What follows belongs to an exercise in optimizing a design on an open flow for small area; a production flow would make more cautious choices.
RTL that was checked went through simulation tests only; none was proved equivalent to the original.
Not every run is shown, and edits may drop behaviour that the tests do not exercise.
Function not checked in run 7: the RTL went through the layout flow alone.
No activity file was given, so power comes from the tool's default toggle rates.

**Run 1: a small window of the routed layout**

Window x 45 to 75, y 45 to 75 um. Cells in grey, sequential cells in the stronger grey; small squares are vias.
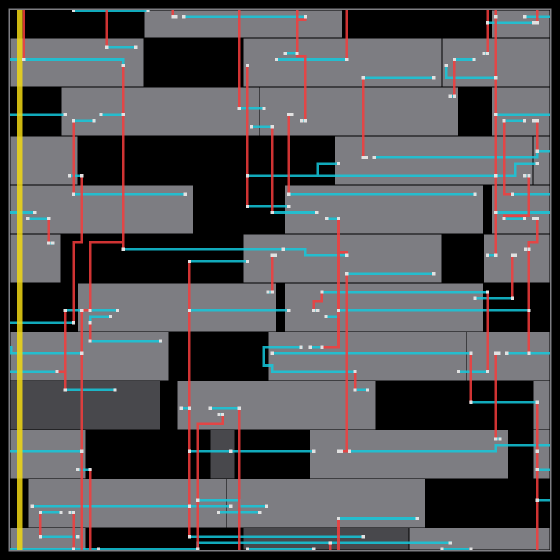
**Run 1: wires after detailed routing**

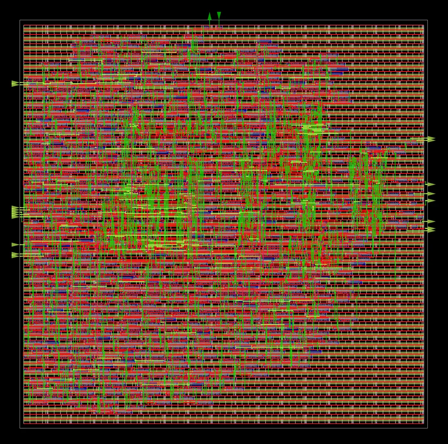
**Run 1: nets reached from selected ports**

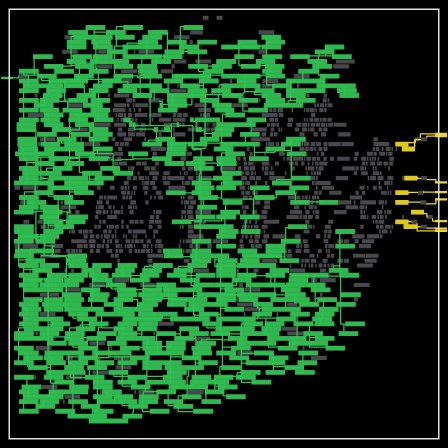
**Run 1: final layout**

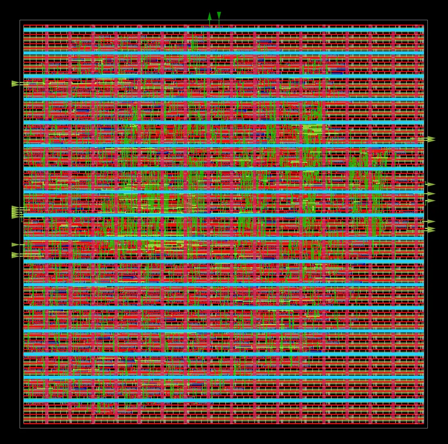
==> flow/design.v <==
module Order3(
    output wire [2:0] sel_min,    
    output wire [2:0] sel_mid,
    output wire [2:0] sel_max,
    input  wire       xab, xbc, xac
);
    assign sel_min = { ~xac & ~xbc,  ~xab &  xbc,  xab &  xac };
    assign sel_max = {  xac &  xbc,   xab & ~xbc, ~xab & ~xac };
    assign sel_mid = {  xac ^  xbc, ~(xab ^ xbc),  xab ^  xac };
endmodule
module Ascending_Sorter_3inputs_8bits(
    output wire [2:0] sel_min,    
    output wire [2:0] sel_mid,
    output wire [2:0] sel_max,
    input  wire       xab, ma, mb
);
    assign sel_min = { xab ? ma : mb, ~xab & ~mb,  xab & ~ma };
    assign sel_max = { xab ? mb : ma,  xab & ~mb, ~xab & ~ma };
    assign sel_mid = { ~ma & ~mb,      mb,         ma        };
endmodule
module Le_8bits(output wire le, input wire [7:0] a, input wire [7:0] b);
    wire [3:0] l2, g2;
    wire [1:0] l4, g4;
    genvar i;
    generate
        for (i = 0; i < 4; i = i + 1) begin : t2
            assign l2[i] = (~a[2*i+1] & b[2*i+1]) | (~a[2*i+1] & ~a[2*i] & b[2*i]) | (b[2*i+1] & ~a[2*i] & b[2*i]);
            assign g2[i] = (a[2*i+1] & ~b[2*i+1]) | (a[2*i+1] & a[2*i] & ~b[2*i]) | (~b[2*i+1] & a[2*i] & ~b[2*i]);
        end
        for (i = 0; i < 2; i = i + 1) begin : t4
            assign l4[i] = l2[2*i+1] | (~g2[2*i+1] & l2[2*i]);
            assign g4[i] = g2[2*i+1] | (~l2[2*i+1] & g2[2*i]);
        end
    endgenerate
    assign le = ~(g4[1] | (~l4[1] & g4[0]));
endmodule
module Sel3_8bits(output wire [7:0] y, input wire [2:0] s,
                  input wire [7:0] a, input wire [7:0] b, input wire [7:0] c);
    assign y = ({8{s[0]}} & a) | ({8{s[1]}} & b) | ({8{s[2]}} & c);
endmodule
module Median_Finder_9inputs_8bits(
    output wire [7:0] med,
    input  wire [7:0] x, y, z
);
    wire xy, yz, xz;
    wire [2:0] smin, smid, smax;
    Le_8bits Cxy(.le(xy), .a(x), .b(y));
    Le_8bits Cyz(.le(yz), .a(y), .b(z));
    Le_8bits Cxz(.le(xz), .a(x), .b(z));
    Order3 Ord(.sel_min(smin), .sel_mid(smid), .sel_max(smax),
                     .xab(xy), .xbc(yz), .xac(xz));
    Sel3_8bits Mux(.y(med), .s(smid), .a(x), .b(y), .c(z));
endmodule
module Median_Filter #(
    parameter WIDTH  = 32,
    parameter HEIGHT = 24
)(
    output wire [7:0] median_pixel,
    output wire       out_valid,
    input  wire [7:0] pixel_in,
    input  wire       in_valid,
    input  wire       rst,
    input  wire       clk
);
    localparam N = 2 * WIDTH;
    reg  [7:0] sr [0:N-1];
    integer i;
    always @(posedge clk)
        if (in_valid) begin
            sr[0] <= pixel_in;
            for (i = 1; i < N; i = i + 1) sr[i] <= sr[i-1];
        end
    reg  [$clog2(WIDTH)-1:0]  col;
    reg  [$clog2(HEIGHT)-1:0] row;
    reg                       primed;    
    reg                       valid0, valid1, valid2;
    wire last_col = (col == WIDTH - 1);
    always @(posedge clk) begin
        if (rst) begin
            col    <= 0;
            row    <= 0;
            primed <= 1'b0;
            valid0 <= 1'b0;
            valid1 <= 1'b0;
            valid2 <= 1'b0;
        end else begin
            valid0 <= in_valid & primed;
            valid1 <= valid0;
            valid2 <= valid1;
            if (in_valid) begin
                col <= col + 1'b1;
                if (last_col) row <= (row == HEIGHT - 1) ? 0 : row + 1'b1;
                if (row == 1 && col == 0) primed <= 1'b1;
            end
        end
    end
    wire r0 = (row == 0);
    wire r1 = (row == 1);
    wire c0 = (col == 0);
    wire c1 = (col == 1);
    wire [7:0] qa = r1 ? 8'd0 : sr[2*WIDTH-1];
    wire [7:0] qb = sr[WIDTH-1];
    wire [7:0] qc = r0 ? 8'd0 : pixel_in;
    wire xab, xbc, xac;
    Le_8bits Cab(.le(xab), .a(qa), .b(qb));
    Le_8bits Cbc(.le(xbc), .a(qb), .b(qc));
    Le_8bits Cac(.le(xac), .a(qa), .b(qc));
    wire [2:0] qs_min, qs_mid, qs_max;
    Order3 OQ(.sel_min(qs_min), .sel_mid(qs_mid), .sel_max(qs_max),
              .xab(xab), .xbc(xbc), .xac(xac));
    wire [7:0] q_min, q_mid, q_max;
    Sel3_8bits SQn(.y(q_min), .s(qs_min), .a(qa), .b(qb), .c(qc));
    Sel3_8bits SQd(.y(q_mid), .s(qs_mid), .a(qa), .b(qb), .c(qc));
    Sel3_8bits SQx(.y(q_max), .s(qs_max), .a(qa), .b(qb), .c(qc));
    reg [7:0] r_min, r_mid, r_max, m_min, m_mid, m_max, l_min, l_mid, l_max;
    always @(posedge clk)
        if (in_valid) begin
            r_min <= q_min;  r_mid <= q_mid;  r_max <= q_max;
            m_min <= r_min;  m_mid <= r_mid;  m_max <= r_max;
            l_min <= m_min;  l_mid <= m_mid;  l_max <= m_max;
        end
    reg lmask, rmask;
    always @(posedge clk)
        if (in_valid) begin
            lmask <= c1;                
            rmask <= c0;                
        end
    wire n_mr, n_lr, d_mr, d_lr, x_mr, x_lr;
    Le_8bits Cn1(.le(n_mr), .a(m_min), .b(r_min));
    Le_8bits Cn2(.le(n_lr), .a(l_min), .b(r_min));
    Le_8bits Cd1(.le(d_mr), .a(m_mid), .b(r_mid));
    Le_8bits Cd2(.le(d_lr), .a(l_mid), .b(r_mid));
    Le_8bits Cx1(.le(x_mr), .a(m_max), .b(r_max));
    Le_8bits Cx2(.le(x_lr), .a(l_max), .b(r_max));
    reg n_lm, d_lm, x_lm;
    always @(posedge clk)
        if (in_valid) begin
            n_lm <= n_mr;
            d_lm <= d_mr;
            x_lm <= x_mr;
        end
    wire [2:0] nmin, nmid, nmax, dmin, dmid, dmax, xmin, xmid, xmax;
    Order3 ON(.sel_min(nmin), .sel_mid(nmid), .sel_max(nmax),
        .xab(lmask | n_lm), .xbc(~rmask & n_mr), .xac(lmask | (~rmask & n_lr)));
    Order3 OD(.sel_min(dmin), .sel_mid(dmid), .sel_max(dmax),
        .xab(lmask | d_lm), .xbc(~rmask & d_mr), .xac(lmask | (~rmask & d_lr)));
    Order3 OX(.sel_min(xmin), .sel_mid(xmid), .sel_max(xmax),
        .xab(lmask | x_lm), .xbc(~rmask & x_mr), .xac(lmask | (~rmask & x_lr)));
    wire [7:0] max_of_min, mid_of_mid, min_of_max;
    Sel3_8bits SN(.y(max_of_min), .s(nmax), .a(l_min), .b(m_min), .c(r_min));
    Sel3_8bits SD(.y(mid_of_mid), .s(dmid), .a(l_mid), .b(m_mid), .c(r_mid));
    Sel3_8bits SX(.y(min_of_max), .s(xmin & {~rmask, 1'b1, ~lmask}),
                  .a(l_max), .b(m_max), .c(r_max));
    reg [7:0] s_x, s_y, s_z;
    always @(posedge clk) begin
        s_x <= max_of_min;
        s_y <= mid_of_mid;
        s_z <= min_of_max;
    end
    wire [7:0] med;
    Median_Finder_9inputs_8bits Kernel(.med(med), .x(s_x), .y(s_y), .z(s_z));
    reg [7:0] med_q;
    always @(posedge clk) med_q <= med;
    assign median_pixel = med_q;
    assign out_valid    = valid2;
endmodule
==> flow/run.sh <==
#!/bin/bash
# synth_recipe.tcl (not shown) runs the flow's synth.tcl, then flattens the netlist and writes it again
# the make line also repeats each setting of config.mk as NAME=value (left out here)
make -C /OpenROAD-flow-scripts/flow DESIGN_CONFIG=/design/flow/config.mk WORK_HOME=/design/flow/orfs CLKGATE_MAP_FILE= SYNTH_SCRIPT=/design/flow/synth_recipe.tcl finish
==> flow/config.mk <==
export PLATFORM = sky130hd
export DESIGN_NAME = Median_Filter
export DESIGN_NICKNAME = Median_Filter
export VERILOG_FILES = /design/flow/design.v
export SDC_FILE = /design/flow/constraint.sdc
export NUM_CORES = 4
export LEC_CHECK = 0
export CAP_MARGIN = 20
export CORE_MARGIN = 2
export CORE_UTILIZATION = 40
export SLEW_MARGIN = 20
==> flow/constraint.sdc <==
create_clock -name core_clock -period 2.8 [get_ports {clk}]
set_input_delay 0.5600 -clock core_clock [delete_from_list [all_inputs] [get_ports {clk}]]
set_output_delay 0.5600 -clock core_clock [all_outputs]
set_load 0.01 [all_outputs]
==> out/qor.yml, run 1 <==
status:
  status: "finished clean"
cells_and_area:
  multiInputGateArea_sq_um: 3300
  nFlopsAndLatches: 635
  register_area_sq_um: 18600
  drive_gt1_share_pct: 15.1
  nets: 1340
  final_util_pct: 47.3
synth:
  synth_area_per_cell_sq_um: 18.8
  synth_ff_type: "edfxtp_1"
  syn_inst: 1183
  ys_types: 75
cts:
  cts_buffers: 67
  cts_tree: "done"
detailed_routing:
  drtAntennaViolNets: 0
  num_vias: 10547
sta:
  hold-worst-slack_ns: 0.351
  rsz0062_at_grt: "yes"
  fin_worst_skew_ns: 0.0197
critical_path:
  slowest_stage: "or4b_4"
  worstPathMaxFanout: 8
  worstReg2RegEnd: "r_mid[0]$_DFFE_PP_"
  reg2reg_from: "row[0]$_SDFFE_PP0P_"
  endpoint: "r_mid[0]$_DFFE_PP_"
  path_common_cell: "buf_4"
global_route:
  grt_pass1_vias: 10359
pwr:
  power_frac_clock_pct: 39.8
  power_mw: 21.0
  combPwrFrac_pct: 5.9
placement:
  routabilityCongestion: 0.866
About 'a small window of the routed layout':
M4 -> yellow
M2 -> red
M1 -> cyan
most frequent = edfxtp_1 (18), clkbuf_16 (1), clkbuf_1 (1)
sequential cells in the window = 18
cells with their middle in the window = 20
netlist names of flops here include = `sr` (18)

About 'wires after detailed routing':
WL/cell: 17.1 um
met3 wire len: 1.75 mm
highest routed layer: met4
GRT Overall Usage: 12.8%

About 'nets reached from selected ports':
`in_valid` -> green  # bits 1, direction input, end cells 600, buffers 12, wire 4980 um
`median_pixel` -> yellow  # bits 8, direction output, end cells 8, buffers 8, wire 108 um
# IOs: 20
Port Buffers: 19

About 'final layout':
fin cells: 2124
design area: 26000 sq um
Die Height: 240 um
WL final: 36.3 mm

==> run 1: how the worst min path moves through the flow <==
stage	to	cells past startpoint	slack, ns
floorplan	sr[10][0]$_DFFE_PP_	0	0.40
global placement	sr[2][2]$_DFFE_PP_	0	0.40
detailed placement	sr[11][4]$_DFFE_PP_	0	0.40
CTS	sr[49][6]$_DFFE_PP_	1	0.31
global route	sr[47][6]$_DFFE_PP_	1	0.34
finish	sr[48][6]$_DFFE_PP_	1	0.35
==> run 1: synthesized netlist by cell type, types with 11 or more instances <==
| library cell | count | area share [%] |
|---|---|---|
| inv_1 | 73 | 1.2 |
| nor2_1 | 56 | 0.95 |
| maj3_1 | 22 | 0.99 |
| edfxtp_1 | 589 | 80 |
| o21ai_0 | 17 | 0.38 |
| a221o_1 | 32 | 1.4 |
| a21oi_1 | 19 | 0.43 |
| nor2b_1 | 32 | 0.90 |
| dfxtp_1 | 46 | 4.1 |
| o211ai_1 | 12 | 0.41 |
| nand2b_1 | 21 | 0.59 |
| nand2_1 | 43 | 0.73 |
| mux2i_1 | 11 | 0.50 |
==> run 1: power groups by stage <==
stage / registers [mW] / clock network, mW / logic, mW
2_1_floorplan: 11.5 / 0 / 0.666
3_3_place_gp: 11.6 / 0 / 1.20
3_5_place_dp: 11.6 / 0 / 1.22
4_1_cts: 11.4 / 8.65 / 1.22
5_1_grt: 11.5 / 9.02 / 1.37
6_report: 11.4 / 8.36 / 1.24
==> run 1: what timing repair did <==
item,4_1_cts,5_1_grt
gates cloned,0,1
pin swaps,3,8
buffers inserted,1,5
endpoints found under the setup margin,13,33
gates resized for setup,7,18
==> run 1: metal layers <==
layer  up-vias  global-route usage, %  part of all wire (%)
met4         0                   5.25                   2.1
met3        58                   2.78                   4.8
li1       4942                      -                     -
met5         -                      0                     0
met1      5305                   18.9                    50
met2       242                   18.4                    43
==> run 1: per-stage QoR <==
stage	TNS (ns)	area, sq um
floorplan	0	22200
global placement	-8.99	23800
detailed placement	-10.20	23800
CTS	0	25900
global route	-0.127	26000
finish	0	26000
==> run 1: flip-flops by register name (all words and copies together) (netlist names), 5 cells and up <==
register	count
r_mid	8
m_min	8
l_mid	8
s_z	8
row	5
med_q	8
col	5
r_max	8
s_y	8
s_x	8
r_min	8
l_max	8
m_max	8
m_mid	8
sr	512
l_min	8
## Run 2: what changed since run 1
--- a/flow/config.mk
+++ b/flow/config.mk
@@ -8,4 +8,7 @@
 export CAP_MARGIN = 20
 export CORE_MARGIN = 2
 export CORE_UTILIZATION = 40
+export CTS_BUF_LIST = sky130_fd_sc_hd__clkbuf_8
+export CTS_CLUSTER_DIAMETER = 40
+export CTS_CLUSTER_SIZE = 12
 export SLEW_MARGIN = 20
**Run 2: nets reached from selected ports**

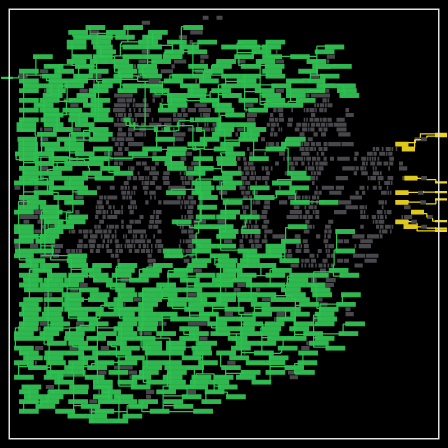
`median_pixel` -> yellow  # bits 8, direction output, end cells 8, buffers 8, wire 108 um
`in_valid` -> green  # bits 1, direction input, end cells 600, buffers 12, wire 4940 um

**Run 2: metal layers overlaid**

Scale bar: 50 um.
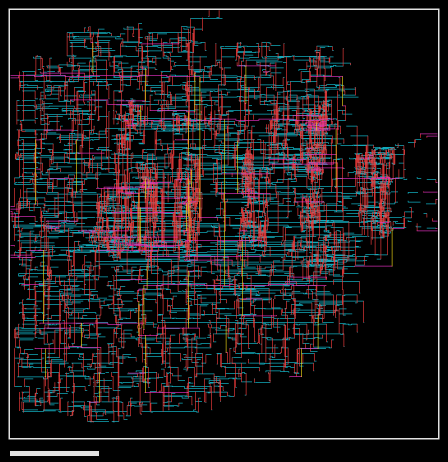
M4 -> yellow  # wire length 881 um
M1 -> cyan  # wire length 17900 um
M2 -> red  # wire length 15600 um
M3 -> magenta  # wire length 1910 um
vias: 10674
GRT Overall Usage: 12.7%
WL/cell: 16.9 um

==> run 2 against run 1 <==
Count of clock-buffer cells in the layout is 4 lower. Clock skew is 0.0024 ns higher. Flip-flop and latch count stayed put. Critical path depth is 2 higher. Fmax is 0.70% lower. Core utilization is 0.69 points lower. Sequential share of layout area is 1.1 points higher. Die area stayed put. Sequential power hardly changed. Worst hold slack worse by 0.071 ns. Global-route usage is 0.075 points lower. Register-to-register slack worse by 0.02 ns.
==> out/qor.yml, run 2 <==
status:
  status: "finished clean"
global_route:
  grt_pass1_vias: 10355
synth:
  ys_types: 75
  synth_area_per_cell_sq_um: 18.8
  synth_ff_type: "edfxtp_1"
  synth_fp_nets: 1201
  syn_inst: 1183
  muxShareOfSynthArea_pct: 0.496
  yosys.area.top_type: "edfxtp_1"
  synth_most_common_cell: "edfxtp_1"
  netlist.area_leader.share_pct: 79.6
  yosys.area_share.adder_pct: 1.54
  synth_commonest_cells: "589 x edfxtp_1, 73 x inv_1, 56 x nor2_1, 46 x dfxtp_1, 43 x nand2_1"
  synthTopCellsByArea: "edfxtp_1 80%, dfxtp_1 4.1%, a221o_1 1.4%"
cells_and_area:
  final_util_pct: 46.6
  fin_cells: 2145
  top_register: "sr"
  nets: 1356
  drive_gt1_share_pct: 17.2
  multiInputGateArea_sq_um: 3340
  largest_reg_flops: 512
  register_area_sq_um: 18600
critical_path:
  path_common_cell: "buf_6"
  cp-start-kind: "flip-flop"
  cp.required_ns: 3.18
  worstPathMaxFanout: 5
  path_class: "flip-flop to flip-flop"
  critical_path.max_stage_delay_ns: 0.46
  slowest_stage: "or4b_4"
floorplan:
  die_h_um: 240
  design.portCount: 20
  die_w_um: 240
detailed_routing:
  met2WireLength_mm: 15.6
  met1Wirelength_mm: 17.9
  drt_wl_total_mm: 36.3
  drtAntennaViolNets: 0
  dr_wl_met3_mm: 1.91
  highest_layer: "met4"
pwr:
  power_mw: 19.4
  p_leak_nw: 8.94
placement:
  pre_cts_ws_ns: -0.557
  routabilityCongestion: 0.866
  numPortBuffers: 19
sta:
  hold-worst-slack_ns: 0.279
  finalSetupViolCount: 0
  fin_worst_skew_ns: 0.0222
  rsz0062_at_grt: "yes"
cts:
  cts_tree: "done"
  cts_buffers: 80
  cts_root_buf: "clkbuf_8"
min_path:
  hold_class: "primary input to flip-flop"
flow_run:
  drv_cap: 0
[run 2: what timing repair did]
| action | in CTS | in global routing |
|---|---|---|
| setup buffers | 1 | 7 |
| gates resized for setup | 7 | 30 |
| cloned | 0 | 2 |
| hold buffers | 0 | 0 |
| pin swaps | 3 | 11 |
| setup endpoints to repair | 13 | 36 |
[run 2: logic make-up (layout without fill, tap and decap cells)]
group                      after synthesis  in the layout
DFF                                    635            635
xor gates and xnor gates                11             11
AOI/OAI and AO/OA                      188            188
and+or+nand+nor                        213            213
muxes                                   11             11
buffers and inverters                   93            307
adders and majority gates               32             32
[run 2: critical path: cells and delay by family, from the launching register on]
family                   cells  cell delay [ns]
adder cells (fa/ha/maj)      1             0.11
AO/OA/AOI/OAI                4             0.87
AND/OR/NAND/NOR              3             0.73
buffers and inverters        3             0.31
flip-flops                   1             0.33
XOR/XNOR                     1             0.14
[run 2: metrics by stage]
| step | instance area [sq um] | TNS (ns) |
|---|---|---|
| global route | 25600 | -0.0467 |
| finish | 25600 | 0 |
| floorplan | 22200 | 0 |
| CTS | 25400 | 0 |
| global placement | 23800 | -8.99 |
| detailed placement | 23800 | -10.20 |
[run 2: routing by layer]
| metal | vias to the layer above | global-route usage (%) |
|---|---|---|
| met1 | 5348 | 18.8 |
| met5 | - | 0 |
| met4 | 0 | 4.49 |
| met3 | 87 | 3.28 |
| met2 | 287 | 18.3 |
| li1 | 4952 | - |
[run 2: path summary, 6_finish.rpt]
kind | from | end | slack [ns] | cells after the start
worst max-delay path | row[1]$_SDFFE_PP0P_ | r_mid[6]$_DFFE_PP_ | 0.05 | 12
worst min-delay path | in_valid | sr[50][6]$_DFFE_PP_ | 0.28 | 1
worst max register to register | row[1]$_SDFFE_PP0P_ | r_mid[6]$_DFFE_PP_ | 0.05 | 12
worst min register to register | sr[36][5]$_DFFE_PP_ | sr[37][5]$_DFFE_PP_ | 0.41 | 0
[run 2: where the power goes]
group / total [mW] / internal (mW) / switching, mW
Sequential: 11.4 / 11.1 / 0.314
Clock: 6.74 / 3.39 / 3.35
Combinational: 1.25 / 0.521 / 0.730
Total: 19.4 / 15.0 / 4.39
[run 2: cell type report]
type	instances	area share (%)
clock buffers	82	4.40
clock inverters	59	2.03
inverters	73	1.07
multi-input cells	455	13.0
flip-flops and latches	635	72.6
well taps	748	3.65
repair buffers	93	3.22
## Run 3: what changed since run 2
--- a/flow/config.mk
+++ b/flow/config.mk
@@ -8,7 +8,7 @@
 export CAP_MARGIN = 20
 export CORE_MARGIN = 2
 export CORE_UTILIZATION = 40
-export CTS_BUF_LIST = sky130_fd_sc_hd__clkbuf_8
-export CTS_CLUSTER_DIAMETER = 40
-export CTS_CLUSTER_SIZE = 12
+export CTS_BUF_LIST = sky130_fd_sc_hd__clkbuf_16
+export CTS_CLUSTER_DIAMETER = 60
+export CTS_CLUSTER_SIZE = 25
 export SLEW_MARGIN = 20
**Run 3: clock distribution**

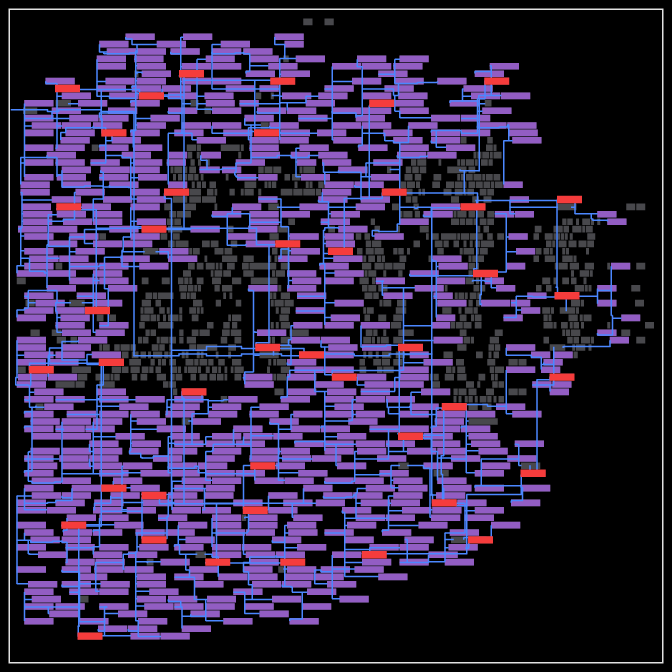
flip-flops -> purple  # count 635
clock-net drivers -> red  # count 42
clock wires -> blue  # length 6600 um
flops lie = all over the die
routed clock nets = 43

**Run 3: metal layers overlaid**

Scale bar: 50 um.
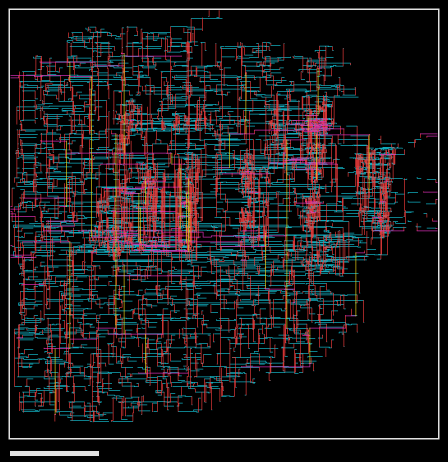
M3 -> magenta  # wire length 1650 um
M4 -> yellow  # wire length 989 um
M1 -> cyan  # wire length 18000 um
M2 -> red  # wire length 15200 um

==> run 3 against run 2 <==
First-iteration DRC count grew 1.1%. Fmax rose by 0.26%. Clock power decreased by 4.0%. Critical path depth did not move. Via count is 2.8% lower. Power fell by 1.5%. Combinational power about the same. Worst hold slack improved by 0.044 ns. Global-route usage down 0.20 points. Non-clock buffer count is 3 lower.
==> out/qor.yml, run 3 <==
critical_path:
  cp.required_ns: 3.14
  reg2reg_from: "row[1]$_SDFFE_PP0P_"
  cp-startpoint: "row[1]$_SDFFE_PP0P_"
  endpoint: "r_mid[6]$_DFFE_PP_"
  worstReg2RegEnd: "r_mid[6]$_DFFE_PP_"
  path_class: "flip-flop to flip-flop"
  critical_path.max_stage_delay_ns: 0.47
  cp-start-kind: "flip-flop"
  r2r_cells: 12
synth:
  synth_most_common_cell: "edfxtp_1"
  netlist.area_leader.share_pct: 79.6
  synth_fp_nets: 1201
  synth_ff_type: "edfxtp_1"
  yosys.area.top_type: "edfxtp_1"
  synth_commonest_cells: "589 x edfxtp_1, 73 x inv_1, 56 x nor2_1, 46 x dfxtp_1, 43 x nand2_1"
  synthTopCellsByArea: "edfxtp_1 80%, dfxtp_1 4.1%, a221o_1 1.4%"
  syn_inst: 1183
  synth_area_per_cell_sq_um: 18.8
status:
  status: "finished clean"
cts:
  cts_root_buf: "clkbuf_16"
  ctsHoldBuffers: 0
  cts_tree: "done"
  cts_buffers: 42
sta:
  finalSetupViolCount: 0
  fin_worst_skew_ns: 0.0218
  rsz0062_at_grt: "yes"
  hold-worst-slack_ns: 0.323
pwr:
  power_frac_clock_pct: 33.9
  power_frac_seq_pct: 59.6
  p_leak_nw: 8.75
  combPwrFrac_pct: 6.5
  netSwitchingPower_mw: 4.44
  switching_share_pct: 23.3
  power_mw: 19.1
detailed_routing:
  num_vias: 10376
  avgRoutedWirePerCell_um: 17.3
  drtAntennaViolNets: 0
cells_and_area:
  largest_reg_flops: 512
  nets: 1315
  top_register: "sr"
  multiInputGateArea_sq_um: 3300
  fin_cells: 2074
  drive_gt1_share_pct: 13.9
  register_area_sq_um: 18600
placement:
  dpl_cell_area_sq_um: 23800
  pre_cts_ws_ns: -0.557
min_path:
  hold_class: "primary input to flip-flop"
floorplan:
  design.portCount: 20
global_route:
  grt_pass1_vias: 10044
[run 3: cell families after synthesis]
kind of cell	Yosys count	synth area share, %
AOI/OAI and AO/OA	188	6.80
buffers and inverters	93	1.72
adders and majority gates	32	1.54
muxes	11	0.496
and+or+nand+nor	213	5.12
DFF	635	83.8
xor gates and xnor gates	11	0.552
[run 3: metal layers]
metal / wire length (um) / GRT usage [%]
met1: 18000 / 18.9
met2: 15200 / 18.1
met3: 1650 / 2.24
met4: 988 / 4.85
met5: 0 / 0
[run 3: how the worst min path moves through the flow]
stage / startpoint / to / slack, ns / cells after the start
after floorplan: sr[9][0]$_DFFE_PP_ / sr[10][0]$_DFFE_PP_ / 0.40 / 0
after global placement: sr[1][2]$_DFFE_PP_ / sr[2][2]$_DFFE_PP_ / 0.40 / 0
after detailed placement: sr[10][4]$_DFFE_PP_ / sr[11][4]$_DFFE_PP_ / 0.40 / 0
after CTS: in_valid / sr[45][6]$_DFFE_PP_ / 0.30 / 1
after global routing: in_valid / sr[42][6]$_DFFE_PP_ / 0.31 / 1
final: in_valid / sr[45][6]$_DFFE_PP_ / 0.32 / 1
[run 3: final cells by class]
type                            instances  area share, %
Sequential cell                       635           73.4
Multi-Input combinational cell        455           13.0
Clock buffer                           42           4.14
Tap cell                              748           3.69
Timing Repair Buffer                   90           3.13
Clock inverter                         31           1.56
Inverter                               73           1.08
[run 3: worst max-delay path, delay by kind of cell, from the launching register on]
family                   cells  cell delay, ns
AND/OR/NAND/NOR              3            0.72
AO/OA/AOI/OAI                4            0.87
buffers and inverters        3            0.29
flip-flops                   1            0.33
adder cells (fa/ha/maj)      1            0.13
XOR/XNOR                     1            0.13
[run 3: metrics by stage]
step,util (%),TNS [ns]
CTS,45.9,0
floorplan,-,0
global placement,43.2,-8.99
global route,46.1,-0.373
finish,46.1,0
detailed placement,43.2,-10.20
[run 3: what timing repair did]
item / in CTS / in global routing
setup endpoints to repair: 13 / 36
pin swaps: 3 / 10
cloned: 0 / 2
buffers inserted: 1 / 4
gates resized for setup: 8 / 19
[run 3: power by group through the flow]
stage	Sequential [mW]	Combinational, mW	Clock [mW]
floorplan	11.5	0.666	0
global placement	11.6	1.20	0
detailed placement	11.6	1.22	0
CTS	11.4	1.22	6.72
global route	11.4	1.37	7.05
finish	11.4	1.24	6.47
## Run 4: what changed since run 3
--- a/flow/config.mk
+++ b/flow/config.mk
@@ -7,7 +7,7 @@
 export LEC_CHECK = 0
 export CAP_MARGIN = 20
 export CORE_MARGIN = 2
-export CORE_UTILIZATION = 40
+export CORE_UTILIZATION = 65
 export CTS_BUF_LIST = sky130_fd_sc_hd__clkbuf_16
 export CTS_CLUSTER_DIAMETER = 60
 export CTS_CLUSTER_SIZE = 25
**Run 4: nets reached from selected ports**

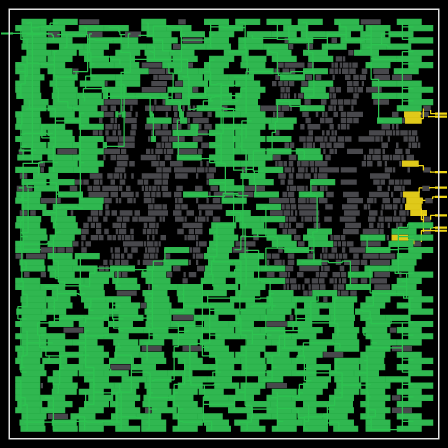
`in_valid` -> green  # bits 1, direction input, end cells 600, buffers 13, wire 4500 um
`median_pixel` -> yellow  # bits 8, direction output, end cells 8, buffers 8, wire 71.0 um

**Run 4: wires after detailed routing**

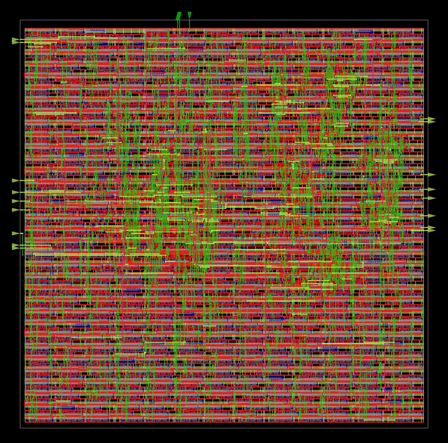
met3 wire len: 1.73 mm
vias: 10384
GRT Overall Usage: 19.4%

==> run 4 against run 3 <==
Flip-flop and latch count unchanged. First-iteration DRC count is 15% lower. Sequential share of layout area grew 1.6 points. Largest cell class unchanged. Still clean. Synthesized cell count is the same. Routed wire length down 3.5%.
==> out/qor.yml, run 4 <==
status:
  status: "finished clean"
cells_and_area:
  drive_gt1_share_pct: 12.6
  top_register: "sr"
  nets: 1311
  largest_reg_flops: 512
floorplan:
  die_h_um: 189
  die_w_um: 189
  design.portCount: 20
  num_rows: 67
synth:
  synth-edff-count: 589
  synth_most_common_cell: "edfxtp_1"
  synth_commonest_cells: "589 x edfxtp_1, 73 x inv_1, 56 x nor2_1, 46 x dfxtp_1, 43 x nand2_1"
  synth-seq-cells: 635
  synth_area_per_cell_sq_um: 18.8
  synth_fp_nets: 1201
  netlist.area_leader.share_pct: 79.6
  synth_ff_type: "edfxtp_1"
  syn_inst: 1183
  synthTopCellsByArea: "edfxtp_1 80%, dfxtp_1 4.1%, a221o_1 1.4%"
  yosys.area.top_type: "edfxtp_1"
  ys_types: 75
global_route:
  grt_pass1_vias: 9634
  grt_pass1_wl_mm: 53.7
  gr-total-overflow: 0
sta:
  max-slew-margin-rel_pct: 55.6
  fmax_mhz: 367
  finalSetupViolCount: 0
  rsz0062_at_grt: "no"
  worst_slack_ns: 0.0737
  fin_worst_skew_ns: 0.0218
  hold-worst-slack_ns: 0.398
critical_path:
  worstPathMaxFanout: 5
  critPathBufInv: 3
  cp.required_ns: 3.09
  path_class: "flip-flop to flip-flop"
  critical_path.max_stage_delay_ns: 0.48
  critical_path.top_delay_family: "compound AO/OA/AOI/OAI gates"
  slowest_stage: "or4b_4"
  cp-start-kind: "flip-flop"
detailed_routing:
  post-route-drc-count: 0
  drt_iter0_drc: 919
  drtAntennaViolNets: 0
  drt_wl_total_mm: 34.6
  avgRoutedWirePerCell_um: 19.6
placement:
  routabilityCongestion: 0.861
  place.detailed.hpwl_mm: 21.1
  numPortBuffers: 19
  pre_cts_ws_ns: -0.512
cts:
  cts_tree: "done"
  path_clk_slew_ns: 0.09
  cts_buffers: 38
  cts_root_buf: "clkbuf_16"
  ctsHoldBuffers: 0
flow_run:
  drv_cap: 0
min_path:
  hold_class: "primary input to flip-flop"
pwr:
  power_mw: 18.5
  p_leak_nw: 8.68
run 4: cell counts after synthesis:
Identical to the previous run, type by type.
run 4: where the power goes:
part | internal, mW | switching [mW] | total, mW
clock network | 2.86 | 3.00 | 5.86
logic | 0.526 | 0.715 | 1.24
registers | 11.1 | 0.323 | 11.4
run 4: cells by family after synthesis:
logic type	count (synthesis)	synth area share, %
AOI/OAI and AO/OA	188	6.80
xor gates and xnor gates	11	0.552
adders and majority gates	32	1.54
buffers and inverters	93	1.72
DFF	635	83.8
muxes	11	0.496
and+or+nand+nor	213	5.12
run 4: cell type report:
type                    count  area (sq um)
repair buffers             90           831
inverters                  73           274
well taps                 448           561
clock inverters            22           239
multi-input cells         455          3280
flip-flops and latches    635         18600
clock buffers              41          1030
fillers                  1941          8800
run 4: through the flow:
stage	setup TNS, ns	utilization [%]	instances	instance area [sq um]
2_1_floorplan	0	-	1183	22200
3_3_place_gp	-8.44	69.7	1696	23400
3_5_place_dp	-9.59	69.7	1696	23400
4_1_cts	0	73.5	1759	24700
5_1_grt	0	73.8	1764	24800
6_report	0	73.8	1764	24800
run 4: worst register-to-register path, cell delays in order, from the launching register on:
cell,delay (ns)
dfxtp_2,0.33
inv_2,0.05
buf_4,0.09
ha_1,0.14
or4b_4,0.48
and2_4,0.18
a21o_1,0.14
a41o_1,0.22
a21oi_4,0.21
buf_6,0.14
xnor2_2,0.15
nor2_1,0.08
a221o_1,0.27
run 4: worst paths after layout:
| kind | from | endpoint | slack [ns] | depth (start not counted) |
|---|---|---|---|---|
| max reg2reg | row[1]$_SDFFE_PP0P_ | r_mid[2]$_DFFE_PP_ | 0.07 | 12 |
| max | row[1]$_SDFFE_PP0P_ | r_mid[2]$_DFFE_PP_ | 0.07 | 12 |
| min reg2reg | sr[13][7]$_DFFE_PP_ | sr[14][7]$_DFFE_PP_ | 0.42 | 0 |
| min | in_valid | sr[45][2]$_DFFE_PP_ | 0.40 | 1 |
run 4: routing by layer:
metal | track usage (%) | vias up | part of all wire [%]
li1 | - | 4823 | -
met1 | 30.8 | 5210 | 48
met2 | 28.8 | 285 | 45
met3 | 2.72 | 66 | 5.0
met4 | 5.50 | 0 | 2.5
met5 | 0 | - | 0
run 4: repair_timing:
item                                    CTS  global route
gates cloned                              0             1
gates resized for setup                   3            16
buffers inserted                          0             4
pin swaps                                 0             4
endpoints found under the setup margin   13            32
## Run 5: what changed since run 4
--- a/flow/config.mk
+++ b/flow/config.mk
@@ -11,4 +11,5 @@
 export CTS_BUF_LIST = sky130_fd_sc_hd__clkbuf_16
 export CTS_CLUSTER_DIAMETER = 60
 export CTS_CLUSTER_SIZE = 25
+export GPL_TIMING_DRIVEN = 0
 export SLEW_MARGIN = 20
**Run 5: clock distribution**

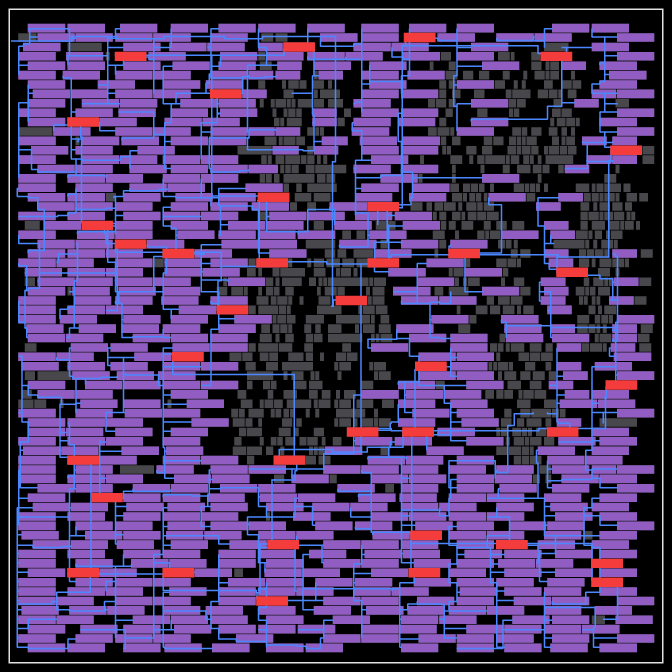
flip-flops -> purple  # count 635
clock-net drivers -> red  # count 36
clock wires -> blue  # length 5630 um
flops lie = all over the die
routed clock nets = 37
clock power share: 30.6%
clk latency of the worst-skew pair: 0.54 ns
clk_skew: 0.0174 ns
power in the clock group: 5.54 mW

**Run 5: wires after detailed routing**

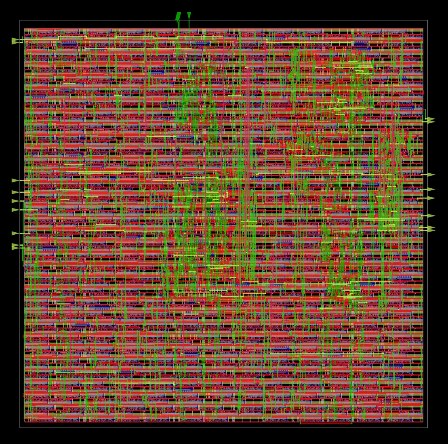
WL/cell: 19.0 um
met3 wire len: 1.30 mm
DR WL met2: 14.5 mm
vias: 10161
GRT Overall Usage: 18.4%

==> run 5 against run 4 <==
Still clean on timing, DRC and antenna. Combinational power is essentially flat. Cell count shrank 1.3%. Core utilization fell by 0.16 points. Die area stayed put. Largest power group unchanged.
==> out/qor.yml, run 5 <==
global_route:
  grt-busiest-layer: "met1"
  gr-total-overflow: 0
  met3_usage_pct: 2.67
status:
  status: "finished clean"
floorplan:
  die_h_um: 189
  design.portCount: 20
  die_w_um: 189
  num_rows: 67
synth:
  synth_compound_area_share_pct: 6.80
  synth-edff-count: 589
  synth_fp_nets: 1201
  synth_commonest_cells: "589 x edfxtp_1, 73 x inv_1, 56 x nor2_1, 46 x dfxtp_1, 43 x nand2_1"
  muxShareOfSynthArea_pct: 0.496
  yosys.area.top_type: "edfxtp_1"
  synth_area_per_cell_sq_um: 18.8
  yosys.area_share.adder_pct: 1.54
  synth_xor_area_share_pct: 0.552
  syn_inst: 1183
  netlist.area_leader.share_pct: 79.6
detailed_routing:
  drt_wl_total_mm: 33.0
  drt_iter0_drc: 1060
min_path:
  hold_class: "flip-flop to flip-flop"
critical_path:
  slowest_stage: "or4b_4"
  cp.required_ns: 3.07
  critical_path.max_stage_delay_ns: 0.52
  path_class: "flip-flop to flip-flop"
  worstPathMaxFanout: 5
  cp-start-kind: "flip-flop"
sta:
  hold-worst-slack_ns: 0.416
  fmax_mhz: 360
  finalSetupViolCount: 0
  fin_setup_tns_ns: 0
cells_and_area:
  top_register: "sr"
  nets: 1290
  register_area_sq_um: 18600
  largest_reg_flops: 512
placement:
  numPortBuffers: 19
  routabilityCongestion: 0.846
cts:
  path_clk_slew_ns: 0.09
  ctsHoldBuffers: 0
flow_run:
  drv_cap: 0
[run 5: critical path, delay by kind of cell (launching register included)]
family / cells / cell delay (ns)
XOR/XNOR: 1 / 0.22
adder cells (fa/ha/maj): 1 / 0.12
flip-flops: 1 / 0.38
AND/OR/NAND/NOR: 3 / 0.68
AO/OA/AOI/OAI: 4 / 0.72
buffers and inverters: 3 / 0.40
[run 5: final timing paths]
path | slack [ns] | cells past startpoint | to | start
hold reg to reg | 0.42 | 0 | sr[56][6]$_DFFE_PP_ | sr[55][6]$_DFFE_PP_
setup / recovery | 0.02 | 12 | r_mid[5]$_DFFE_PP_ | row[0]$_SDFFE_PP0P_
hold / removal | 0.42 | 0 | sr[56][6]$_DFFE_PP_ | sr[55][6]$_DFFE_PP_
setup reg to reg | 0.02 | 12 | r_mid[5]$_DFFE_PP_ | row[0]$_SDFFE_PP0P_
[run 5: metrics by stage]
stage	power (mW)	cells	utilization, %
after global routing	18.8	1741	73.7
after CTS	18.3	1730	73.1
final	18.1	1741	73.7
after floorplan	12.1	1183	-
after detailed placement	12.7	1655	68.7
after global placement	13.1	1650	68.3
[run 5: cells by family (layout without fill, tap and decap cells)]
| logic type | Yosys count | count (layout) |
|---|---|---|
| mux | 11 | 11 |
| xor+xnor | 11 | 11 |
| simple gates | 213 | 213 |
| flops | 635 | 635 |
| buf+inv | 93 | 203 |
| compound gates | 188 | 188 |
| fa+ha+maj | 32 | 32 |
[run 5: timing repair]
item | 4_1_cts | 5_1_grt
setup endpoints to repair | 31 | 32
cloned | 1 | 1
setup buffers | 17 | 12
resized for setup | 38 | 25
pin swaps | 15 | 13
[run 5: report_power, final]
group,internal (mW),switching (mW),total [mW]
clock,2.62,2.92,5.54
sequential,11.1,0.303,11.4
combinational,0.505,0.731,1.24
[run 5: final cells by class]
class | count | area share (%)
Sequential cell | 635 | 75.2
Tap cell | 448 | 2.26
Timing Repair Buffer | 55 | 2.51
Multi-Input combinational cell | 455 | 13.8
Clock buffer | 37 | 3.74
Inverter | 73 | 1.13
Clock inverter | 22 | 0.935
Buffer | 16 | 0.435
[run 5: routing by layer]
layer / vias to the layer above / routed length, um
met1: 5063 / 16300
met3: 57 / 1300
met4: 0 / 1000
met5: - / 0
li1: 4801 / -
met2: 240 / 14500
## Run 6: what changed since run 5
--- a/flow/config.mk
+++ b/flow/config.mk
@@ -10,6 +10,5 @@
 export CORE_UTILIZATION = 65
 export CTS_BUF_LIST = sky130_fd_sc_hd__clkbuf_16
 export CTS_CLUSTER_DIAMETER = 60
-export CTS_CLUSTER_SIZE = 25
-export GPL_TIMING_DRIVEN = 0
+export CTS_CLUSTER_SIZE = 32
 export SLEW_MARGIN = 20
**Run 6: wires after detailed routing**

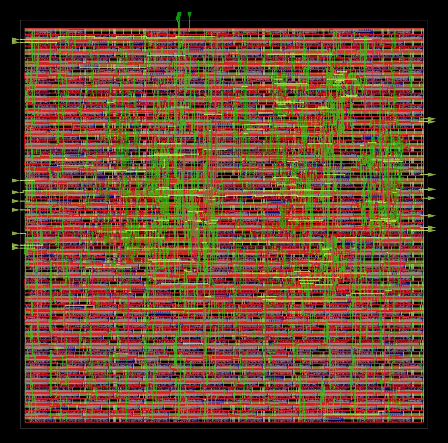
DR WL met2: 15.3 mm
GRT Overall Usage: 19.5%

**Run 6: a small window of the routed layout**

Window x 32 to 62, y 32 to 62 um. Cells in grey, sequential cells in the stronger grey; small squares are vias.
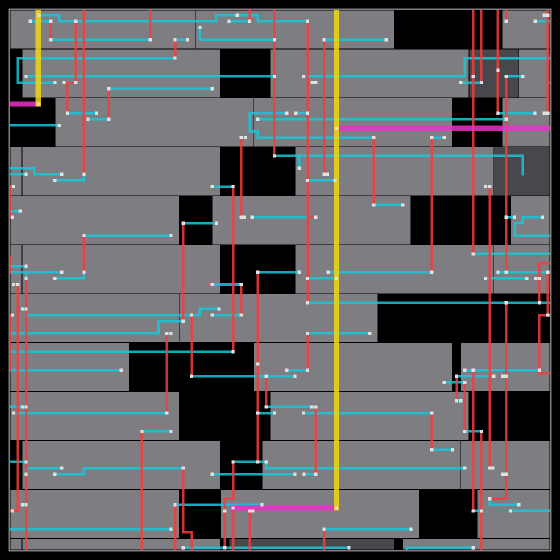
M4 -> yellow
M3 -> magenta
M1 -> cyan
M2 -> red
most frequent = edfxtp_1 (22), buf_4 (1)
sequential cells in the window = 22
cells with their middle in the window = 23
netlist names of flops here include = `sr` (22)

==> run 6 against run 5 <==
Synthesized cell count is the same. Flip-flop and latch count stayed put. Still clean. Fmax is 1.8% higher. Sequential share of layout area decreased by 0.30 points. Largest power group unchanged. Design area up 0.38%. Die area did not move.
==> out/qor.yml, run 6 <==
sta:
  hold-worst-slack_ns: 0.397
  finalSetupViolCount: 0
  max-slew-margin-rel_pct: 55.0
  rsz0062_at_grt: "no"
placement:
  numPortBuffers: 19
  place.detailed.hpwl_mm: 21.1
  routabilityCongestion: 0.861
synth:
  synth_commonest_cells: "589 x edfxtp_1, 73 x inv_1, 56 x nor2_1, 46 x dfxtp_1, 43 x nand2_1"
  synth_ff_type: "edfxtp_1"
  syn_inst: 1183
  synth_fp_nets: 1201
  synthTopCellsByArea: "edfxtp_1 80%, dfxtp_1 4.1%, a221o_1 1.4%"
critical_path:
  slowest_stage: "or4b_4"
  path_class: "flip-flop to flip-flop"
  ff2ff_setup_slack_ns: 0.07
  cp.required_ns: 3.10
cts:
  ctsHoldBuffers: 0
  cts_tree: "done"
  clock_latency_ns: 0.56
  cts_buffers: 37
  path_clk_slew_ns: 0.09
cells_and_area:
  nFillCells: 1949
  largest_reg_flops: 512
  drive_gt1_share_pct: 13.1
floorplan:
  die_w_um: 189
  die_h_um: 189
  num_rows: 67
status:
  status: "finished clean"
global_route:
  use_met2_pct: 28.5
  met3_usage_pct: 2.78
  grt_pass1_vias: 9644
  met1_usage_pct: 31.1
detailed_routing:
  avgRoutedWirePerCell_um: 19.7
  drt_wl_total_mm: 34.7
  num_vias: 10330
  drtAntennaViolNets: 0
pwr:
  power_mw: 18.6
  p_leak_nw: 8.68
flow_run:
  drv_cap: 0
min_path:
  hold_class: "primary input to flip-flop"
run 6: cell counts after synthesis:
No cell type changed its count.
run 6: kinds of logic after synthesis:
group,count (synthesis),share of synthesized area (%)
flops,635,83.8
buf+inv,93,1.72
fa+ha+maj,32,1.54
simple gates,213,5.12
mux,11,0.496
compound gates,188,6.80
xor+xnor,11,0.552
run 6: per-layer routing:
metal  part of all wire [%]  vias to the layer above
met5                      0                        -
met4                    2.8                        0
met3                    4.5                       75
met2                     44                      257
met1                     49                     5158
li1                       -                     4840
run 6: report_power, final:
part           switching (mW)  internal (mW)  total, mW  leakage [nW]
sequential              0.324           11.1       11.4          6.16
clock                    3.16           2.81       5.97         0.622
combinational           0.719          0.527       1.25          1.90
run 6: metrics by stage:
step / TNS [ns] / util, % / cells / setup WS (ns) / area [sq um]
detailed placement: -9.59 / 69.7 / 1696 / -0.512 / 23400
floorplan: 0 / - / 1183 / 0.116 / 22200
global route: 0 / 73.9 / 1764 / 0.00308 / 24900
finish: 0 / 73.9 / 1764 / 0.0704 / 24900
CTS: 0 / 73.6 / 1759 / 0.00544 / 24700
global placement: -8.44 / 69.7 / 1696 / -0.409 / 23400
run 6: final cells by class:
class / count / area (sq um) / share of cell area, %
sequential: 635 / 18600 / 74.9
multi-input combinational: 455 / 3290 / 13.2
clock buffer: 37 / 926 / 3.72
timing repair buffer: 90 / 831 / 3.34
tap: 448 / 561 / 2.25
clock inverter: 26 / 364 / 1.46
inverter: 73 / 274 / 1.10
run 6: path summary, 6_finish.rpt:
check | startpoint | end | cells after the start
hold reg to reg | sr[36][4]$_DFFE_PP_ | sr[37][4]$_DFFE_PP_ | 0
hold / removal | in_valid | sr[41][2]$_DFFE_PP_ | 1
setup / recovery | row[1]$_SDFFE_PP0P_ | r_mid[2]$_DFFE_PP_ | 12
setup reg to reg | row[1]$_SDFFE_PP0P_ | r_mid[2]$_DFFE_PP_ | 12
run 6: repair_timing:
| action | CTS | global route |
|---|---|---|
| resized for setup | 3 | 19 |
| pin swaps | 0 | 6 |
| cloned | 0 | 1 |
| setup endpoints to repair | 9 | 37 |
| setup buffers | 0 | 4 |
## Run 7: what changed since run 6
--- a/flow/design.v
+++ b/flow/design.v
@@ -72,6 +72,7 @@
         end
     reg  [$clog2(WIDTH)-1:0]  col;
     reg  [$clog2(HEIGHT)-1:0] row;
+    reg                       row0, row1;    
     reg                       primed;    
     reg                       valid0, valid1, valid2;
     wire last_col = (col == WIDTH - 1);
@@ -79,6 +80,8 @@
         if (rst) begin
             col    <= 0;
             row    <= 0;
+            row0   <= 1'b1;
+            row1   <= 1'b0;
             primed <= 1'b0;
             valid0 <= 1'b0;
             valid1 <= 1'b0;
@@ -89,18 +92,18 @@
             valid2 <= valid1;
             if (in_valid) begin
                 col <= col + 1'b1;
-                if (last_col) row <= (row == HEIGHT - 1) ? 0 : row + 1'b1;
-                if (row == 1 && col == 0) primed <= 1'b1;
+                if (last_col) begin
+                    row  <= (row == HEIGHT - 1) ? 0 : row + 1'b1;
+                    row0 <= (row == HEIGHT - 1);
+                    row1 <= row0;
+                end
+                if (row1 && col == 0) primed <= 1'b1;
             end
         end
     end
-    wire r0 = (row == 0);
-    wire r1 = (row == 1);
-    wire c0 = (col == 0);
-    wire c1 = (col == 1);
-    wire [7:0] qa = r1 ? 8'd0 : sr[2*WIDTH-1];
+    wire [7:0] qa = row1 ? 8'd0 : sr[2*WIDTH-1];
     wire [7:0] qb = sr[WIDTH-1];
-    wire [7:0] qc = r0 ? 8'd0 : pixel_in;
+    wire [7:0] qc = row0 ? 8'd0 : pixel_in;
     wire xab, xbc, xac;
     Le_8bits Cab(.le(xab), .a(qa), .b(qb));
     Le_8bits Cbc(.le(xbc), .a(qb), .b(qc));
@@ -119,12 +122,8 @@
             m_min <= r_min;  m_mid <= r_mid;  m_max <= r_max;
             l_min <= m_min;  l_mid <= m_mid;  l_max <= m_max;
         end
-    reg lmask, rmask;
-    always @(posedge clk)
-        if (in_valid) begin
-            lmask <= c1;                
-            rmask <= c0;                
-        end
+    wire lmask = (col == 2);            
+    wire rmask = (col == 1);            
     wire n_mr, n_lr, d_mr, d_lr, x_mr, x_lr;
     Le_8bits Cn1(.le(n_mr), .a(m_min), .b(r_min));
     Le_8bits Cn2(.le(n_lr), .a(l_min), .b(r_min));
--- a/flow/config.mk
+++ b/flow/config.mk
@@ -10,5 +10,5 @@
 export CORE_UTILIZATION = 65
 export CTS_BUF_LIST = sky130_fd_sc_hd__clkbuf_16
 export CTS_CLUSTER_DIAMETER = 60
-export CTS_CLUSTER_SIZE = 32
+export CTS_CLUSTER_SIZE = 25
 export SLEW_MARGIN = 20
**Run 7: metal layers overlaid**

Scale bar: 50 um.
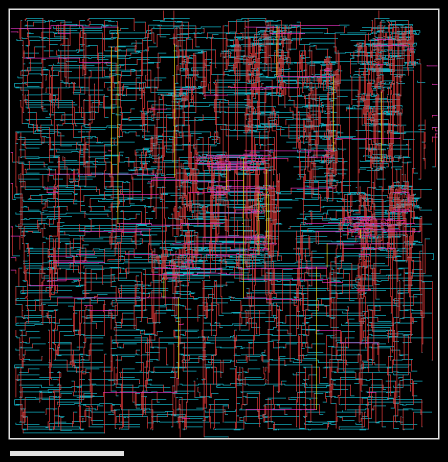
M2 -> red  # wire length 15900 um
M1 -> cyan  # wire length 16100 um
M4 -> yellow  # wire length 560 um
M3 -> magenta  # wire length 1840 um
WL/cell: 19.9 um
GRT Overall Usage: 19.8%
vias: 9977

**Run 7: a small window of the routed layout**

Window x 32 to 62, y 32 to 62 um. Cells in grey, sequential cells in the stronger grey; small squares are vias.
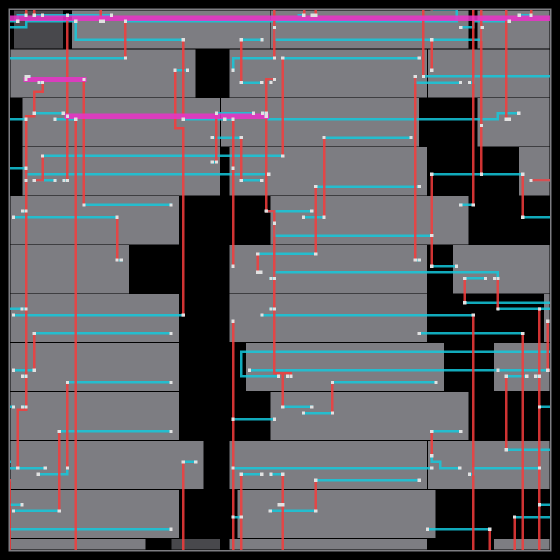
M3 -> magenta
M1 -> cyan
M2 -> red
netlist names of flops here include = `sr` (24)
sequential cells in the window = 24
cells with their middle in the window = 25
most frequent = edfxtp_1 (24), buf_4 (1)

==> run 7 against run 6 <==
Now fails the layout checks on setup timing. Cell count down 2.2%. Register-to-register slack worse by 0.25 ns. Synthesized cell count down 1.8%. Critical endpoint is now r_mid[5]$_DFFE_PP_.
==> out/qor.yml, run 7 <==
cells_and_area:
  nets: 1279
  top_register: "sr"
  fin_cells: 1726
  largest_reg_flops: 512
  final_cell_area_sq_um: 24400
global_route:
  gr-total-overflow: 0
  grt_pass1_vias: 9510
  grt_pass1_wl_mm: 53.2
sta:
  rsz0062_at_grt: "yes"
  worst_slack_ns: -0.178
  fmax_mhz: 336
  finalSetupViolCount: 24
  max-slew-margin-rel_pct: 48.6
critical_path:
  cp.required_ns: 3.08
  slowest_stage: "edfxtp_1"
  path_class: "flip-flop to flip-flop"
  path_common_cell: "maj3_2"
  worstPathMaxFanout: 8
  cp-start-kind: "flip-flop"
  critical_path.max_stage_delay_ns: 0.45
synth:
  yosys.area_share.simple_pct: 4.89
  synth_area_per_cell_sq_um: 19.0
  synth_commonest_cells: "587 x edfxtp_1, 82 x inv_1, 51 x nor2_1, 48 x dfxtp_1, 40 x nor2b_1"
  synth-seq-cells: 635
  yosys.area.top_type: "edfxtp_1"
  ys_types: 76
  syn_inst: 1162
  synth_xor_area_share_pct: 0.358
  synth_most_common_cell: "edfxtp_1"
  synth-edff-count: 587
  yosys.area_share.adder_pct: 2.32
  synth_compound_area_share_pct: 6.16
min_path:
  hold_class: "flip-flop to flip-flop"
floorplan:
  design.portCount: 20
  die_h_um: 188
  num_rows: 67
detailed_routing:
  drt_wl_total_mm: 34.4
  post-route-drc-count: 0
pwr:
  p_leak_nw: 8.64
cts:
  cts_root_buf: "clkbuf_16"
  ctsHoldBuffers: 0
  cts_buffers: 35
  path_clk_slew_ns: 0.09
  cts_tree: "done"
placement:
  numPortBuffers: 19
  place.detailed.hpwl_mm: 20.3
  pre_cts_ws_ns: -0.807
  routabilityCongestion: 0.844
flow_run:
  drv_cap: 0
status:
  violations: "setup timing"
  status: "complete, but fails checks"
run 7: worst paths after layout:
path,slack [ns],depth (start not counted),to,from
min reg2reg,0.42,0,sr[42][2]$_DFFE_PP_,sr[41][2]$_DFFE_PP_
max,-0.18,11,r_mid[5]$_DFFE_PP_,sr[31][0]$_DFFE_PP_
max reg2reg,-0.18,11,r_mid[5]$_DFFE_PP_,sr[31][0]$_DFFE_PP_
min,0.42,0,sr[42][2]$_DFFE_PP_,sr[41][2]$_DFFE_PP_
run 7: metrics by stage:
step                utilization [%]  hold WS (ns)  total power [mW]  TNS [ns]
detailed placement             69.3         0.405              13.4    -16.67
global route                   72.9         0.407              19.2     -5.14
global placement               69.3         0.402              13.3    -16.20
finish                         72.9         0.416              18.5     -2.02
floorplan                         -         0.400              12.6    -0.502
CTS                            72.8         0.417              18.6     -2.45
run 7: cells by family (layout without fill, tap and decap cells):
kind of cell             Yosys count  count (layout)
AO/OA/AOI/OAI                    160             160
buffers and inverters            102             218
XOR/XNOR                           9               9
flip-flops                       635             635
multiplexers                       3               3
adder cells (fa/ha/maj)           46              46
AND/OR/NAND/NOR                  207             207
run 7: what timing repair did:
action                                  CTS  global route
cloned                                    0             0
endpoints found under the setup margin   24            32
pin swaps                                18            11
resized for setup                        27             7
buffers inserted                          3             0
run 7: power breakdown:
group / internal [mW] / total [mW] / switching, mW
sequential: 11.1 / 11.5 / 0.363
clock: 2.44 / 5.25 / 2.82
combinational: 0.764 / 1.74 / 0.979
total: 14.3 / 18.5 / 4.16
run 7: worst max-delay path: cells and delay by family (launching register included):
kind	cells	cell delay (ns)
buffers and inverters	2	0.23
adders and majority gates	4	1.19
DFF	1	0.45
AOI/OAI and AO/OA	5	0.83
run 7: final cells by class:
| cell class | instances | area [sq um] |
|---|---|---|
| Sequential cell | 635 | 18600 |
| Fill cell | 1986 | 9050 |
| Multi-Input combinational cell | 425 | 3210 |
| Clock buffer | 35 | 876 |
| Tap cell | 448 | 561 |
| Clock inverter | 24 | 174 |
| Inverter | 82 | 308 |
| Timing Repair Buffer | 77 | 682 |
run 7: routing by layer:
metal / global-route usage [%] / vias to the layer above / share of wire (%)
li1: - / 4677 / -
met1: 30.4 / 4983 / 47
met2: 30.5 / 274 / 46
met3: 3.44 / 43 / 5.4
met4: 4.15 / 0 / 1.6
met5: 0 / - / 0
## Run 8: what changed since run 7
--- a/flow/design.v
+++ b/flow/design.v
@@ -62,7 +62,7 @@
     input  wire       rst,
     input  wire       clk
 );
-    localparam N = 2 * WIDTH;
+    localparam N = 2 * WIDTH + 1;
     reg  [7:0] sr [0:N-1];
     integer i;
     always @(posedge clk)
@@ -72,58 +72,71 @@
         end
     reg  [$clog2(WIDTH)-1:0]  col;
     reg  [$clog2(HEIGHT)-1:0] row;
-    reg                       row0, row1;    
     reg                       primed;    
-    reg                       valid0, valid1, valid2;
+    reg                       valid0, valid1, valid2, valid3;
     wire last_col = (col == WIDTH - 1);
     always @(posedge clk) begin
         if (rst) begin
             col    <= 0;
             row    <= 0;
-            row0   <= 1'b1;
-            row1   <= 1'b0;
             primed <= 1'b0;
             valid0 <= 1'b0;
             valid1 <= 1'b0;
             valid2 <= 1'b0;
+            valid3 <= 1'b0;
         end else begin
             valid0 <= in_valid & primed;
             valid1 <= valid0;
             valid2 <= valid1;
+            valid3 <= valid2;
             if (in_valid) begin
                 col <= col + 1'b1;
-                if (last_col) begin
-                    row  <= (row == HEIGHT - 1) ? 0 : row + 1'b1;
-                    row0 <= (row == HEIGHT - 1);
-                    row1 <= row0;
-                end
-                if (row1 && col == 0) primed <= 1'b1;
+                if (last_col) row <= (row == HEIGHT - 1) ? 0 : row + 1'b1;
+                if (row == 1 && col == 0) primed <= 1'b1;
             end
         end
     end
-    wire [7:0] qa = row1 ? 8'd0 : sr[2*WIDTH-1];
-    wire [7:0] qb = sr[WIDTH-1];
-    wire [7:0] qc = row0 ? 8'd0 : pixel_in;
-    wire xab, xbc, xac;
-    Le_8bits Cab(.le(xab), .a(qa), .b(qb));
-    Le_8bits Cbc(.le(xbc), .a(qb), .b(qc));
-    Le_8bits Cac(.le(xac), .a(qa), .b(qc));
+    wire ntop = (row == 1);
+    wire nbot = (row == 0);
+    wire [7:0] na = sr[2*WIDTH-1], nb = sr[WIDTH-1], nc = pixel_in;
+    wire le_ab, le_bc, le_ac;
+    Le_8bits Cab(.le(le_ab), .a(na), .b(nb));
+    Le_8bits Cbc(.le(le_bc), .a(nb), .b(nc));
+    Le_8bits Cac(.le(le_ac), .a(na), .b(nc));
+    wire nxab = ntop | le_ab;
+    wire nxbc = ~nbot & le_bc;
+    wire nxac = ntop | (~nbot & le_ac);
+    reg ptop, pbot, moved;
+    reg [2:0] qx;
+    always @(posedge clk) begin
+        if (in_valid) begin
+            ptop <= ntop;
+            pbot <= nbot;
+            qx   <= {~(nxab ^ nxbc), nxab ^ nxac, nxab};
+        end
+        moved <= in_valid;
+    end
+    wire [7:0] qa = sr[2*WIDTH], qb = sr[WIDTH], qc = sr[0];
     wire [2:0] qs_min, qs_mid, qs_max;
-    Order3 OQ(.sel_min(qs_min), .sel_mid(qs_mid), .sel_max(qs_max),
-              .xab(xab), .xbc(xbc), .xac(xac));
+    Ascending_Sorter_3inputs_8bits OQ(.sel_min(qs_min), .sel_mid(qs_mid), .sel_max(qs_max),
+                                      .xab(qx[0]), .ma(qx[1]), .mb(qx[2]));
     wire [7:0] q_min, q_mid, q_max;
-    Sel3_8bits SQn(.y(q_min), .s(qs_min), .a(qa), .b(qb), .c(qc));
+    Sel3_8bits SQn(.y(q_min), .s(qs_min & {~pbot, 1'b1, ~ptop}), .a(qa), .b(qb), .c(qc));
     Sel3_8bits SQd(.y(q_mid), .s(qs_mid), .a(qa), .b(qb), .c(qc));
     Sel3_8bits SQx(.y(q_max), .s(qs_max), .a(qa), .b(qb), .c(qc));
     reg [7:0] r_min, r_mid, r_max, m_min, m_mid, m_max, l_min, l_mid, l_max;
-    always @(posedge clk)
-        if (in_valid) begin
-            r_min <= q_min;  r_mid <= q_mid;  r_max <= q_max;
+    always @(posedge clk) begin
+        r_min <= q_min;  r_mid <= q_mid;  r_max <= q_max;
+        if (moved) begin
             m_min <= r_min;  m_mid <= r_mid;  m_max <= r_max;
             l_min <= m_min;  l_mid <= m_mid;  l_max <= m_max;
         end
-    wire lmask = (col == 2);            
-    wire rmask = (col == 1);            
+    end
+    reg lmask, rmask;
+    always @(posedge clk) begin
+        lmask <= (col == 2);            
+        rmask <= (col == 1);            
+    end
     wire n_mr, n_lr, d_mr, d_lr, x_mr, x_lr;
     Le_8bits Cn1(.le(n_mr), .a(m_min), .b(r_min));
     Le_8bits Cn2(.le(n_lr), .a(l_min), .b(r_min));
@@ -133,7 +146,7 @@
     Le_8bits Cx2(.le(x_lr), .a(l_max), .b(r_max));
     reg n_lm, d_lm, x_lm;
     always @(posedge clk)
-        if (in_valid) begin
+        if (moved) begin
             n_lm <= n_mr;
             d_lm <= d_mr;
             x_lm <= x_mr;
@@ -161,5 +174,5 @@
     reg [7:0] med_q;
     always @(posedge clk) med_q <= med;
     assign median_pixel = med_q;
-    assign out_valid    = valid2;
+    assign out_valid    = valid3;
 endmodule
**Run 8: clock distribution**

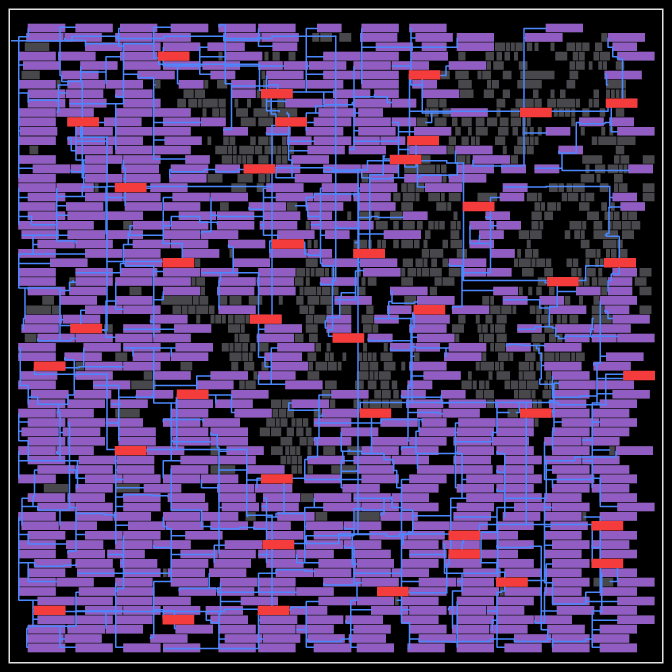
flip-flops -> purple  # count 650
clock wires -> blue  # length 6140 um
clock-net drivers -> red  # count 38
flops lie = all over the die
clock power share: 29.4%
clk latency of the worst-skew pair: 0.56 ns

**Run 8: a small window of the routed layout**

Window x 32 to 62, y 32 to 62 um. Cells in grey, sequential cells in the stronger grey; small squares are vias.
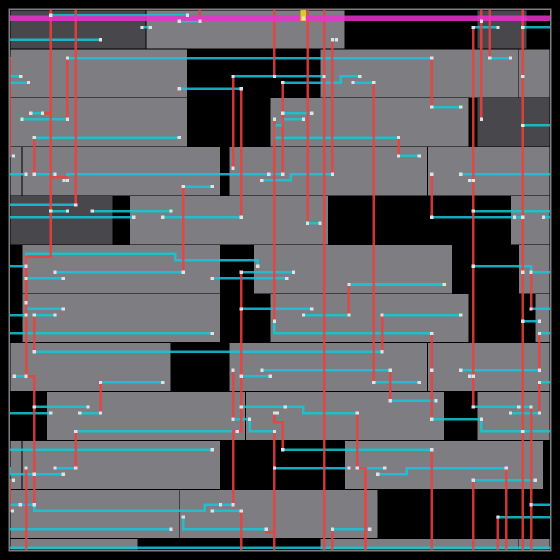
M3 -> magenta
M4 -> yellow
M1 -> cyan
M2 -> red
most frequent = edfxtp_1 (22), buf_12 (2)
netlist names of flops here include = `sr` (22)
sequential cells in the window = 22
cells with their middle in the window = 26

==> run 8 against run 7 <==
Now clean on timing, DRC and antenna. Clock power grew 11%. Count of clock-buffer cells in the layout up 5. Via count is 1.8% higher. Cell count is 1.7% higher. Global-route usage shrank 0.63 points. Routed wire length shrank 2.5%. Critical path depth fell by 2.
==> out/qor.yml, run 8 <==
cells_and_area:
  final_util_pct: 72.9
  nFillCells: 2018
  final_cell_area_sq_um: 24500
  top_register: "sr"
  drive_gt1_share_pct: 8.72
  largest_reg_flops: 520
  register_area_sq_um: 18800
synth:
  synth_xor_area_share_pct: 0.671
  synth_area_per_cell_sq_um: 18.4
  synth_top_family_by_area: "compound AO/OA/AOI/OAI gates"
  syn_inst: 1204
  muxShareOfSynthArea_pct: 0.496
  yosys.area.top_type: "edfxtp_1"
  synth-seq-cells: 650
  synthTopCellsByArea: "edfxtp_1 78%, dfxtp_1 6.7%, inv_1 1.2%"
  ys_types: 64
  synth_compound_area_share_pct: 5.73
  netlist.area_leader.share_pct: 77.9
  synth-edff-count: 576
  synth_most_common_cell: "edfxtp_1"
pwr:
  power_frac_seq_pct: 59.9
  netSwitchingPower_mw: 4.80
sta:
  max-slew-margin-rel_pct: 39.0
  rsz0062_at_grt: "no"
  fin_worst_skew_ns: 0.0172
critical_path:
  worstPathMaxFanout: 9
  path_common_cell: "maj3_2"
  critical_path.max_stage_delay_ns: 0.39
  cp.required_ns: 3.24
  r2r_cells: 9
cts:
  cts_tree: "done"
  path_clk_slew_ns: 0.09
  cts_buffers: 38
detailed_routing:
  drtAntennaViolNets: 0
  drt_iter0_drc: 903
global_route:
  grt_usage_pct: 19.1
  gr-total-overflow: 0
placement:
  numPortBuffers: 19
  dpl_cell_area_sq_um: 23300
  place.detailed.hpwl_mm: 19.7
min_path:
  hold_class: "primary input to flip-flop"
status:
  status: "finished clean"
floorplan:
  num_rows: 67
## run 8: stage by stage
stage / setup WS, ns / std cells / TNS, ns
after floorplan: 0.319 / 1204 / 0
after global placement: -0.219 / 1692 / -0.219
after CTS: 0.147 / 1756 / 0
final: 0.152 / 1756 / 0
after detailed placement: -0.314 / 1692 / -0.314
after global routing: 0.000247 / 1756 / 0
## run 8: timing repair
action	in CTS	in global routing
setup endpoints to repair	0	2
buffers inserted	0	0
gates resized for setup	0	1
## run 8: logic make-up after synthesis
logic type | Yosys count
flops | 650
simple gates | 226
compound gates | 175
buf+inv | 88
fa+ha+maj | 40
xor+xnor | 14
mux | 11
## run 8: path summary, 6_finish.rpt
check | slack (ns) | startpoint | endpoint
worst max register to register | 0.15 | l_max[0]$_DFFE_PP_ | s_z[6]$_DFF_P_
worst max-delay path | 0.15 | l_max[0]$_DFFE_PP_ | s_z[6]$_DFF_P_
worst min-delay path | 0.40 | in_valid | sr[43][0]$_DFFE_PP_
worst min register to register | 0.42 | sr[14][5]$_DFFE_PP_ | sr[15][5]$_DFFE_PP_
## run 8: critical path: cells and delay by family, from the launching register on
family                     cells  cell delay [ns]
and+or+nand+nor                3             0.49
adders and majority gates      3             1.00
AOI/OAI and AO/OA              3             0.67
DFF                            1             0.38
## run 8: area by class of cell
type	instances	share of cell area (%)
inverter	72	1.10
sequential	650	76.6
tap	448	2.29
multi-input combinational	466	12.5
timing repair buffer	56	2.39
clock buffer	40	4.09
clock inverter	24	0.950
## run 8: metal layers
metal,global-route usage [%],wire length [um],vias up
met5,0,0,-
met4,5.17,553,0
met3,3.54,1590,49
met2,28.5,14900,264
met1,29.7,16500,5056
li1,-,-,4787
## run 8: power by group through the flow
stage	registers, mW	logic (mW)	clock network, mW
2_1_floorplan	11.9	1.31	0
3_3_place_gp	12.1	2.04	0
3_5_place_dp	12.1	2.08	0
4_1_cts	11.9	2.09	6.04
5_1_grt	12.0	2.32	6.35
6_report	11.9	2.11	5.84
## Run 9: what changed since run 8
--- a/flow/config.mk
+++ b/flow/config.mk
@@ -9,6 +9,6 @@
 export CORE_MARGIN = 2
 export CORE_UTILIZATION = 65
 export CTS_BUF_LIST = sky130_fd_sc_hd__clkbuf_16
-export CTS_CLUSTER_DIAMETER = 60
-export CTS_CLUSTER_SIZE = 25
+export CTS_CLUSTER_DIAMETER = 75
+export CTS_CLUSTER_SIZE = 34
 export SLEW_MARGIN = 20
**Run 9: clock distribution**

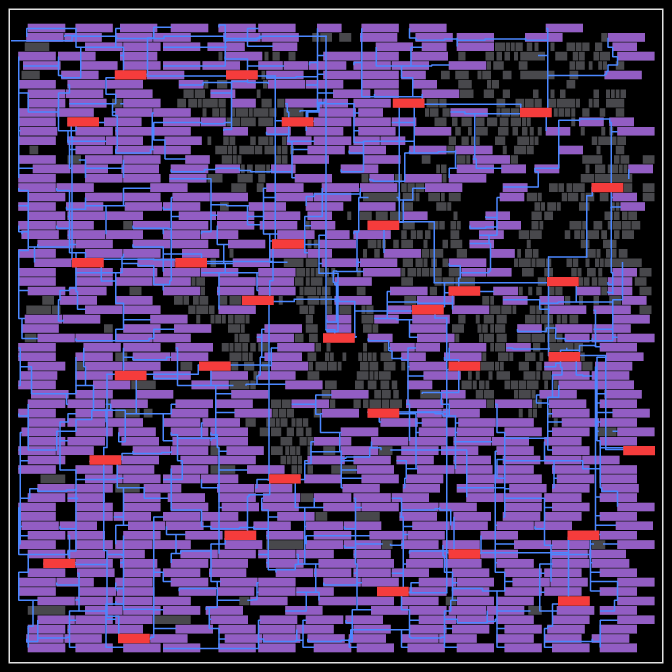
clock-net drivers -> red  # count 31
clock wires -> blue  # length 5850 um
flip-flops -> purple  # count 650
routed clock nets = 32
flops lie = all over the die

**Run 9: a small window of the routed layout**

Window x 32 to 62, y 32 to 62 um. Cells in grey, sequential cells in the stronger grey; small squares are vias.
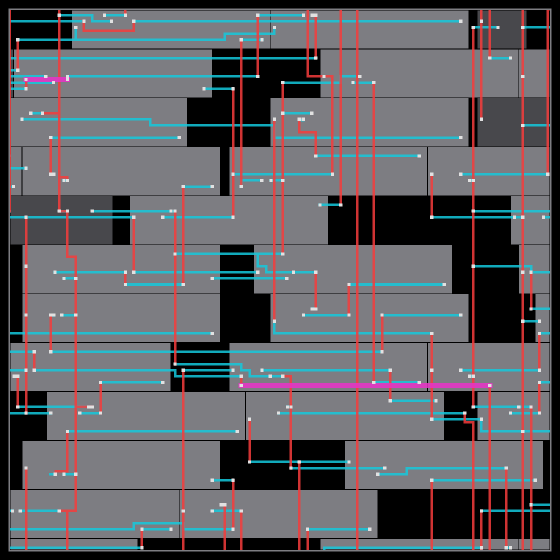
M2 -> red
M3 -> magenta
M1 -> cyan
netlist names of flops here include = `sr` (23)
sequential cells in the window = 23
most frequent = edfxtp_1 (23), buf_12 (2), buf_4 (1)
cells with their middle in the window = 26

==> run 9 against run 8 <==
Fmax is 0.73% lower. Flip-flop and latch count stayed put. Critical endpoint unchanged. Still clean on timing, DRC and antenna. Sequential share of layout area is 0.051 points higher. Clock power is 2% lower.
==> out/qor.yml, run 9 <==
critical_path:
  cp-start-kind: "flip-flop"
  endpoint: "s_z[6]$_DFF_P_"
  cp-startpoint: "l_max[0]$_DFFE_PP_"
  r2r_cells: 9
  reg2reg_from: "l_max[0]$_DFFE_PP_"
  ff2ff_setup_slack_ns: 0.13
  cp.required_ns: 3.29
  path_class: "flip-flop to flip-flop"
  worstPathMaxFanout: 5
  worstReg2RegEnd: "s_z[6]$_DFF_P_"
floorplan:
  design.portCount: 20
  die_w_um: 189
  core-area_sq_um: 33600
synth:
  synth_area_per_cell_sq_um: 18.4
  yosys.area.top_type: "edfxtp_1"
  synth-edff-count: 576
  synth_most_common_cell: "edfxtp_1"
  netlist.area_leader.share_pct: 77.9
  synth-seq-cells: 650
  syn_inst: 1204
  synth_ff_type: "edfxtp_1"
  yosysWarningCount: 2
  ys_types: 64
placement:
  routabilityCongestion: 0.828
  numPortBuffers: 19
  dp_cells: 1692
sta:
  fmax_mhz: 375
  finalSetupViolCount: 0
  fin_setup_tns_ns: 0
  max-slew-margin-rel_pct: 37.6
cts:
  clock_latency_ns: 0.59
  cts_root_buf: "clkbuf_16"
  ctsHoldBuffers: 0
  cts_buffers: 31
  cts_tree: "done"
  path_clk_slew_ns: 0.11
status:
  status: "finished clean"
detailed_routing:
  drtAntennaViolNets: 0
  avgRoutedWirePerCell_um: 19.0
  post-route-drc-count: 0
  drt_wl_total_mm: 33.2
min_path:
  min-delay-start: "in_valid"
  min_to: "sr[43][0]$_DFFE_PP_"
  hold_class: "primary input to flip-flop"
  holdPathStages: 1
pwr:
  power_mw: 19.7
  p_leak_nw: 8.56
cells_and_area:
  final_cell_area_sq_um: 24500
  nets: 1299
  fin_cells: 1750
  largest_reg_flops: 520
  top_register: "sr"
  final_util_pct: 72.8
global_route:
  gr-total-overflow: 0
  grt_pass1_vias: 9563
  grt_pass1_wl_mm: 52.1
  grt_usage_pct: 18.8
==> run 9: cell types whose count changed in the layout (fill, tap and decap cells not counted), moves of 3 or more <==
cell and delta:
inv_1 -6, clkinv_2 -4, inv_12 +4, clkbuf_16 -9, clkinv_16 +4, clkinv_8 -3
==> run 9: cells by family (layout without fill, tap and decap cells) <==
logic type | Yosys count | in the layout | synth area share (%)
buf+inv | 88 | 185 | 1.57
mux | 11 | 11 | 0.496
flops | 650 | 650 | 84.6
simple gates | 226 | 226 | 5.01
xor+xnor | 14 | 14 | 0.671
fa+ha+maj | 40 | 41 | 1.93
compound gates | 175 | 175 | 5.73
==> run 9: power by group <==
part / internal, mW / total [mW] / switching [mW]
clock network: 2.48 / 5.72 / 3.24
logic: 0.929 / 2.13 / 1.20
registers: 11.4 / 11.9 / 0.494
==> run 9: layout make-up <==
| type | count | area (sq um) |
|---|---|---|
| clock buffer | 31 | 776 |
| tap | 448 | 561 |
| sequential | 650 | 18800 |
| inverter | 72 | 270 |
| timing repair buffer | 58 | 601 |
| clock inverter | 24 | 413 |
| fill | 2007 | 9130 |
| multi-input combinational | 467 | 3090 |
==> run 9: critical path: stages, from the launching register on <==
cell and delay [ns]:
edfxtp_1 0.39, nor2b_2 0.18, nor2_2 0.08, o21ai_1 0.08
maj3_2 0.31, maj3_2 0.30, a221o_1 0.37, maj3_2 0.37
and4_1 0.21, a211o_1 0.27
==> run 9: repair_timing <==
item	in CTS	in global routing
resized for setup	0	3
setup endpoints to repair	0	5
buffers inserted	0	2
==> run 9: per-layer routing <==
layer | vias to the layer above | share of wire (%) | routed length, um | track usage (%)
met2 | 207 | 45 | 14800 | 28.3
met3 | 50 | 4.1 | 1360 | 2.64
li1 | 4776 | - | - | -
met4 | 0 | 1.9 | 637 | 4.36
met1 | 5066 | 49 | 16400 | 29.8
met5 | - | 0 | 0 | 0
==> run 9: per-stage QoR <==
step | hold WS [ns] | worst slack, ns
2_1_floorplan | 0.400 | 0.319
3_3_place_gp | 0.402 | -0.219
3_5_place_dp | 0.405 | -0.314
4_1_cts | 0.337 | 0.126
5_1_grt | 0.336 | 0.00304
6_report | 0.354 | 0.133
## Run 10: what changed since run 9
==> flow/flow/run.sh (new file) <==
#!/bin/bash
# The standard layout (standard.sh), with clock tree synthesis told not to
# add dummy loads. The make output goes to standard.log; each tool's own log
# is under orfs/logs/.
set -euo pipefail
export CTS_ARGS="-sink_clustering_enable -repair_clock_nets -sink_clustering_size 25 -sink_clustering_max_diameter 60 -buf_list sky130_fd_sc_hd__clkbuf_16 -dont_use_dummy_load"
bash standard.sh > standard.log 2>&1
==> flow/standard.sh (new file) <==
#!/bin/bash
# synth_recipe.tcl (not shown) runs the flow's synth.tcl, then flattens the netlist and writes it again
# the make line also repeats each setting of config.mk as NAME=value (left out here)
make -C /OpenROAD-flow-scripts/flow DESIGN_CONFIG=/design/flow/config.mk WORK_HOME=/design/flow/orfs CLKGATE_MAP_FILE= SYNTH_SCRIPT=/design/flow/synth_recipe.tcl "${@:-finish}"
--- a/flow/config.mk
+++ b/flow/config.mk
@@ -9,6 +9,6 @@
 export CORE_MARGIN = 2
 export CORE_UTILIZATION = 65
 export CTS_BUF_LIST = sky130_fd_sc_hd__clkbuf_16
-export CTS_CLUSTER_DIAMETER = 75
-export CTS_CLUSTER_SIZE = 34
+export CTS_CLUSTER_DIAMETER = 60
+export CTS_CLUSTER_SIZE = 25
 export SLEW_MARGIN = 20
removed: flow/run.sh
**Run 10: a small window of the routed layout**

Window x 32 to 62, y 32 to 62 um. Cells in grey, sequential cells in the stronger grey; small squares are vias.
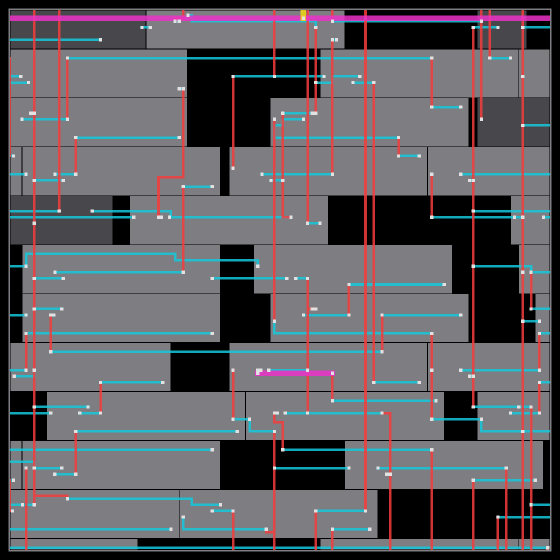
M2 -> red
M4 -> yellow
M1 -> cyan
M3 -> magenta
cells with their middle in the window = 26
netlist names of flops here include = `sr` (22)
most frequent = edfxtp_1 (22), buf_12 (2)
sequential cells in the window = 22

**Run 10: final layout**

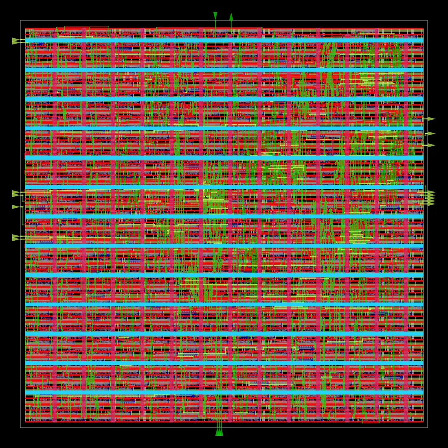
design area: 24200 sq um
FP Rows: 67
chip width: 189 um

==> run 10 against run 9 <==
Synthesized cell count is the same. Setup slack improved by 0.014 ns. Via count fell by 0.40%. Synthesized area unchanged. Still clean. Critical path type unchanged. Largest cell class unchanged. Clock power down about 10%.
==> out/qor.yml, run 10 <==
synth:
  ys_types: 64
  synth_fp_nets: 1223
  synth_most_common_cell: "edfxtp_1"
  yosys.area.top_type: "edfxtp_1"
  synth_ff_type: "edfxtp_1"
  synth_commonest_cells: "576 x edfxtp_1, 74 x dfxtp_1, 72 x inv_1, 59 x nand2_1, 53 x nor2_1"
  netlist.area_leader.share_pct: 77.9
  synth-seq-cells: 650
  yosys.area_share.adder_pct: 1.93
  synth_top_family_by_area: "compound AO/OA/AOI/OAI gates"
  synth_area_per_cell_sq_um: 18.4
  muxShareOfSynthArea_pct: 0.496
  yosysWarningCount: 2
  yosys.area_share.simple_pct: 5.01
  synth-edff-count: 576
  synth_compound_area_share_pct: 5.73
  synth_xor_area_share_pct: 0.671
cells_and_area:
  largest_reg_flops: 520
  nFillCells: 2041
  multiInputGateArea_sq_um: 3070
  nets: 1304
  register_area_sq_um: 18800
  drive_gt1_share_pct: 7.40
  top_register: "sr"
pwr:
  combPwrFrac_pct: 11.0
  netSwitchingPower_mw: 4.38
  power_mw: 19.1
  power_frac_clock_pct: 26.8
  switching_share_pct: 22.9
critical_path:
  path_class: "flip-flop to flip-flop"
  cp-start-kind: "flip-flop"
  cp.required_ns: 3.20
  worstPathMaxFanout: 9
sta:
  finalSetupViolCount: 0
  fmax_mhz: 377
  worst_slack_ns: 0.146
placement:
  numPortBuffers: 19
  dpl_cell_area_sq_um: 23300
  place.detailed.hpwl_mm: 19.7
  routabilityCongestion: 0.828
global_route:
  gr-total-overflow: 0
  grt_pass1_wl_mm: 52.1
  grt_pass1_vias: 9601
  grt_usage_pct: 18.9
cts:
  cts_tree: "done"
  ctsHoldBuffers: 0
  path_clk_slew_ns: 0.08
  clock_latency_ns: 0.55
  cts_buffers: 38
floorplan:
  design.portCount: 20
  core-area_sq_um: 33600
detailed_routing:
  drt_wl_total_mm: 33.3
  drt_iter0_drc: 939
  avgRoutedWirePerCell_um: 19.2
  post-route-drc-count: 0
status:
  status: "finished clean"
min_path:
  hold_class: "primary input to flip-flop"
## run 10: routing by layer
layer | wire length, um | part of all wire (%) | track usage [%] | up-vias
met2 | 14600 | 44 | 28.1 | 242
met1 | 16400 | 49 | 29.5 | 5007
met4 | 644 | 1.9 | 5.44 | 0
li1 | - | - | - | 4761
met5 | 0 | 0 | 0 | -
met3 | 1660 | 5.0 | 3.43 | 49
## run 10: stage by stage
stage	TNS (ns)	utilization, %	cells
after floorplan	0	-	1204
after global placement	-0.219	69.2	1692
after detailed placement	-0.314	69.2	1692
after CTS	0	72.0	1730
after global routing	0	72.1	1731
final	0	72.1	1731
## run 10: layout make-up
class                   count  share of cell area (%)
multi-input cells         466                    12.7
well taps                 448                    2.31
inverters                  72                    1.12
repair buffers             57                    2.45
flip-flops and latches    650                    77.5
clock buffers              38                    3.93
## run 10: power groups by stage
stage                     clock network [mW]  registers [mW]  logic (mW)
after floorplan                            0            11.9        1.31
after global placement                     0            12.1        2.04
after detailed placement                   0            12.1        2.08
after CTS                               5.32            11.9        2.09
after global routing                    5.60            12.0        2.32
final                                   5.12            11.9        2.10
## run 10: final timing paths
path / start / to / slack (ns) / cells past startpoint
worst max-delay path: l_max[0]$_DFFE_PP_ / s_z[6]$_DFF_P_ / 0.15 / 9
worst min-delay path: in_valid / sr[43][0]$_DFFE_PP_ / 0.40 / 1
worst min register to register: sr[58][2]$_DFFE_PP_ / sr[59][2]$_DFFE_PP_ / 0.40 / 0
worst max register to register: l_max[0]$_DFFE_PP_ / s_z[6]$_DFF_P_ / 0.15 / 9
## run 10: timing repair
action / 4_1_cts / 5_1_grt
resized for setup: 0 / 1
setup buffers: 0 / 1
endpoints found under the setup margin: 0 / 3
## run 10: kinds of logic (layout without fill, tap and decap cells)
| family | Yosys count | in the layout |
|---|---|---|
| multiplexers | 11 | 11 |
| AO/OA/AOI/OAI | 175 | 175 |
| XOR/XNOR | 14 | 14 |
| flip-flops | 650 | 650 |
| adder cells (fa/ha/maj) | 40 | 40 |
| buffers and inverters | 88 | 167 |
| AND/OR/NAND/NOR | 226 | 226 |
## run 10: critical path, stage by stage (launching register included)
cell and delay [ns]:
edfxtp_1 0.37, nor2b_1 0.17, nor2_2 0.09, o21ai_1 0.08
maj3_2 0.31, maj3_2 0.30, a221o_1 0.33, maj3_2 0.39
and4_1 0.23, a211o_1 0.26
## Run 11: what changed since run 10
--- a/flow/design.v
+++ b/flow/design.v
@@ -137,19 +137,19 @@
         lmask <= (col == 2);            
         rmask <= (col == 1);            
     end
-    wire n_mr, n_lr, d_mr, d_lr, x_mr, x_lr;
-    Le_8bits Cn1(.le(n_mr), .a(m_min), .b(r_min));
-    Le_8bits Cn2(.le(n_lr), .a(l_min), .b(r_min));
-    Le_8bits Cd1(.le(d_mr), .a(m_mid), .b(r_mid));
-    Le_8bits Cd2(.le(d_lr), .a(l_mid), .b(r_mid));
-    Le_8bits Cx1(.le(x_mr), .a(m_max), .b(r_max));
-    Le_8bits Cx2(.le(x_lr), .a(l_max), .b(r_max));
-    reg n_lm, d_lm, x_lm;
+    wire n_mr_d, n_lr_d, d_mr_d, d_lr_d, x_mr_d, x_lr_d;
+    Le_8bits Cn1(.le(n_mr_d), .a(r_min), .b(q_min));
+    Le_8bits Cn2(.le(n_lr_d), .a(m_min), .b(q_min));
+    Le_8bits Cd1(.le(d_mr_d), .a(r_mid), .b(q_mid));
+    Le_8bits Cd2(.le(d_lr_d), .a(m_mid), .b(q_mid));
+    Le_8bits Cx1(.le(x_mr_d), .a(r_max), .b(q_max));
+    Le_8bits Cx2(.le(x_lr_d), .a(m_max), .b(q_max));
+    reg n_lm, d_lm, x_lm, n_mr, d_mr, x_mr, n_lr, d_lr, x_lr;
     always @(posedge clk)
         if (moved) begin
-            n_lm <= n_mr;
-            d_lm <= d_mr;
-            x_lm <= x_mr;
+            n_lm <= n_mr;    d_lm <= d_mr;    x_lm <= x_mr;
+            n_mr <= n_mr_d;  d_mr <= d_mr_d;  x_mr <= x_mr_d;
+            n_lr <= n_lr_d;  d_lr <= d_lr_d;  x_lr <= x_lr_d;
         end
     wire [2:0] nmin, nmid, nmax, dmin, dmid, dmax, xmin, xmid, xmax;
     Order3 ON(.sel_min(nmin), .sel_mid(nmid), .sel_max(nmax),
**Run 11: nets reached from selected ports**

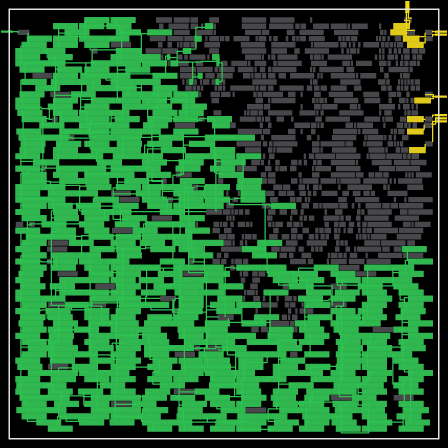
`in_valid` -> green  # bits 1, direction input, end cells 537, buffers 25, wire 4320 um
`median_pixel` -> yellow  # bits 8, direction output, end cells 8, buffers 8, wire 66.0 um

**Run 11: clock distribution**

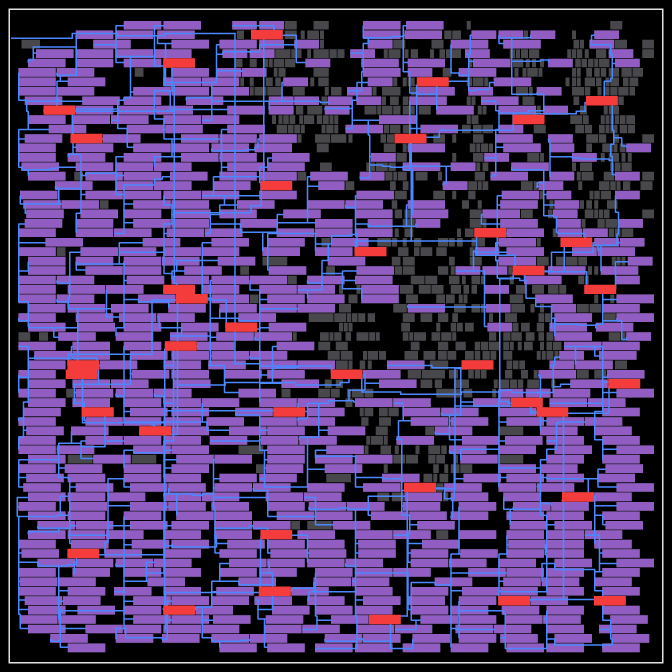
clock-net drivers -> red  # count 37
flip-flops -> purple  # count 656
clock wires -> blue  # length 5860 um
routed clock nets = 38

==> run 11 against run 10 <==
Die area shrank 0.85%. Critical path depth shrank 2. Critical endpoint is now x_lr$_DFFE_PP_. Synthesized area shrank 0.87%. Highest routed layer unchanged. Fmax shrank 1.9%. Largest power group unchanged. Design area shrank 0.37%. Cell count shrank 2.7%.
==> out/qor.yml, run 11 <==
pwr:
  power_frac_seq_pct: 64.1
  p_leak_nw: 8.51
  combPwrFrac_pct: 8.7
  switching_share_pct: 21.6
  power_frac_clock_pct: 27.2
cells_and_area:
  final_cell_area_sq_um: 24100
  nFillCells: 2010
  nets: 1257
  top_register: "sr"
  final_util_pct: 72.2
  largest_reg_flops: 520
placement:
  pre_cts_ws_ns: -0.213
  place.detailed.hpwl_mm: 19.1
  dp_cells: 1645
min_path:
  min_to: "sr[9][1]$_DFFE_PP_"
  hold_class: "flip-flop to flip-flop"
  min-delay-start: "sr[8][1]$_DFFE_PP_"
  holdPathStages: 0
critical_path:
  cp-start-kind: "flip-flop"
  path_common_cell: "maj3_1"
  cp.required_ns: 3.07
  r2r_cells: 7
  slowest_stage: "edfxtp_1"
  reg2reg_from: "qx[1]$_DFFE_PP_"
  worstReg2RegEnd: "x_lr$_DFFE_PP_"
  ff2ff_setup_slack_ns: 0.09
  path_class: "flip-flop to flip-flop"
synth:
  synth_area_per_cell_sq_um: 19.2
  synth-edff-count: 582
  yosysWarningCount: 2
  syn_inst: 1144
  ys_types: 54
  netlist.area_leader.share_pct: 79.4
  synth_fp_nets: 1163
detailed_routing:
  num_vias: 9603
  post-route-drc-count: 0
  highest_layer: "met4"
  drt_wl_total_mm: 31.8
  dr_wl_met3_mm: 1.13
  met1Wirelength_mm: 15.6
sta:
  fin_setup_tns_ns: 0
  hold-worst-slack_ns: 0.399
  fmax_mhz: 370
  max-slew-margin-rel_pct: 37.6
  worst_slack_ns: 0.0947
  fin_worst_skew_ns: 0.0404
  finalSetupViolCount: 0
global_route:
  grt-busiest-layer: "met1"
  met1_usage_pct: 28.4
  grt_pass1_vias: 9270
  gr-total-overflow: 0
cts:
  cts_tree: "done"
  cts_buffers: 37
  cts_root_buf: "clkbuf_16"
floorplan:
  die_h_um: 188
  num_rows: 67
  design.portCount: 20
status:
  status: "finished clean"
run 11: changes by cell type after synthesis, sizes merged, moves of 11 or more:
cell    delta
nand2     -19
a222oi    +16
inv       +18
nor2      -19
nor2b     -13
a22oi     -12
nor3      -12
a221o     -11
run 11: logic make-up after synthesis:
logic type	Yosys count	share of synthesized area, %
DFF	656	86.1
AOI/OAI and AO/OA	170	5.53
and+or+nand+nor	144	3.13
buffers and inverters	101	1.77
adders and majority gates	40	1.92
muxes	21	1.01
xor gates and xnor gates	12	0.478
run 11: cell type report:
type,count,area share [%]
Multi-Input combinational cell,387,11.1
Inverter,90,1.40
Timing Repair Buffer,66,2.79
Tap cell,448,2.32
Clock buffer,37,3.84
Sequential cell,656,78.5
run 11: critical path: cells and delay by family (launching register included):
kind	cells	cell delay, ns
adders and majority gates	2	0.73
AOI/OAI and AO/OA	2	0.56
DFF	1	0.54
muxes	1	0.38
and+or+nand+nor	2	0.26
run 11: what timing repair did:
| action | in CTS | in global routing |
|---|---|---|
| gates resized for setup | 0 | 6 |
| buffers inserted | 0 | 2 |
| hold buffers | 0 | 0 |
| hold endpoints to repair | 0 | 0 |
| setup endpoints to repair | 0 | 2 |
run 11: power groups by stage:
stage / registers, mW / clock network, mW / logic, mW
2_1_floorplan: 11.9 / 0 / 0.928
5_1_grt: 11.9 / 5.53 / 1.77
6_report: 11.8 / 5.03 / 1.61
3_5_place_dp: 12.0 / 0 / 1.58
4_1_cts: 11.8 / 5.21 / 1.58
3_3_place_gp: 12.0 / 0 / 1.53
run 11: worst max path at each step:
stage | start | to | slack (ns) | depth (start not counted)
6_report | qx[1]$_DFFE_PP_ | x_lr$_DFFE_PP_ | 0.09 | 7
3_3_place_gp | pixel_in[0] | qx[2]$_DFFE_PP_ | -0.18 | 9
4_1_cts | qx[1]$_DFFE_PP_ | n_mr$_DFFE_PP_ | 0.09 | 8
5_1_grt | qx[1]$_DFFE_PP_ | x_lr$_DFFE_PP_ | -0.0002 | 7
2_1_floorplan | qx[2]$_DFFE_PP_ | n_mr$_DFFE_PP_ | 0.008 | 8
3_5_place_dp | pixel_in[0] | qx[2]$_DFFE_PP_ | -0.21 | 9
## Run 12: what changed since run 11
--- a/flow/config.mk
+++ b/flow/config.mk
@@ -7,8 +7,6 @@
 export LEC_CHECK = 0
 export CAP_MARGIN = 20
 export CORE_MARGIN = 2
-export CORE_UTILIZATION = 65
-export CTS_BUF_LIST = sky130_fd_sc_hd__clkbuf_16
-export CTS_CLUSTER_DIAMETER = 60
-export CTS_CLUSTER_SIZE = 25
+export CORE_UTILIZATION = 70
+export GPL_TIMING_DRIVEN = 0
 export SLEW_MARGIN = 20
==> run 12 against run 11 <==
Synthesized cell count is the same. The run now fails in 3_5_place_dp. Synthesized area is the same.
==> out/qor.yml, run 12 <==
status:
  status: "did not finish"
  haltStage: "3_5_place_dp"
  stop_error: "[ERROR DPL-0033] detailed placement checks failed during check placement."
synth:
  syn_area_sq_um: 22000
  synth_fp_nets: 1163
  yosysWarningCount: 2
  synth_ff_type: "edfxtp_1"
  synth_commonest_cells: "582 x edfxtp_1, 90 x inv_1, 74 x dfxtp_1, 40 x nand2_1, 36 x nor2_1"
  yosys.area.top_type: "edfxtp_1"
  synth_most_common_cell: "edfxtp_1"
  synth-seq-cells: 656
  synthTopCellsByArea: "edfxtp_1 79%, dfxtp_1 6.7%, inv_1 1.5%"
  synth_area_per_cell_sq_um: 19.2
  syn_inst: 1144
  synth-edff-count: 582
  ys_types: 54
  ys_async_sr_fraction_pct: 0
  seq_area_frac_synth_pct: 86.1
  netlist.area_leader.share_pct: 79.4
placement:
  numPortBuffers: 19
  routabilityCongestion: 0.801
  place.detailed.hpwl_mm: 19.2
floorplan:
  num_rows: 64
  die_w_um: 181
  start_util_pct: 71.6
  die_h_um: 181
  design.portCount: 20
==> run 12: cell counts after synthesis <==
Identical to the previous run, type by type.
==> run 12: cell families after synthesis <==
| kind of cell | count (synthesis) | share of synthesized area, % |
|---|---|---|
| and+or+nand+nor | 144 | 3.13 |
| xor gates and xnor gates | 12 | 0.478 |
| muxes | 21 | 1.01 |
| DFF | 656 | 86.1 |
| AOI/OAI and AO/OA | 170 | 5.53 |
| adders and majority gates | 40 | 1.92 |
| buffers and inverters | 101 | 1.77 |
==> run 12: power groups by stage <==
stage,registers (mW),clock network (mW),logic [mW]
3_3_place_gp,12.3,0,1.45
2_1_floorplan,11.9,0,0.928
==> run 12: how the worst max path moves through the flow <==
| stage | end | cells past startpoint |
|---|---|---|
| global placement | row[4]$_SDFFE_PP0P_ | 6 |
| floorplan | n_mr$_DFFE_PP_ | 8 |
==> run 12: per-stage QoR <==
stage             setup slack (ns)  std cells  area, sq um  power [mW]  hold WS, ns
floorplan                  0.00766       1144        22000        12.9        0.400
global placement            -15.56       1559        22700        13.8        0.402
## Run 13: what changed since run 12
==> flow/run.sh (new file) <==
#!/bin/bash
# synth_recipe.tcl (not shown) runs the flow's synth.tcl, then flattens the netlist and writes it again
# the make line also repeats each setting of config.mk as NAME=value (left out here)
make -C /OpenROAD-flow-scripts/flow DESIGN_CONFIG=/design/flow/config.mk WORK_HOME=/design/flow/orfs CLKGATE_MAP_FILE= SYNTH_SCRIPT=/design/flow/synth_recipe.tcl finish
--- a/flow/config.mk
+++ b/flow/config.mk
@@ -7,6 +7,8 @@
 export LEC_CHECK = 0
 export CAP_MARGIN = 20
 export CORE_MARGIN = 2
-export CORE_UTILIZATION = 70
-export GPL_TIMING_DRIVEN = 0
+export CORE_UTILIZATION = 65
+export CTS_BUF_LIST = sky130_fd_sc_hd__clkbuf_16
+export CTS_CLUSTER_DIAMETER = 60
+export CTS_CLUSTER_SIZE = 25
 export SLEW_MARGIN = 20
removed: flow/flow/run.sh
removed: flow/standard.sh
**Run 13: clock distribution**

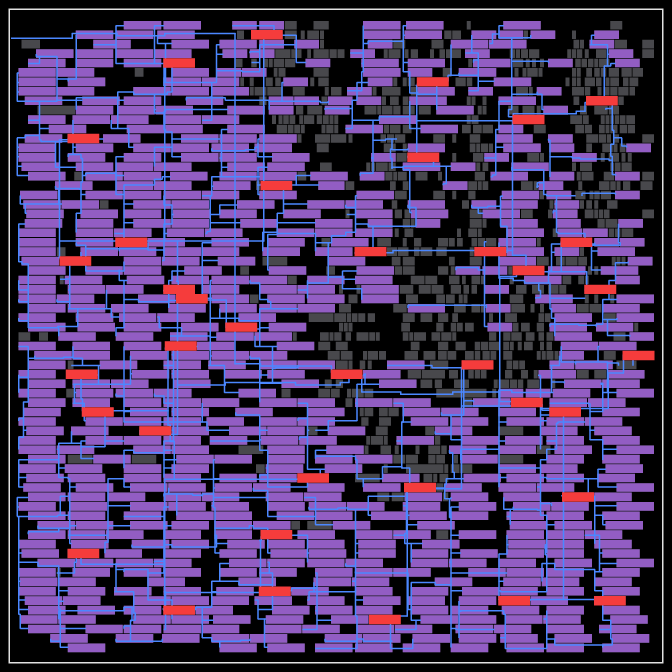
clock-net drivers -> red  # count 37
clock wires -> blue  # length 5930 um
flip-flops -> purple  # count 656
flops lie = all over the die
routed clock nets = 38
power in the clock group: 5.57 mW
clock power share: 29.3%
clk latency of the worst-skew pair: 0.54 ns
clk_skew: 0.0250 ns

**Run 13: final layout**

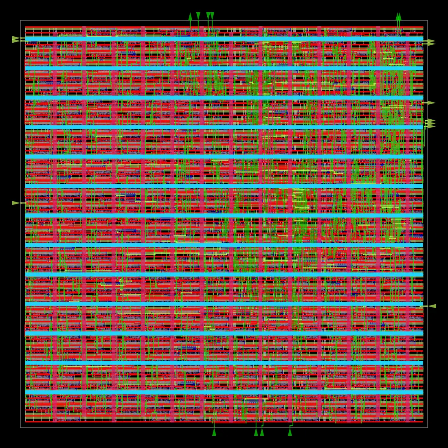
chip width: 188 um
WL final: 32.1 mm
Final Core Density: 72.8%
fin cells: 1702
Die ar.: 35300 sq um

==> run 13 against run 12 <==
The run now finishes clean. Synthesized area unchanged. Synthesized cell count unchanged.
==> out/qor.yml, run 13 <==
placement:
  numPortBuffers: 19
global_route:
  gr-total-overflow: 0
  met3_usage_pct: 2.83
  grt-busiest-layer: "met1"
detailed_routing:
  drtAntennaViolNets: 0
  avgRoutedWirePerCell_um: 18.8
  post-route-drc-count: 0
  num_vias: 9657
synth:
  ys_async_sr_fraction_pct: 0
  yosysWarningCount: 2
  synth-edff-count: 582
  netlist.area_leader.share_pct: 79.4
  ys_types: 54
  synth_area_per_cell_sq_um: 19.2
  syn_inst: 1144
min_path:
  hold_class: "flip-flop to flip-flop"
critical_path:
  path_class: "flip-flop to flip-flop"
  path_common_cell: "maj3_1"
  worstPathMaxFanout: 7
sta:
  worst_slack_ns: 0.0424
  finalSetupViolCount: 0
  hold-worst-slack_ns: 0.416
  rsz0062_at_grt: "yes"
status:
  status: "finished clean"
cells_and_area:
  nFillCells: 1997
pwr:
  p_leak_nw: 8.61
cts:
  cts_root_buf: "clkbuf_16"
  cts_tree: "done"
floorplan:
  core-area_sq_um: 33400
  design.portCount: 20
run 13: cell counts after synthesis:
Identical to the previous run, type by type.
run 13: repair_timing:
item	4_1_cts	5_1_grt
gates resized for setup	0	8
endpoints found under the setup margin	0	4
buffers inserted	0	2
run 13: worst register-to-register path: cells and delay by family, from the launching register on:
family / cells / cell delay (ns)
adders and majority gates: 2 / 0.74
AOI/OAI and AO/OA: 2 / 0.56
DFF: 1 / 0.55
muxes: 1 / 0.38
and+or+nand+nor: 2 / 0.26
run 13: path summary, 6_finish.rpt:
check / start / endpoint / slack, ns / cells after the start
worst max-delay path: qx[1]$_DFFE_PP_ / x_lr$_DFFE_PP_ / 0.04 / 7
worst min-delay path: sr[39][2]$_DFFE_PP_ / sr[40][2]$_DFFE_PP_ / 0.42 / 0
worst max register to register: qx[1]$_DFFE_PP_ / x_lr$_DFFE_PP_ / 0.04 / 7
worst min register to register: sr[39][2]$_DFFE_PP_ / sr[40][2]$_DFFE_PP_ / 0.42 / 0
run 13: metrics by stage:
step                instances  util [%]  total power, mW
floorplan                1144         -             12.9
global placement         1645      69.3             13.6
detailed placement       1645      69.3             13.6
CTS                      1700      72.6             19.2
global route             1702      72.8             19.8
finish                   1702      72.8             19.0
run 13: logic make-up after synthesis:
kind of cell	after synthesis	synth area share, %
flops	656	86.1
buf+inv	101	1.77
simple gates	144	3.13
fa+ha+maj	40	1.92
xor+xnor	12	0.478
compound gates	170	5.53
mux	21	1.01
run 13: cell type report:
cell class	instances	area (sq um)	share of cell area (%)
sequential	656	19000	77.9
multi-input combinational	387	2690	11.0
clock buffer	37	926	3.80
timing repair buffer	66	673	2.77
tap	448	561	2.30
inverter	90	338	1.39
clock inverter	18	191	0.787
run 13: power breakdown:
group,leakage (nW),switching [mW],internal [mW]
registers,6.31,0.389,11.4
logic,1.74,0.928,0.683
clock network,0.554,2.91,2.66
run 13: per-layer routing:
layer	share of wire [%]	up-vias
met2	44	187
met5	0	-
met1	50	4805
li1	-	4602
met4	2.9	0
met3	3.2	63
## Run 14: what changed since run 13
--- a/flow/config.mk
+++ b/flow/config.mk
@@ -7,7 +7,7 @@
 export LEC_CHECK = 0
 export CAP_MARGIN = 20
 export CORE_MARGIN = 2
-export CORE_UTILIZATION = 65
+export CORE_UTILIZATION = 80
 export CTS_BUF_LIST = sky130_fd_sc_hd__clkbuf_16
 export CTS_CLUSTER_DIAMETER = 60
 export CTS_CLUSTER_SIZE = 25
==> run 14 against run 13 <==
The flow now stops in 4_1_cts. Synthesized cell count did not move. Synthesized area did not move.
==> out/qor.yml, run 14 <==
synth:
  synth_commonest_cells: "582 x edfxtp_1, 90 x inv_1, 74 x dfxtp_1, 40 x nand2_1, 36 x nor2_1"
  synthTopCellsByArea: "edfxtp_1 79%, dfxtp_1 6.7%, inv_1 1.5%"
  synth_fp_nets: 1163
  synth-seq-cells: 656
  yosys.area.top_type: "edfxtp_1"
  netlist.area_leader.share_pct: 79.4
  ys_types: 54
  seq_area_frac_synth_pct: 86.1
  synth_ff_type: "edfxtp_1"
  ys_async_sr_fraction_pct: 0
  synth_area_per_cell_sq_um: 19.2
  syn_inst: 1144
  synth-edff-count: 582
  syn_area_sq_um: 22000
  yosysWarningCount: 2
  synth_most_common_cell: "edfxtp_1"
floorplan:
  num_rows: 60
  start_util_pct: 81.7
  die_h_um: 170
  die_w_um: 170
  design.portCount: 20
cts:
  cts_root_buf: "clkbuf_16"
  clkSinkCount: 656
  ctsHoldBuffers: 0
  max-clock-path-buffers: 3
  htreeDepth: 2
  cts_resized: 23
  cts_setup_buffers: 8
  cts_buffers: 35
status:
  haltStage: "4_1_cts"
  status: "did not finish"
  stop_error: "[ERROR DPL-0033] detailed placement checks failed during check placement."
placement:
  dp_cells: 1522
  numPortBuffers: 19
  dpl_cell_area_sq_um: 22900
  place.detailed.hpwl_mm: 23.4
  routabilityCongestion: 0.853
run 14: cell counts after synthesis:
Identical to the previous run, type by type.
run 14: through the flow:
step                TNS, ns  hold slack, ns  worst slack (ns)  utilization [%]
floorplan                 0           0.400           0.00766                -
global placement     -0.266           0.401            -0.199             84.9
detailed placement   -0.879           0.405            -0.457             84.9
run 14: power groups by stage:
| stage | Combinational [mW] | Clock (mW) | Sequential (mW) |
|---|---|---|---|
| floorplan | 0.928 | 0 | 11.9 |
| global placement | 1.48 | 0 | 12.0 |
| detailed placement | 1.57 | 0 | 12.1 |
run 14: how the worst min path moves through the flow:
| stage | start | endpoint | slack (ns) | cells past startpoint |
|---|---|---|---|---|
| detailed placement | sr[10][0]$_DFFE_PP_ | sr[11][0]$_DFFE_PP_ | 0.40 | 0 |
| global placement | sr[29][6]$_DFFE_PP_ | sr[30][6]$_DFFE_PP_ | 0.40 | 0 |
| floorplan | sr[9][0]$_DFFE_PP_ | sr[10][0]$_DFFE_PP_ | 0.40 | 0 |
run 14: logic make-up after synthesis:
group / synth area share (%)
buffers and inverters: 1.77
AND/OR/NAND/NOR: 3.13
AO/OA/AOI/OAI: 5.53
flip-flops: 86.1
multiplexers: 1.01
adder cells (fa/ha/maj): 1.92
XOR/XNOR: 0.478
## Run 15: what changed since run 14
==> flow/flow/run.sh (new file) <==
#!/bin/bash
# The standard layout (standard.sh), with clock tree synthesis told to
# cluster the flip-flops under clkbuf_8 leaf buffers and not to add dummy
# loads. The make output goes to standard.log; each tool's own log is under
# orfs/logs/.
set -euo pipefail
export CTS_ARGS="-sink_clustering_enable -repair_clock_nets -sink_clustering_size 22 -sink_clustering_max_diameter 60 -sink_clustering_buffer sky130_fd_sc_hd__clkbuf_8 -buf_list sky130_fd_sc_hd__clkbuf_16 -dont_use_dummy_load"
bash standard.sh > standard.log 2>&1
==> flow/standard.sh (new file) <==
#!/bin/bash
# synth_recipe.tcl (not shown) runs the flow's synth.tcl, then flattens the netlist and writes it again
# the make line also repeats each setting of config.mk as NAME=value (left out here)
make -C /OpenROAD-flow-scripts/flow DESIGN_CONFIG=/design/flow/config.mk WORK_HOME=/design/flow/orfs CLKGATE_MAP_FILE= SYNTH_SCRIPT=/design/flow/synth_recipe.tcl "${@:-finish}"
--- a/flow/config.mk
+++ b/flow/config.mk
@@ -7,7 +7,7 @@
 export LEC_CHECK = 0
 export CAP_MARGIN = 20
 export CORE_MARGIN = 2
-export CORE_UTILIZATION = 80
+export CORE_UTILIZATION = 65
 export CTS_BUF_LIST = sky130_fd_sc_hd__clkbuf_16
 export CTS_CLUSTER_DIAMETER = 60
 export CTS_CLUSTER_SIZE = 25
removed: flow/run.sh
**Run 15: a small window of the routed layout**

Window x 32 to 62, y 32 to 62 um. Cells in grey, sequential cells in the stronger grey; small squares are vias.
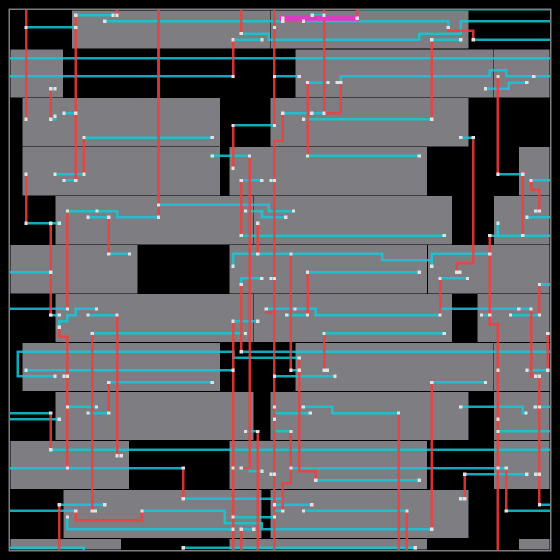
M3 -> magenta
M2 -> red
M1 -> cyan
cells with their middle in the window = 22
most frequent = edfxtp_1 (22)
sequential cells in the window = 22
netlist names of flops here include = `sr` (22)

**Run 15: wires after detailed routing**

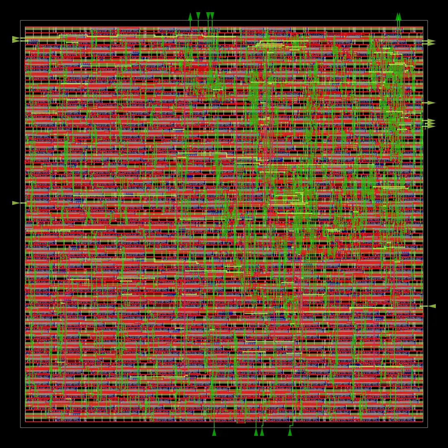
WL/cell: 18.7 um
met3 wire len: 1.15 mm
WL final: 31.5 mm

==> run 15 against run 14 <==
The run now finishes clean. Synthesized area unchanged. Synthesized cell count unchanged.
==> out/qor.yml, run 15 <==
detailed_routing:
  num_vias: 9593
  post-route-drc-count: 0
  drtAntennaViolNets: 0
synth:
  synth_fp_nets: 1163
  yosys.area_share.simple_pct: 3.13
  synth_most_common_cell: "edfxtp_1"
  synth_ff_type: "edfxtp_1"
  synth_commonest_cells: "582 x edfxtp_1, 90 x inv_1, 74 x dfxtp_1, 40 x nand2_1, 36 x nor2_1"
  synthTopCellsByArea: "edfxtp_1 79%, dfxtp_1 6.7%, inv_1 1.5%"
  yosysWarningCount: 2
  yosys.area.top_type: "edfxtp_1"
  seq_area_frac_synth_pct: 86.1
global_route:
  grt_usage_pct: 18.1
  grt_pass1_wl_mm: 49.7
  grt_pass1_vias: 9193
status:
  status: "finished clean"
sta:
  fmax_mhz: 372
  max-slew-margin-rel_pct: 38.0
cts:
  max-clock-path-buffers: 3
  cts_buffers: 40
  htreeDepth: 2
  cts_root_buf: "clkbuf_16"
critical_path:
  path_common_cell: "maj3_1"
  cp-start-kind: "flip-flop"
  path_class: "flip-flop to flip-flop"
  slowest_stage: "edfxtp_1"
  critPathBufInv: 0
cells_and_area:
  nets: 1261
  top_register: "sr"
floorplan:
  die_w_um: 188
  die_h_um: 188
  core-area_sq_um: 33400
  die-area_sq_um: 35300
pwr:
  power_mw: 17.4
placement:
  dp_cells: 1645
  numPortBuffers: 19
flow_run:
  drv_cap: 0
[run 15: logic make-up after synthesis]
logic type / Yosys count
AO/OA/AOI/OAI: 170
adder cells (fa/ha/maj): 40
AND/OR/NAND/NOR: 144
flip-flops: 656
multiplexers: 21
XOR/XNOR: 12
buffers and inverters: 101
[run 15: worst paths after layout]
kind,from,to,cells past startpoint
min,sr[2][1]$_DFFE_PP_,sr[3][1]$_DFFE_PP_,0
min reg2reg,sr[2][1]$_DFFE_PP_,sr[3][1]$_DFFE_PP_,0
max,qx[1]$_DFFE_PP_,x_lr$_DFFE_PP_,7
max reg2reg,qx[1]$_DFFE_PP_,x_lr$_DFFE_PP_,7
[run 15: cell type report]
class / count / area (sq um)
clock buffers: 40 / 607
flip-flops and latches: 656 / 19000
well taps: 448 / 561
multi-input cells: 387 / 2690
inverters: 90 / 338
repair buffers: 67 / 681
fillers: 2049 / 9620
[run 15: power breakdown]
part           total [mW]  switching [mW]  internal (mW)  leakage (nW)
Clock                4.00            2.54           1.46         0.313
Combinational        1.61           0.923          0.682          1.74
Sequential           11.8           0.387           11.4          6.31
[run 15: through the flow]
stage / hold WS (ns) / setup WS, ns / utilization [%] / TNS [ns] / cell area, sq um
finish: 0.391 / 0.111 / 71.2 / 0 / 23800
global route: 0.403 / -0.00735 / 71.2 / -0.0136 / 23800
CTS: 0.396 / 0.0819 / 71.1 / 0 / 23800
detailed placement: 0.405 / -0.213 / 69.3 / -0.309 / 23200
global placement: 0.400 / -0.175 / 69.3 / -0.266 / 23200
floorplan: 0.400 / 0.00766 / - / 0 / 22000
[run 15: timing repair]
| item | CTS | global route |
|---|---|---|
| buffers inserted | 0 | 3 |
| hold buffers | 0 | 0 |
| endpoints found under the setup margin | 0 | 3 |
| gates resized for setup | 0 | 7 |
[run 15: routing by layer]
| metal | share of wire [%] | track usage [%] |
|---|---|---|
| met2 | 44 | 27.0 |
| met3 | 3.6 | 2.71 |
| met1 | 50 | 28.3 |
| met5 | 0 | 0 |
| met4 | 2.4 | 5.54 |
## Run 16: what changed since run 15
==> flow/flow/run.sh (replaced) <==
#!/bin/bash
# The standard layout (standard.sh), with clock tree synthesis told to
# cluster the flip-flops under clkbuf_8 leaf buffers and not to add dummy
# loads. The make output goes to standard.log; each tool's own log is under
# orfs/logs/.
set -euo pipefail
export CTS_ARGS="-sink_clustering_enable -repair_clock_nets -sink_clustering_size 18 -sink_clustering_max_diameter 50 -sink_clustering_buffer sky130_fd_sc_hd__clkbuf_8 -buf_list sky130_fd_sc_hd__clkbuf_16 -dont_use_dummy_load"
bash standard.sh > standard.log 2>&1
**Run 16: metal layers overlaid**

Scale bar: 50 um.
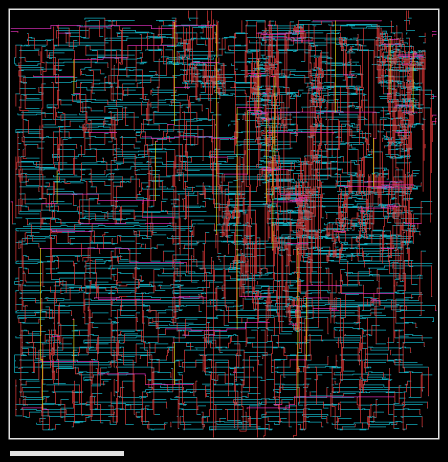
M2 -> red  # wire length 14200 um
M3 -> magenta  # wire length 1290 um
M1 -> cyan  # wire length 15700 um
M4 -> yellow  # wire length 780 um
GRT Overall Usage: 18.4%
vias: 9613
WL/cell: 18.8 um
WL final: 31.9 mm

**Run 16: nets reached from selected ports**

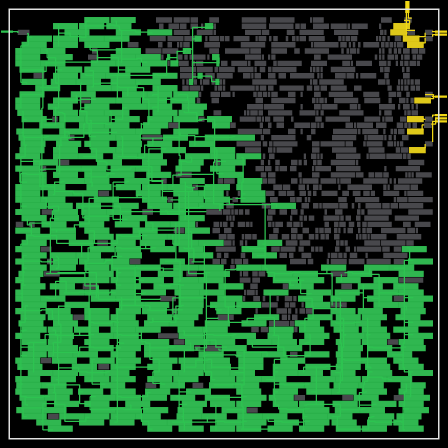
`in_valid` -> green  # bits 1, direction input, end cells 537, buffers 25, wire 4340 um
`median_pixel` -> yellow  # bits 8, direction output, end cells 8, buffers 8, wire 66.9 um

==> run 16 against run 15 <==
Clock power grew 8.2%. Fmax shrank 0.28%. Count of clock-buffer cells in the layout grew 8. Power increased by 1.9%. Highest routed layer unchanged.
==> out/qor.yml, run 16 <==
synth:
  seq_area_frac_synth_pct: 86.1
  syn_inst: 1144
  synth_ff_type: "edfxtp_1"
  syn_area_sq_um: 22000
  synth-seq-cells: 656
  synth_most_common_cell: "edfxtp_1"
  yosys.area.top_type: "edfxtp_1"
  synth-edff-count: 582
sta:
  fmax_mhz: 371
  worst_slack_ns: 0.103
  max-slew-margin-rel_pct: 38.7
floorplan:
  die-area_sq_um: 35300
  num_rows: 67
  die_h_um: 188
  core-area_sq_um: 33400
placement:
  dpl_cell_area_sq_um: 23200
  pre_cts_ws_ns: -0.213
  numPortBuffers: 19
  routabilityCongestion: 0.840
critical_path:
  critical_path.top_delay_family: "adder cells"
  reg2reg_from: "qx[1]$_DFFE_PP_"
  slowest_stage: "edfxtp_1"
  worstPathCellList: "mux2_2 -> o21ai_1 -> nor2_1 -> maj3_1 -> a211o_1 -> and3_1 -> maj3_1"
  cp.required_ns: 3.07
cells_and_area:
  drive_gt1_share_pct: 9.14
  top_register: "sr"
  largest_reg_flops: 520
  nFillCells: 2034
detailed_routing:
  drtAntennaViolNets: 0
  post-route-drc-count: 0
  met2WireLength_mm: 14.2
  dr_wl_met3_mm: 1.29
cts:
  ctsHoldBuffers: 0
  cts_tree: "done"
  htreeDepth: 2
  max-clock-path-buffers: 3
  clkSinkCount: 656
  clock_latency_ns: 0.52
global_route:
  gr-total-overflow: 0
  grt_pass1_vias: 9260
  grt_pass1_wl_mm: 50.3
pwr:
  p_leak_nw: 8.42
flow_run:
  drv_cap: 0
status:
  status: "finished clean"
==> run 16: cell counts after synthesis <==
Identical to the previous run, type by type.
==> run 16: path summary, 6_finish.rpt <==
| path | to | slack [ns] | cells past startpoint |
|---|---|---|---|
| max | x_lr$_DFFE_PP_ | 0.10 | 7 |
| min | sr[14][6]$_DFFE_PP_ | 0.40 | 0 |
| max reg2reg | x_lr$_DFFE_PP_ | 0.10 | 7 |
| min reg2reg | sr[14][6]$_DFFE_PP_ | 0.40 | 0 |
==> run 16: cell type report <==
cell class	instances	area [sq um]	share of cell area [%]
Timing Repair Buffer	66	673	2.81
Clock buffer	48	717	3.00
Multi-Input combinational cell	387	2680	11.2
Tap cell	448	561	2.34
Sequential cell	656	19000	79.2
Inverter	90	338	1.41
==> run 16: metrics by stage <==
| step | hold WS, ns | utilization [%] | setup TNS, ns | total power, mW | instances |
|---|---|---|---|---|---|
| final | 0.397 | 71.5 | 0 | 17.8 | 1695 |
| after global routing | 0.402 | 71.5 | 0 | 18.5 | 1695 |
| after CTS | 0.398 | 71.4 | 0 | 18.0 | 1693 |
| after detailed placement | 0.405 | 69.3 | -0.309 | 13.6 | 1645 |
| after global placement | 0.400 | 69.3 | -0.266 | 13.6 | 1645 |
| after floorplan | 0.400 | - | 0 | 12.9 | 1144 |
==> run 16: cell families after synthesis <==
logic type | Yosys count | synth area share, %
adders and majority gates | 40 | 1.92
DFF | 656 | 86.1
AOI/OAI and AO/OA | 170 | 5.53
xor gates and xnor gates | 12 | 0.478
and+or+nand+nor | 144 | 3.13
muxes | 21 | 1.01
buffers and inverters | 101 | 1.77
==> run 16: report_power, final <==
group / switching (mW) / internal [mW]
clock network: 2.63 / 1.71
logic: 0.923 / 0.682
registers: 0.386 / 11.4
total: 3.93 / 13.8
==> run 16: what timing repair did <==
action	in CTS	in global routing
setup buffers	0	2
endpoints found under the setup margin	0	2
endpoints found under the hold margin	0	0
gates resized for setup	0	6
==> run 16: routing by layer <==
metal / GRT usage [%] / vias to the layer above
li1: - / 4587
met1: 28.5 / 4756
met2: 27.2 / 219
met3: 3.07 / 51
met4: 6.21 / 0
met5: 0 / -

==> layout pictures side by side <==
Nets reached from selected ports.
Plate I
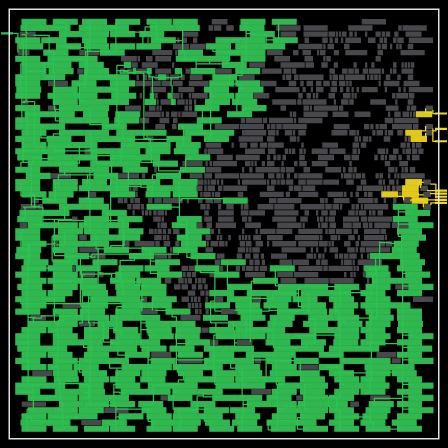
Plate II
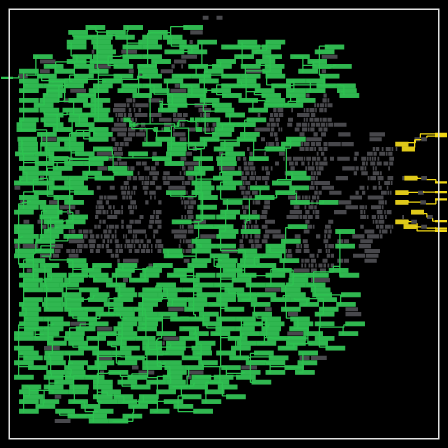
Plate III
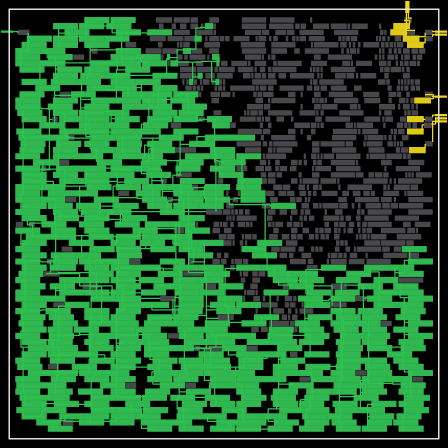
Plate IV
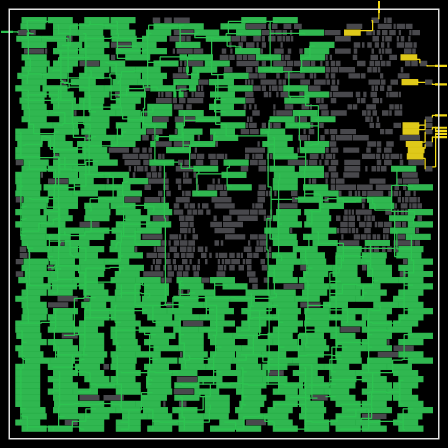
Plate V
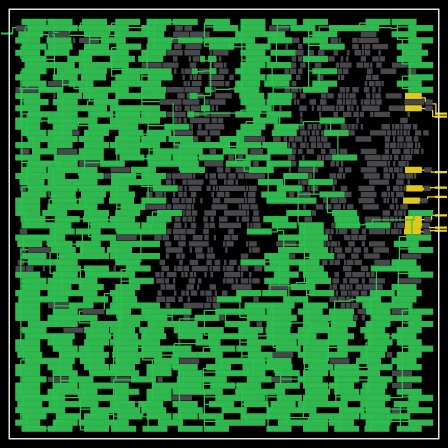
Plate VI
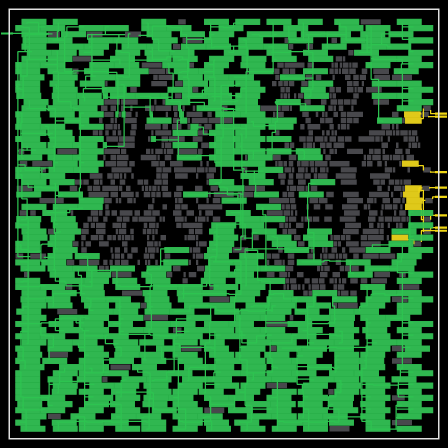
Plate III comes from run 15.
Plate II comes from run 3.
Plate IV comes from run 7.
Plate V comes from run 5.
Plate VI comes from run 6.
Plate I comes from run 9.
The one with the most cells is Plate II.


## Gallery

Wires after detailed routing.
picture 1
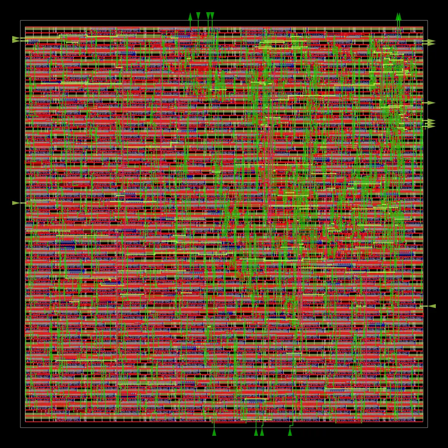
picture 2
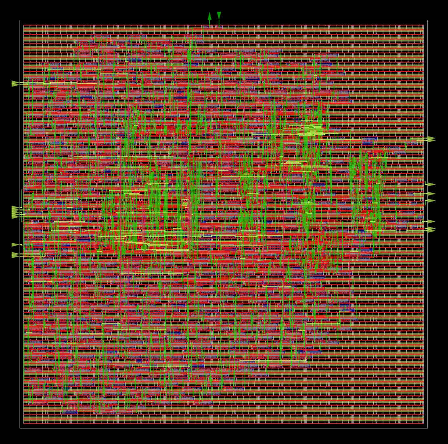
picture 3
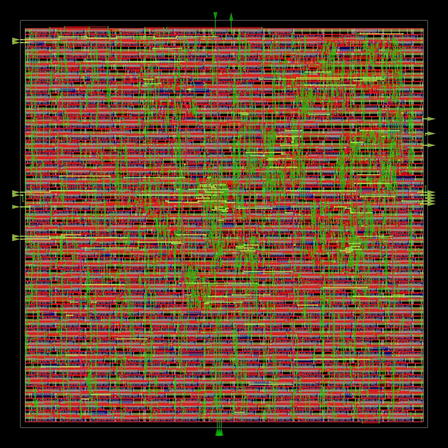
Of these, lowest track usage: picture 2
For run 3, see picture 2.
For run 11, see picture 1.
For run 9, see picture 3.

-- what the ideal ports hide --
The results above use ideal ports. As a check the final layouts listed here were re-extracted and re-timed, cells and wires unchanged.
Step 1, drivers: a clkbuf_16 drives clk and a buf_2 each remaining input, both assumed.
Step 2, shift: input delay + t, output delay - t, t = (earliest + latest rising clock arrival at the registers) / 2. This alone moves slack from input paths to output paths.
Slacks: ideal ports / drivers / drivers and shift; pairs: ideal ports / drivers.
run | t (ns) | setup slack, ns | worst setup path after step 2 | latest minus earliest clock arrival (ns)
run 1 | 0.635 | 0.068 / 0.068 / -0.514 | input to register | 0.023 / 0.023
run 2 | 0.695 | 0.049 / 0.049 / -0.439 | input to register | 0.026 / 0.025
run 3 | 0.647 | 0.056 / 0.056 / -0.491 | input to register | 0.030 / 0.031
run 4 | 0.585 | 0.074 / 0.074 / -0.459 | input to register | 0.027 / 0.028
run 5 | 0.584 | 0.023 / 0.023 / -0.502 | input to register | 0.020 / 0.020
run 6 | 0.594 | 0.070 / 0.070 / -0.464 | input to register | 0.040 / 0.040
run 7 | 0.591 | -0.178 / -0.178 / -0.718 | input to register | 0.024 / 0.025
run 8 | 0.601 | 0.152 / 0.152 / -0.312 | input to register | 0.020 / 0.020
run 9 | 0.641 | 0.133 / 0.133 / -0.298 | input to register | 0.030 / 0.029
run 10 | 0.583 | 0.146 / 0.146 / -0.310 | input to register | 0.053 / 0.053
run 11 | 0.572 | 0.095 / 0.095 / -0.227 | input to register | 0.044 / 0.044
run 13 | 0.580 | 0.042 / 0.042 / -0.270 | input to register | 0.029 / 0.028
run 15 | 0.551 | 0.111 / 0.111 / -0.208 | input to register | 0.058 / 0.058
run 16 | 0.565 | 0.103 / 0.103 / -0.243 | input to register | 0.059 / 0.058
Met with ideal ports but missed after step 2: setup timing in 13 of these runs. The setup slack of run 1, which loses most, moves by 0.000 ns with the drivers and by -0.582 ns with both steps.
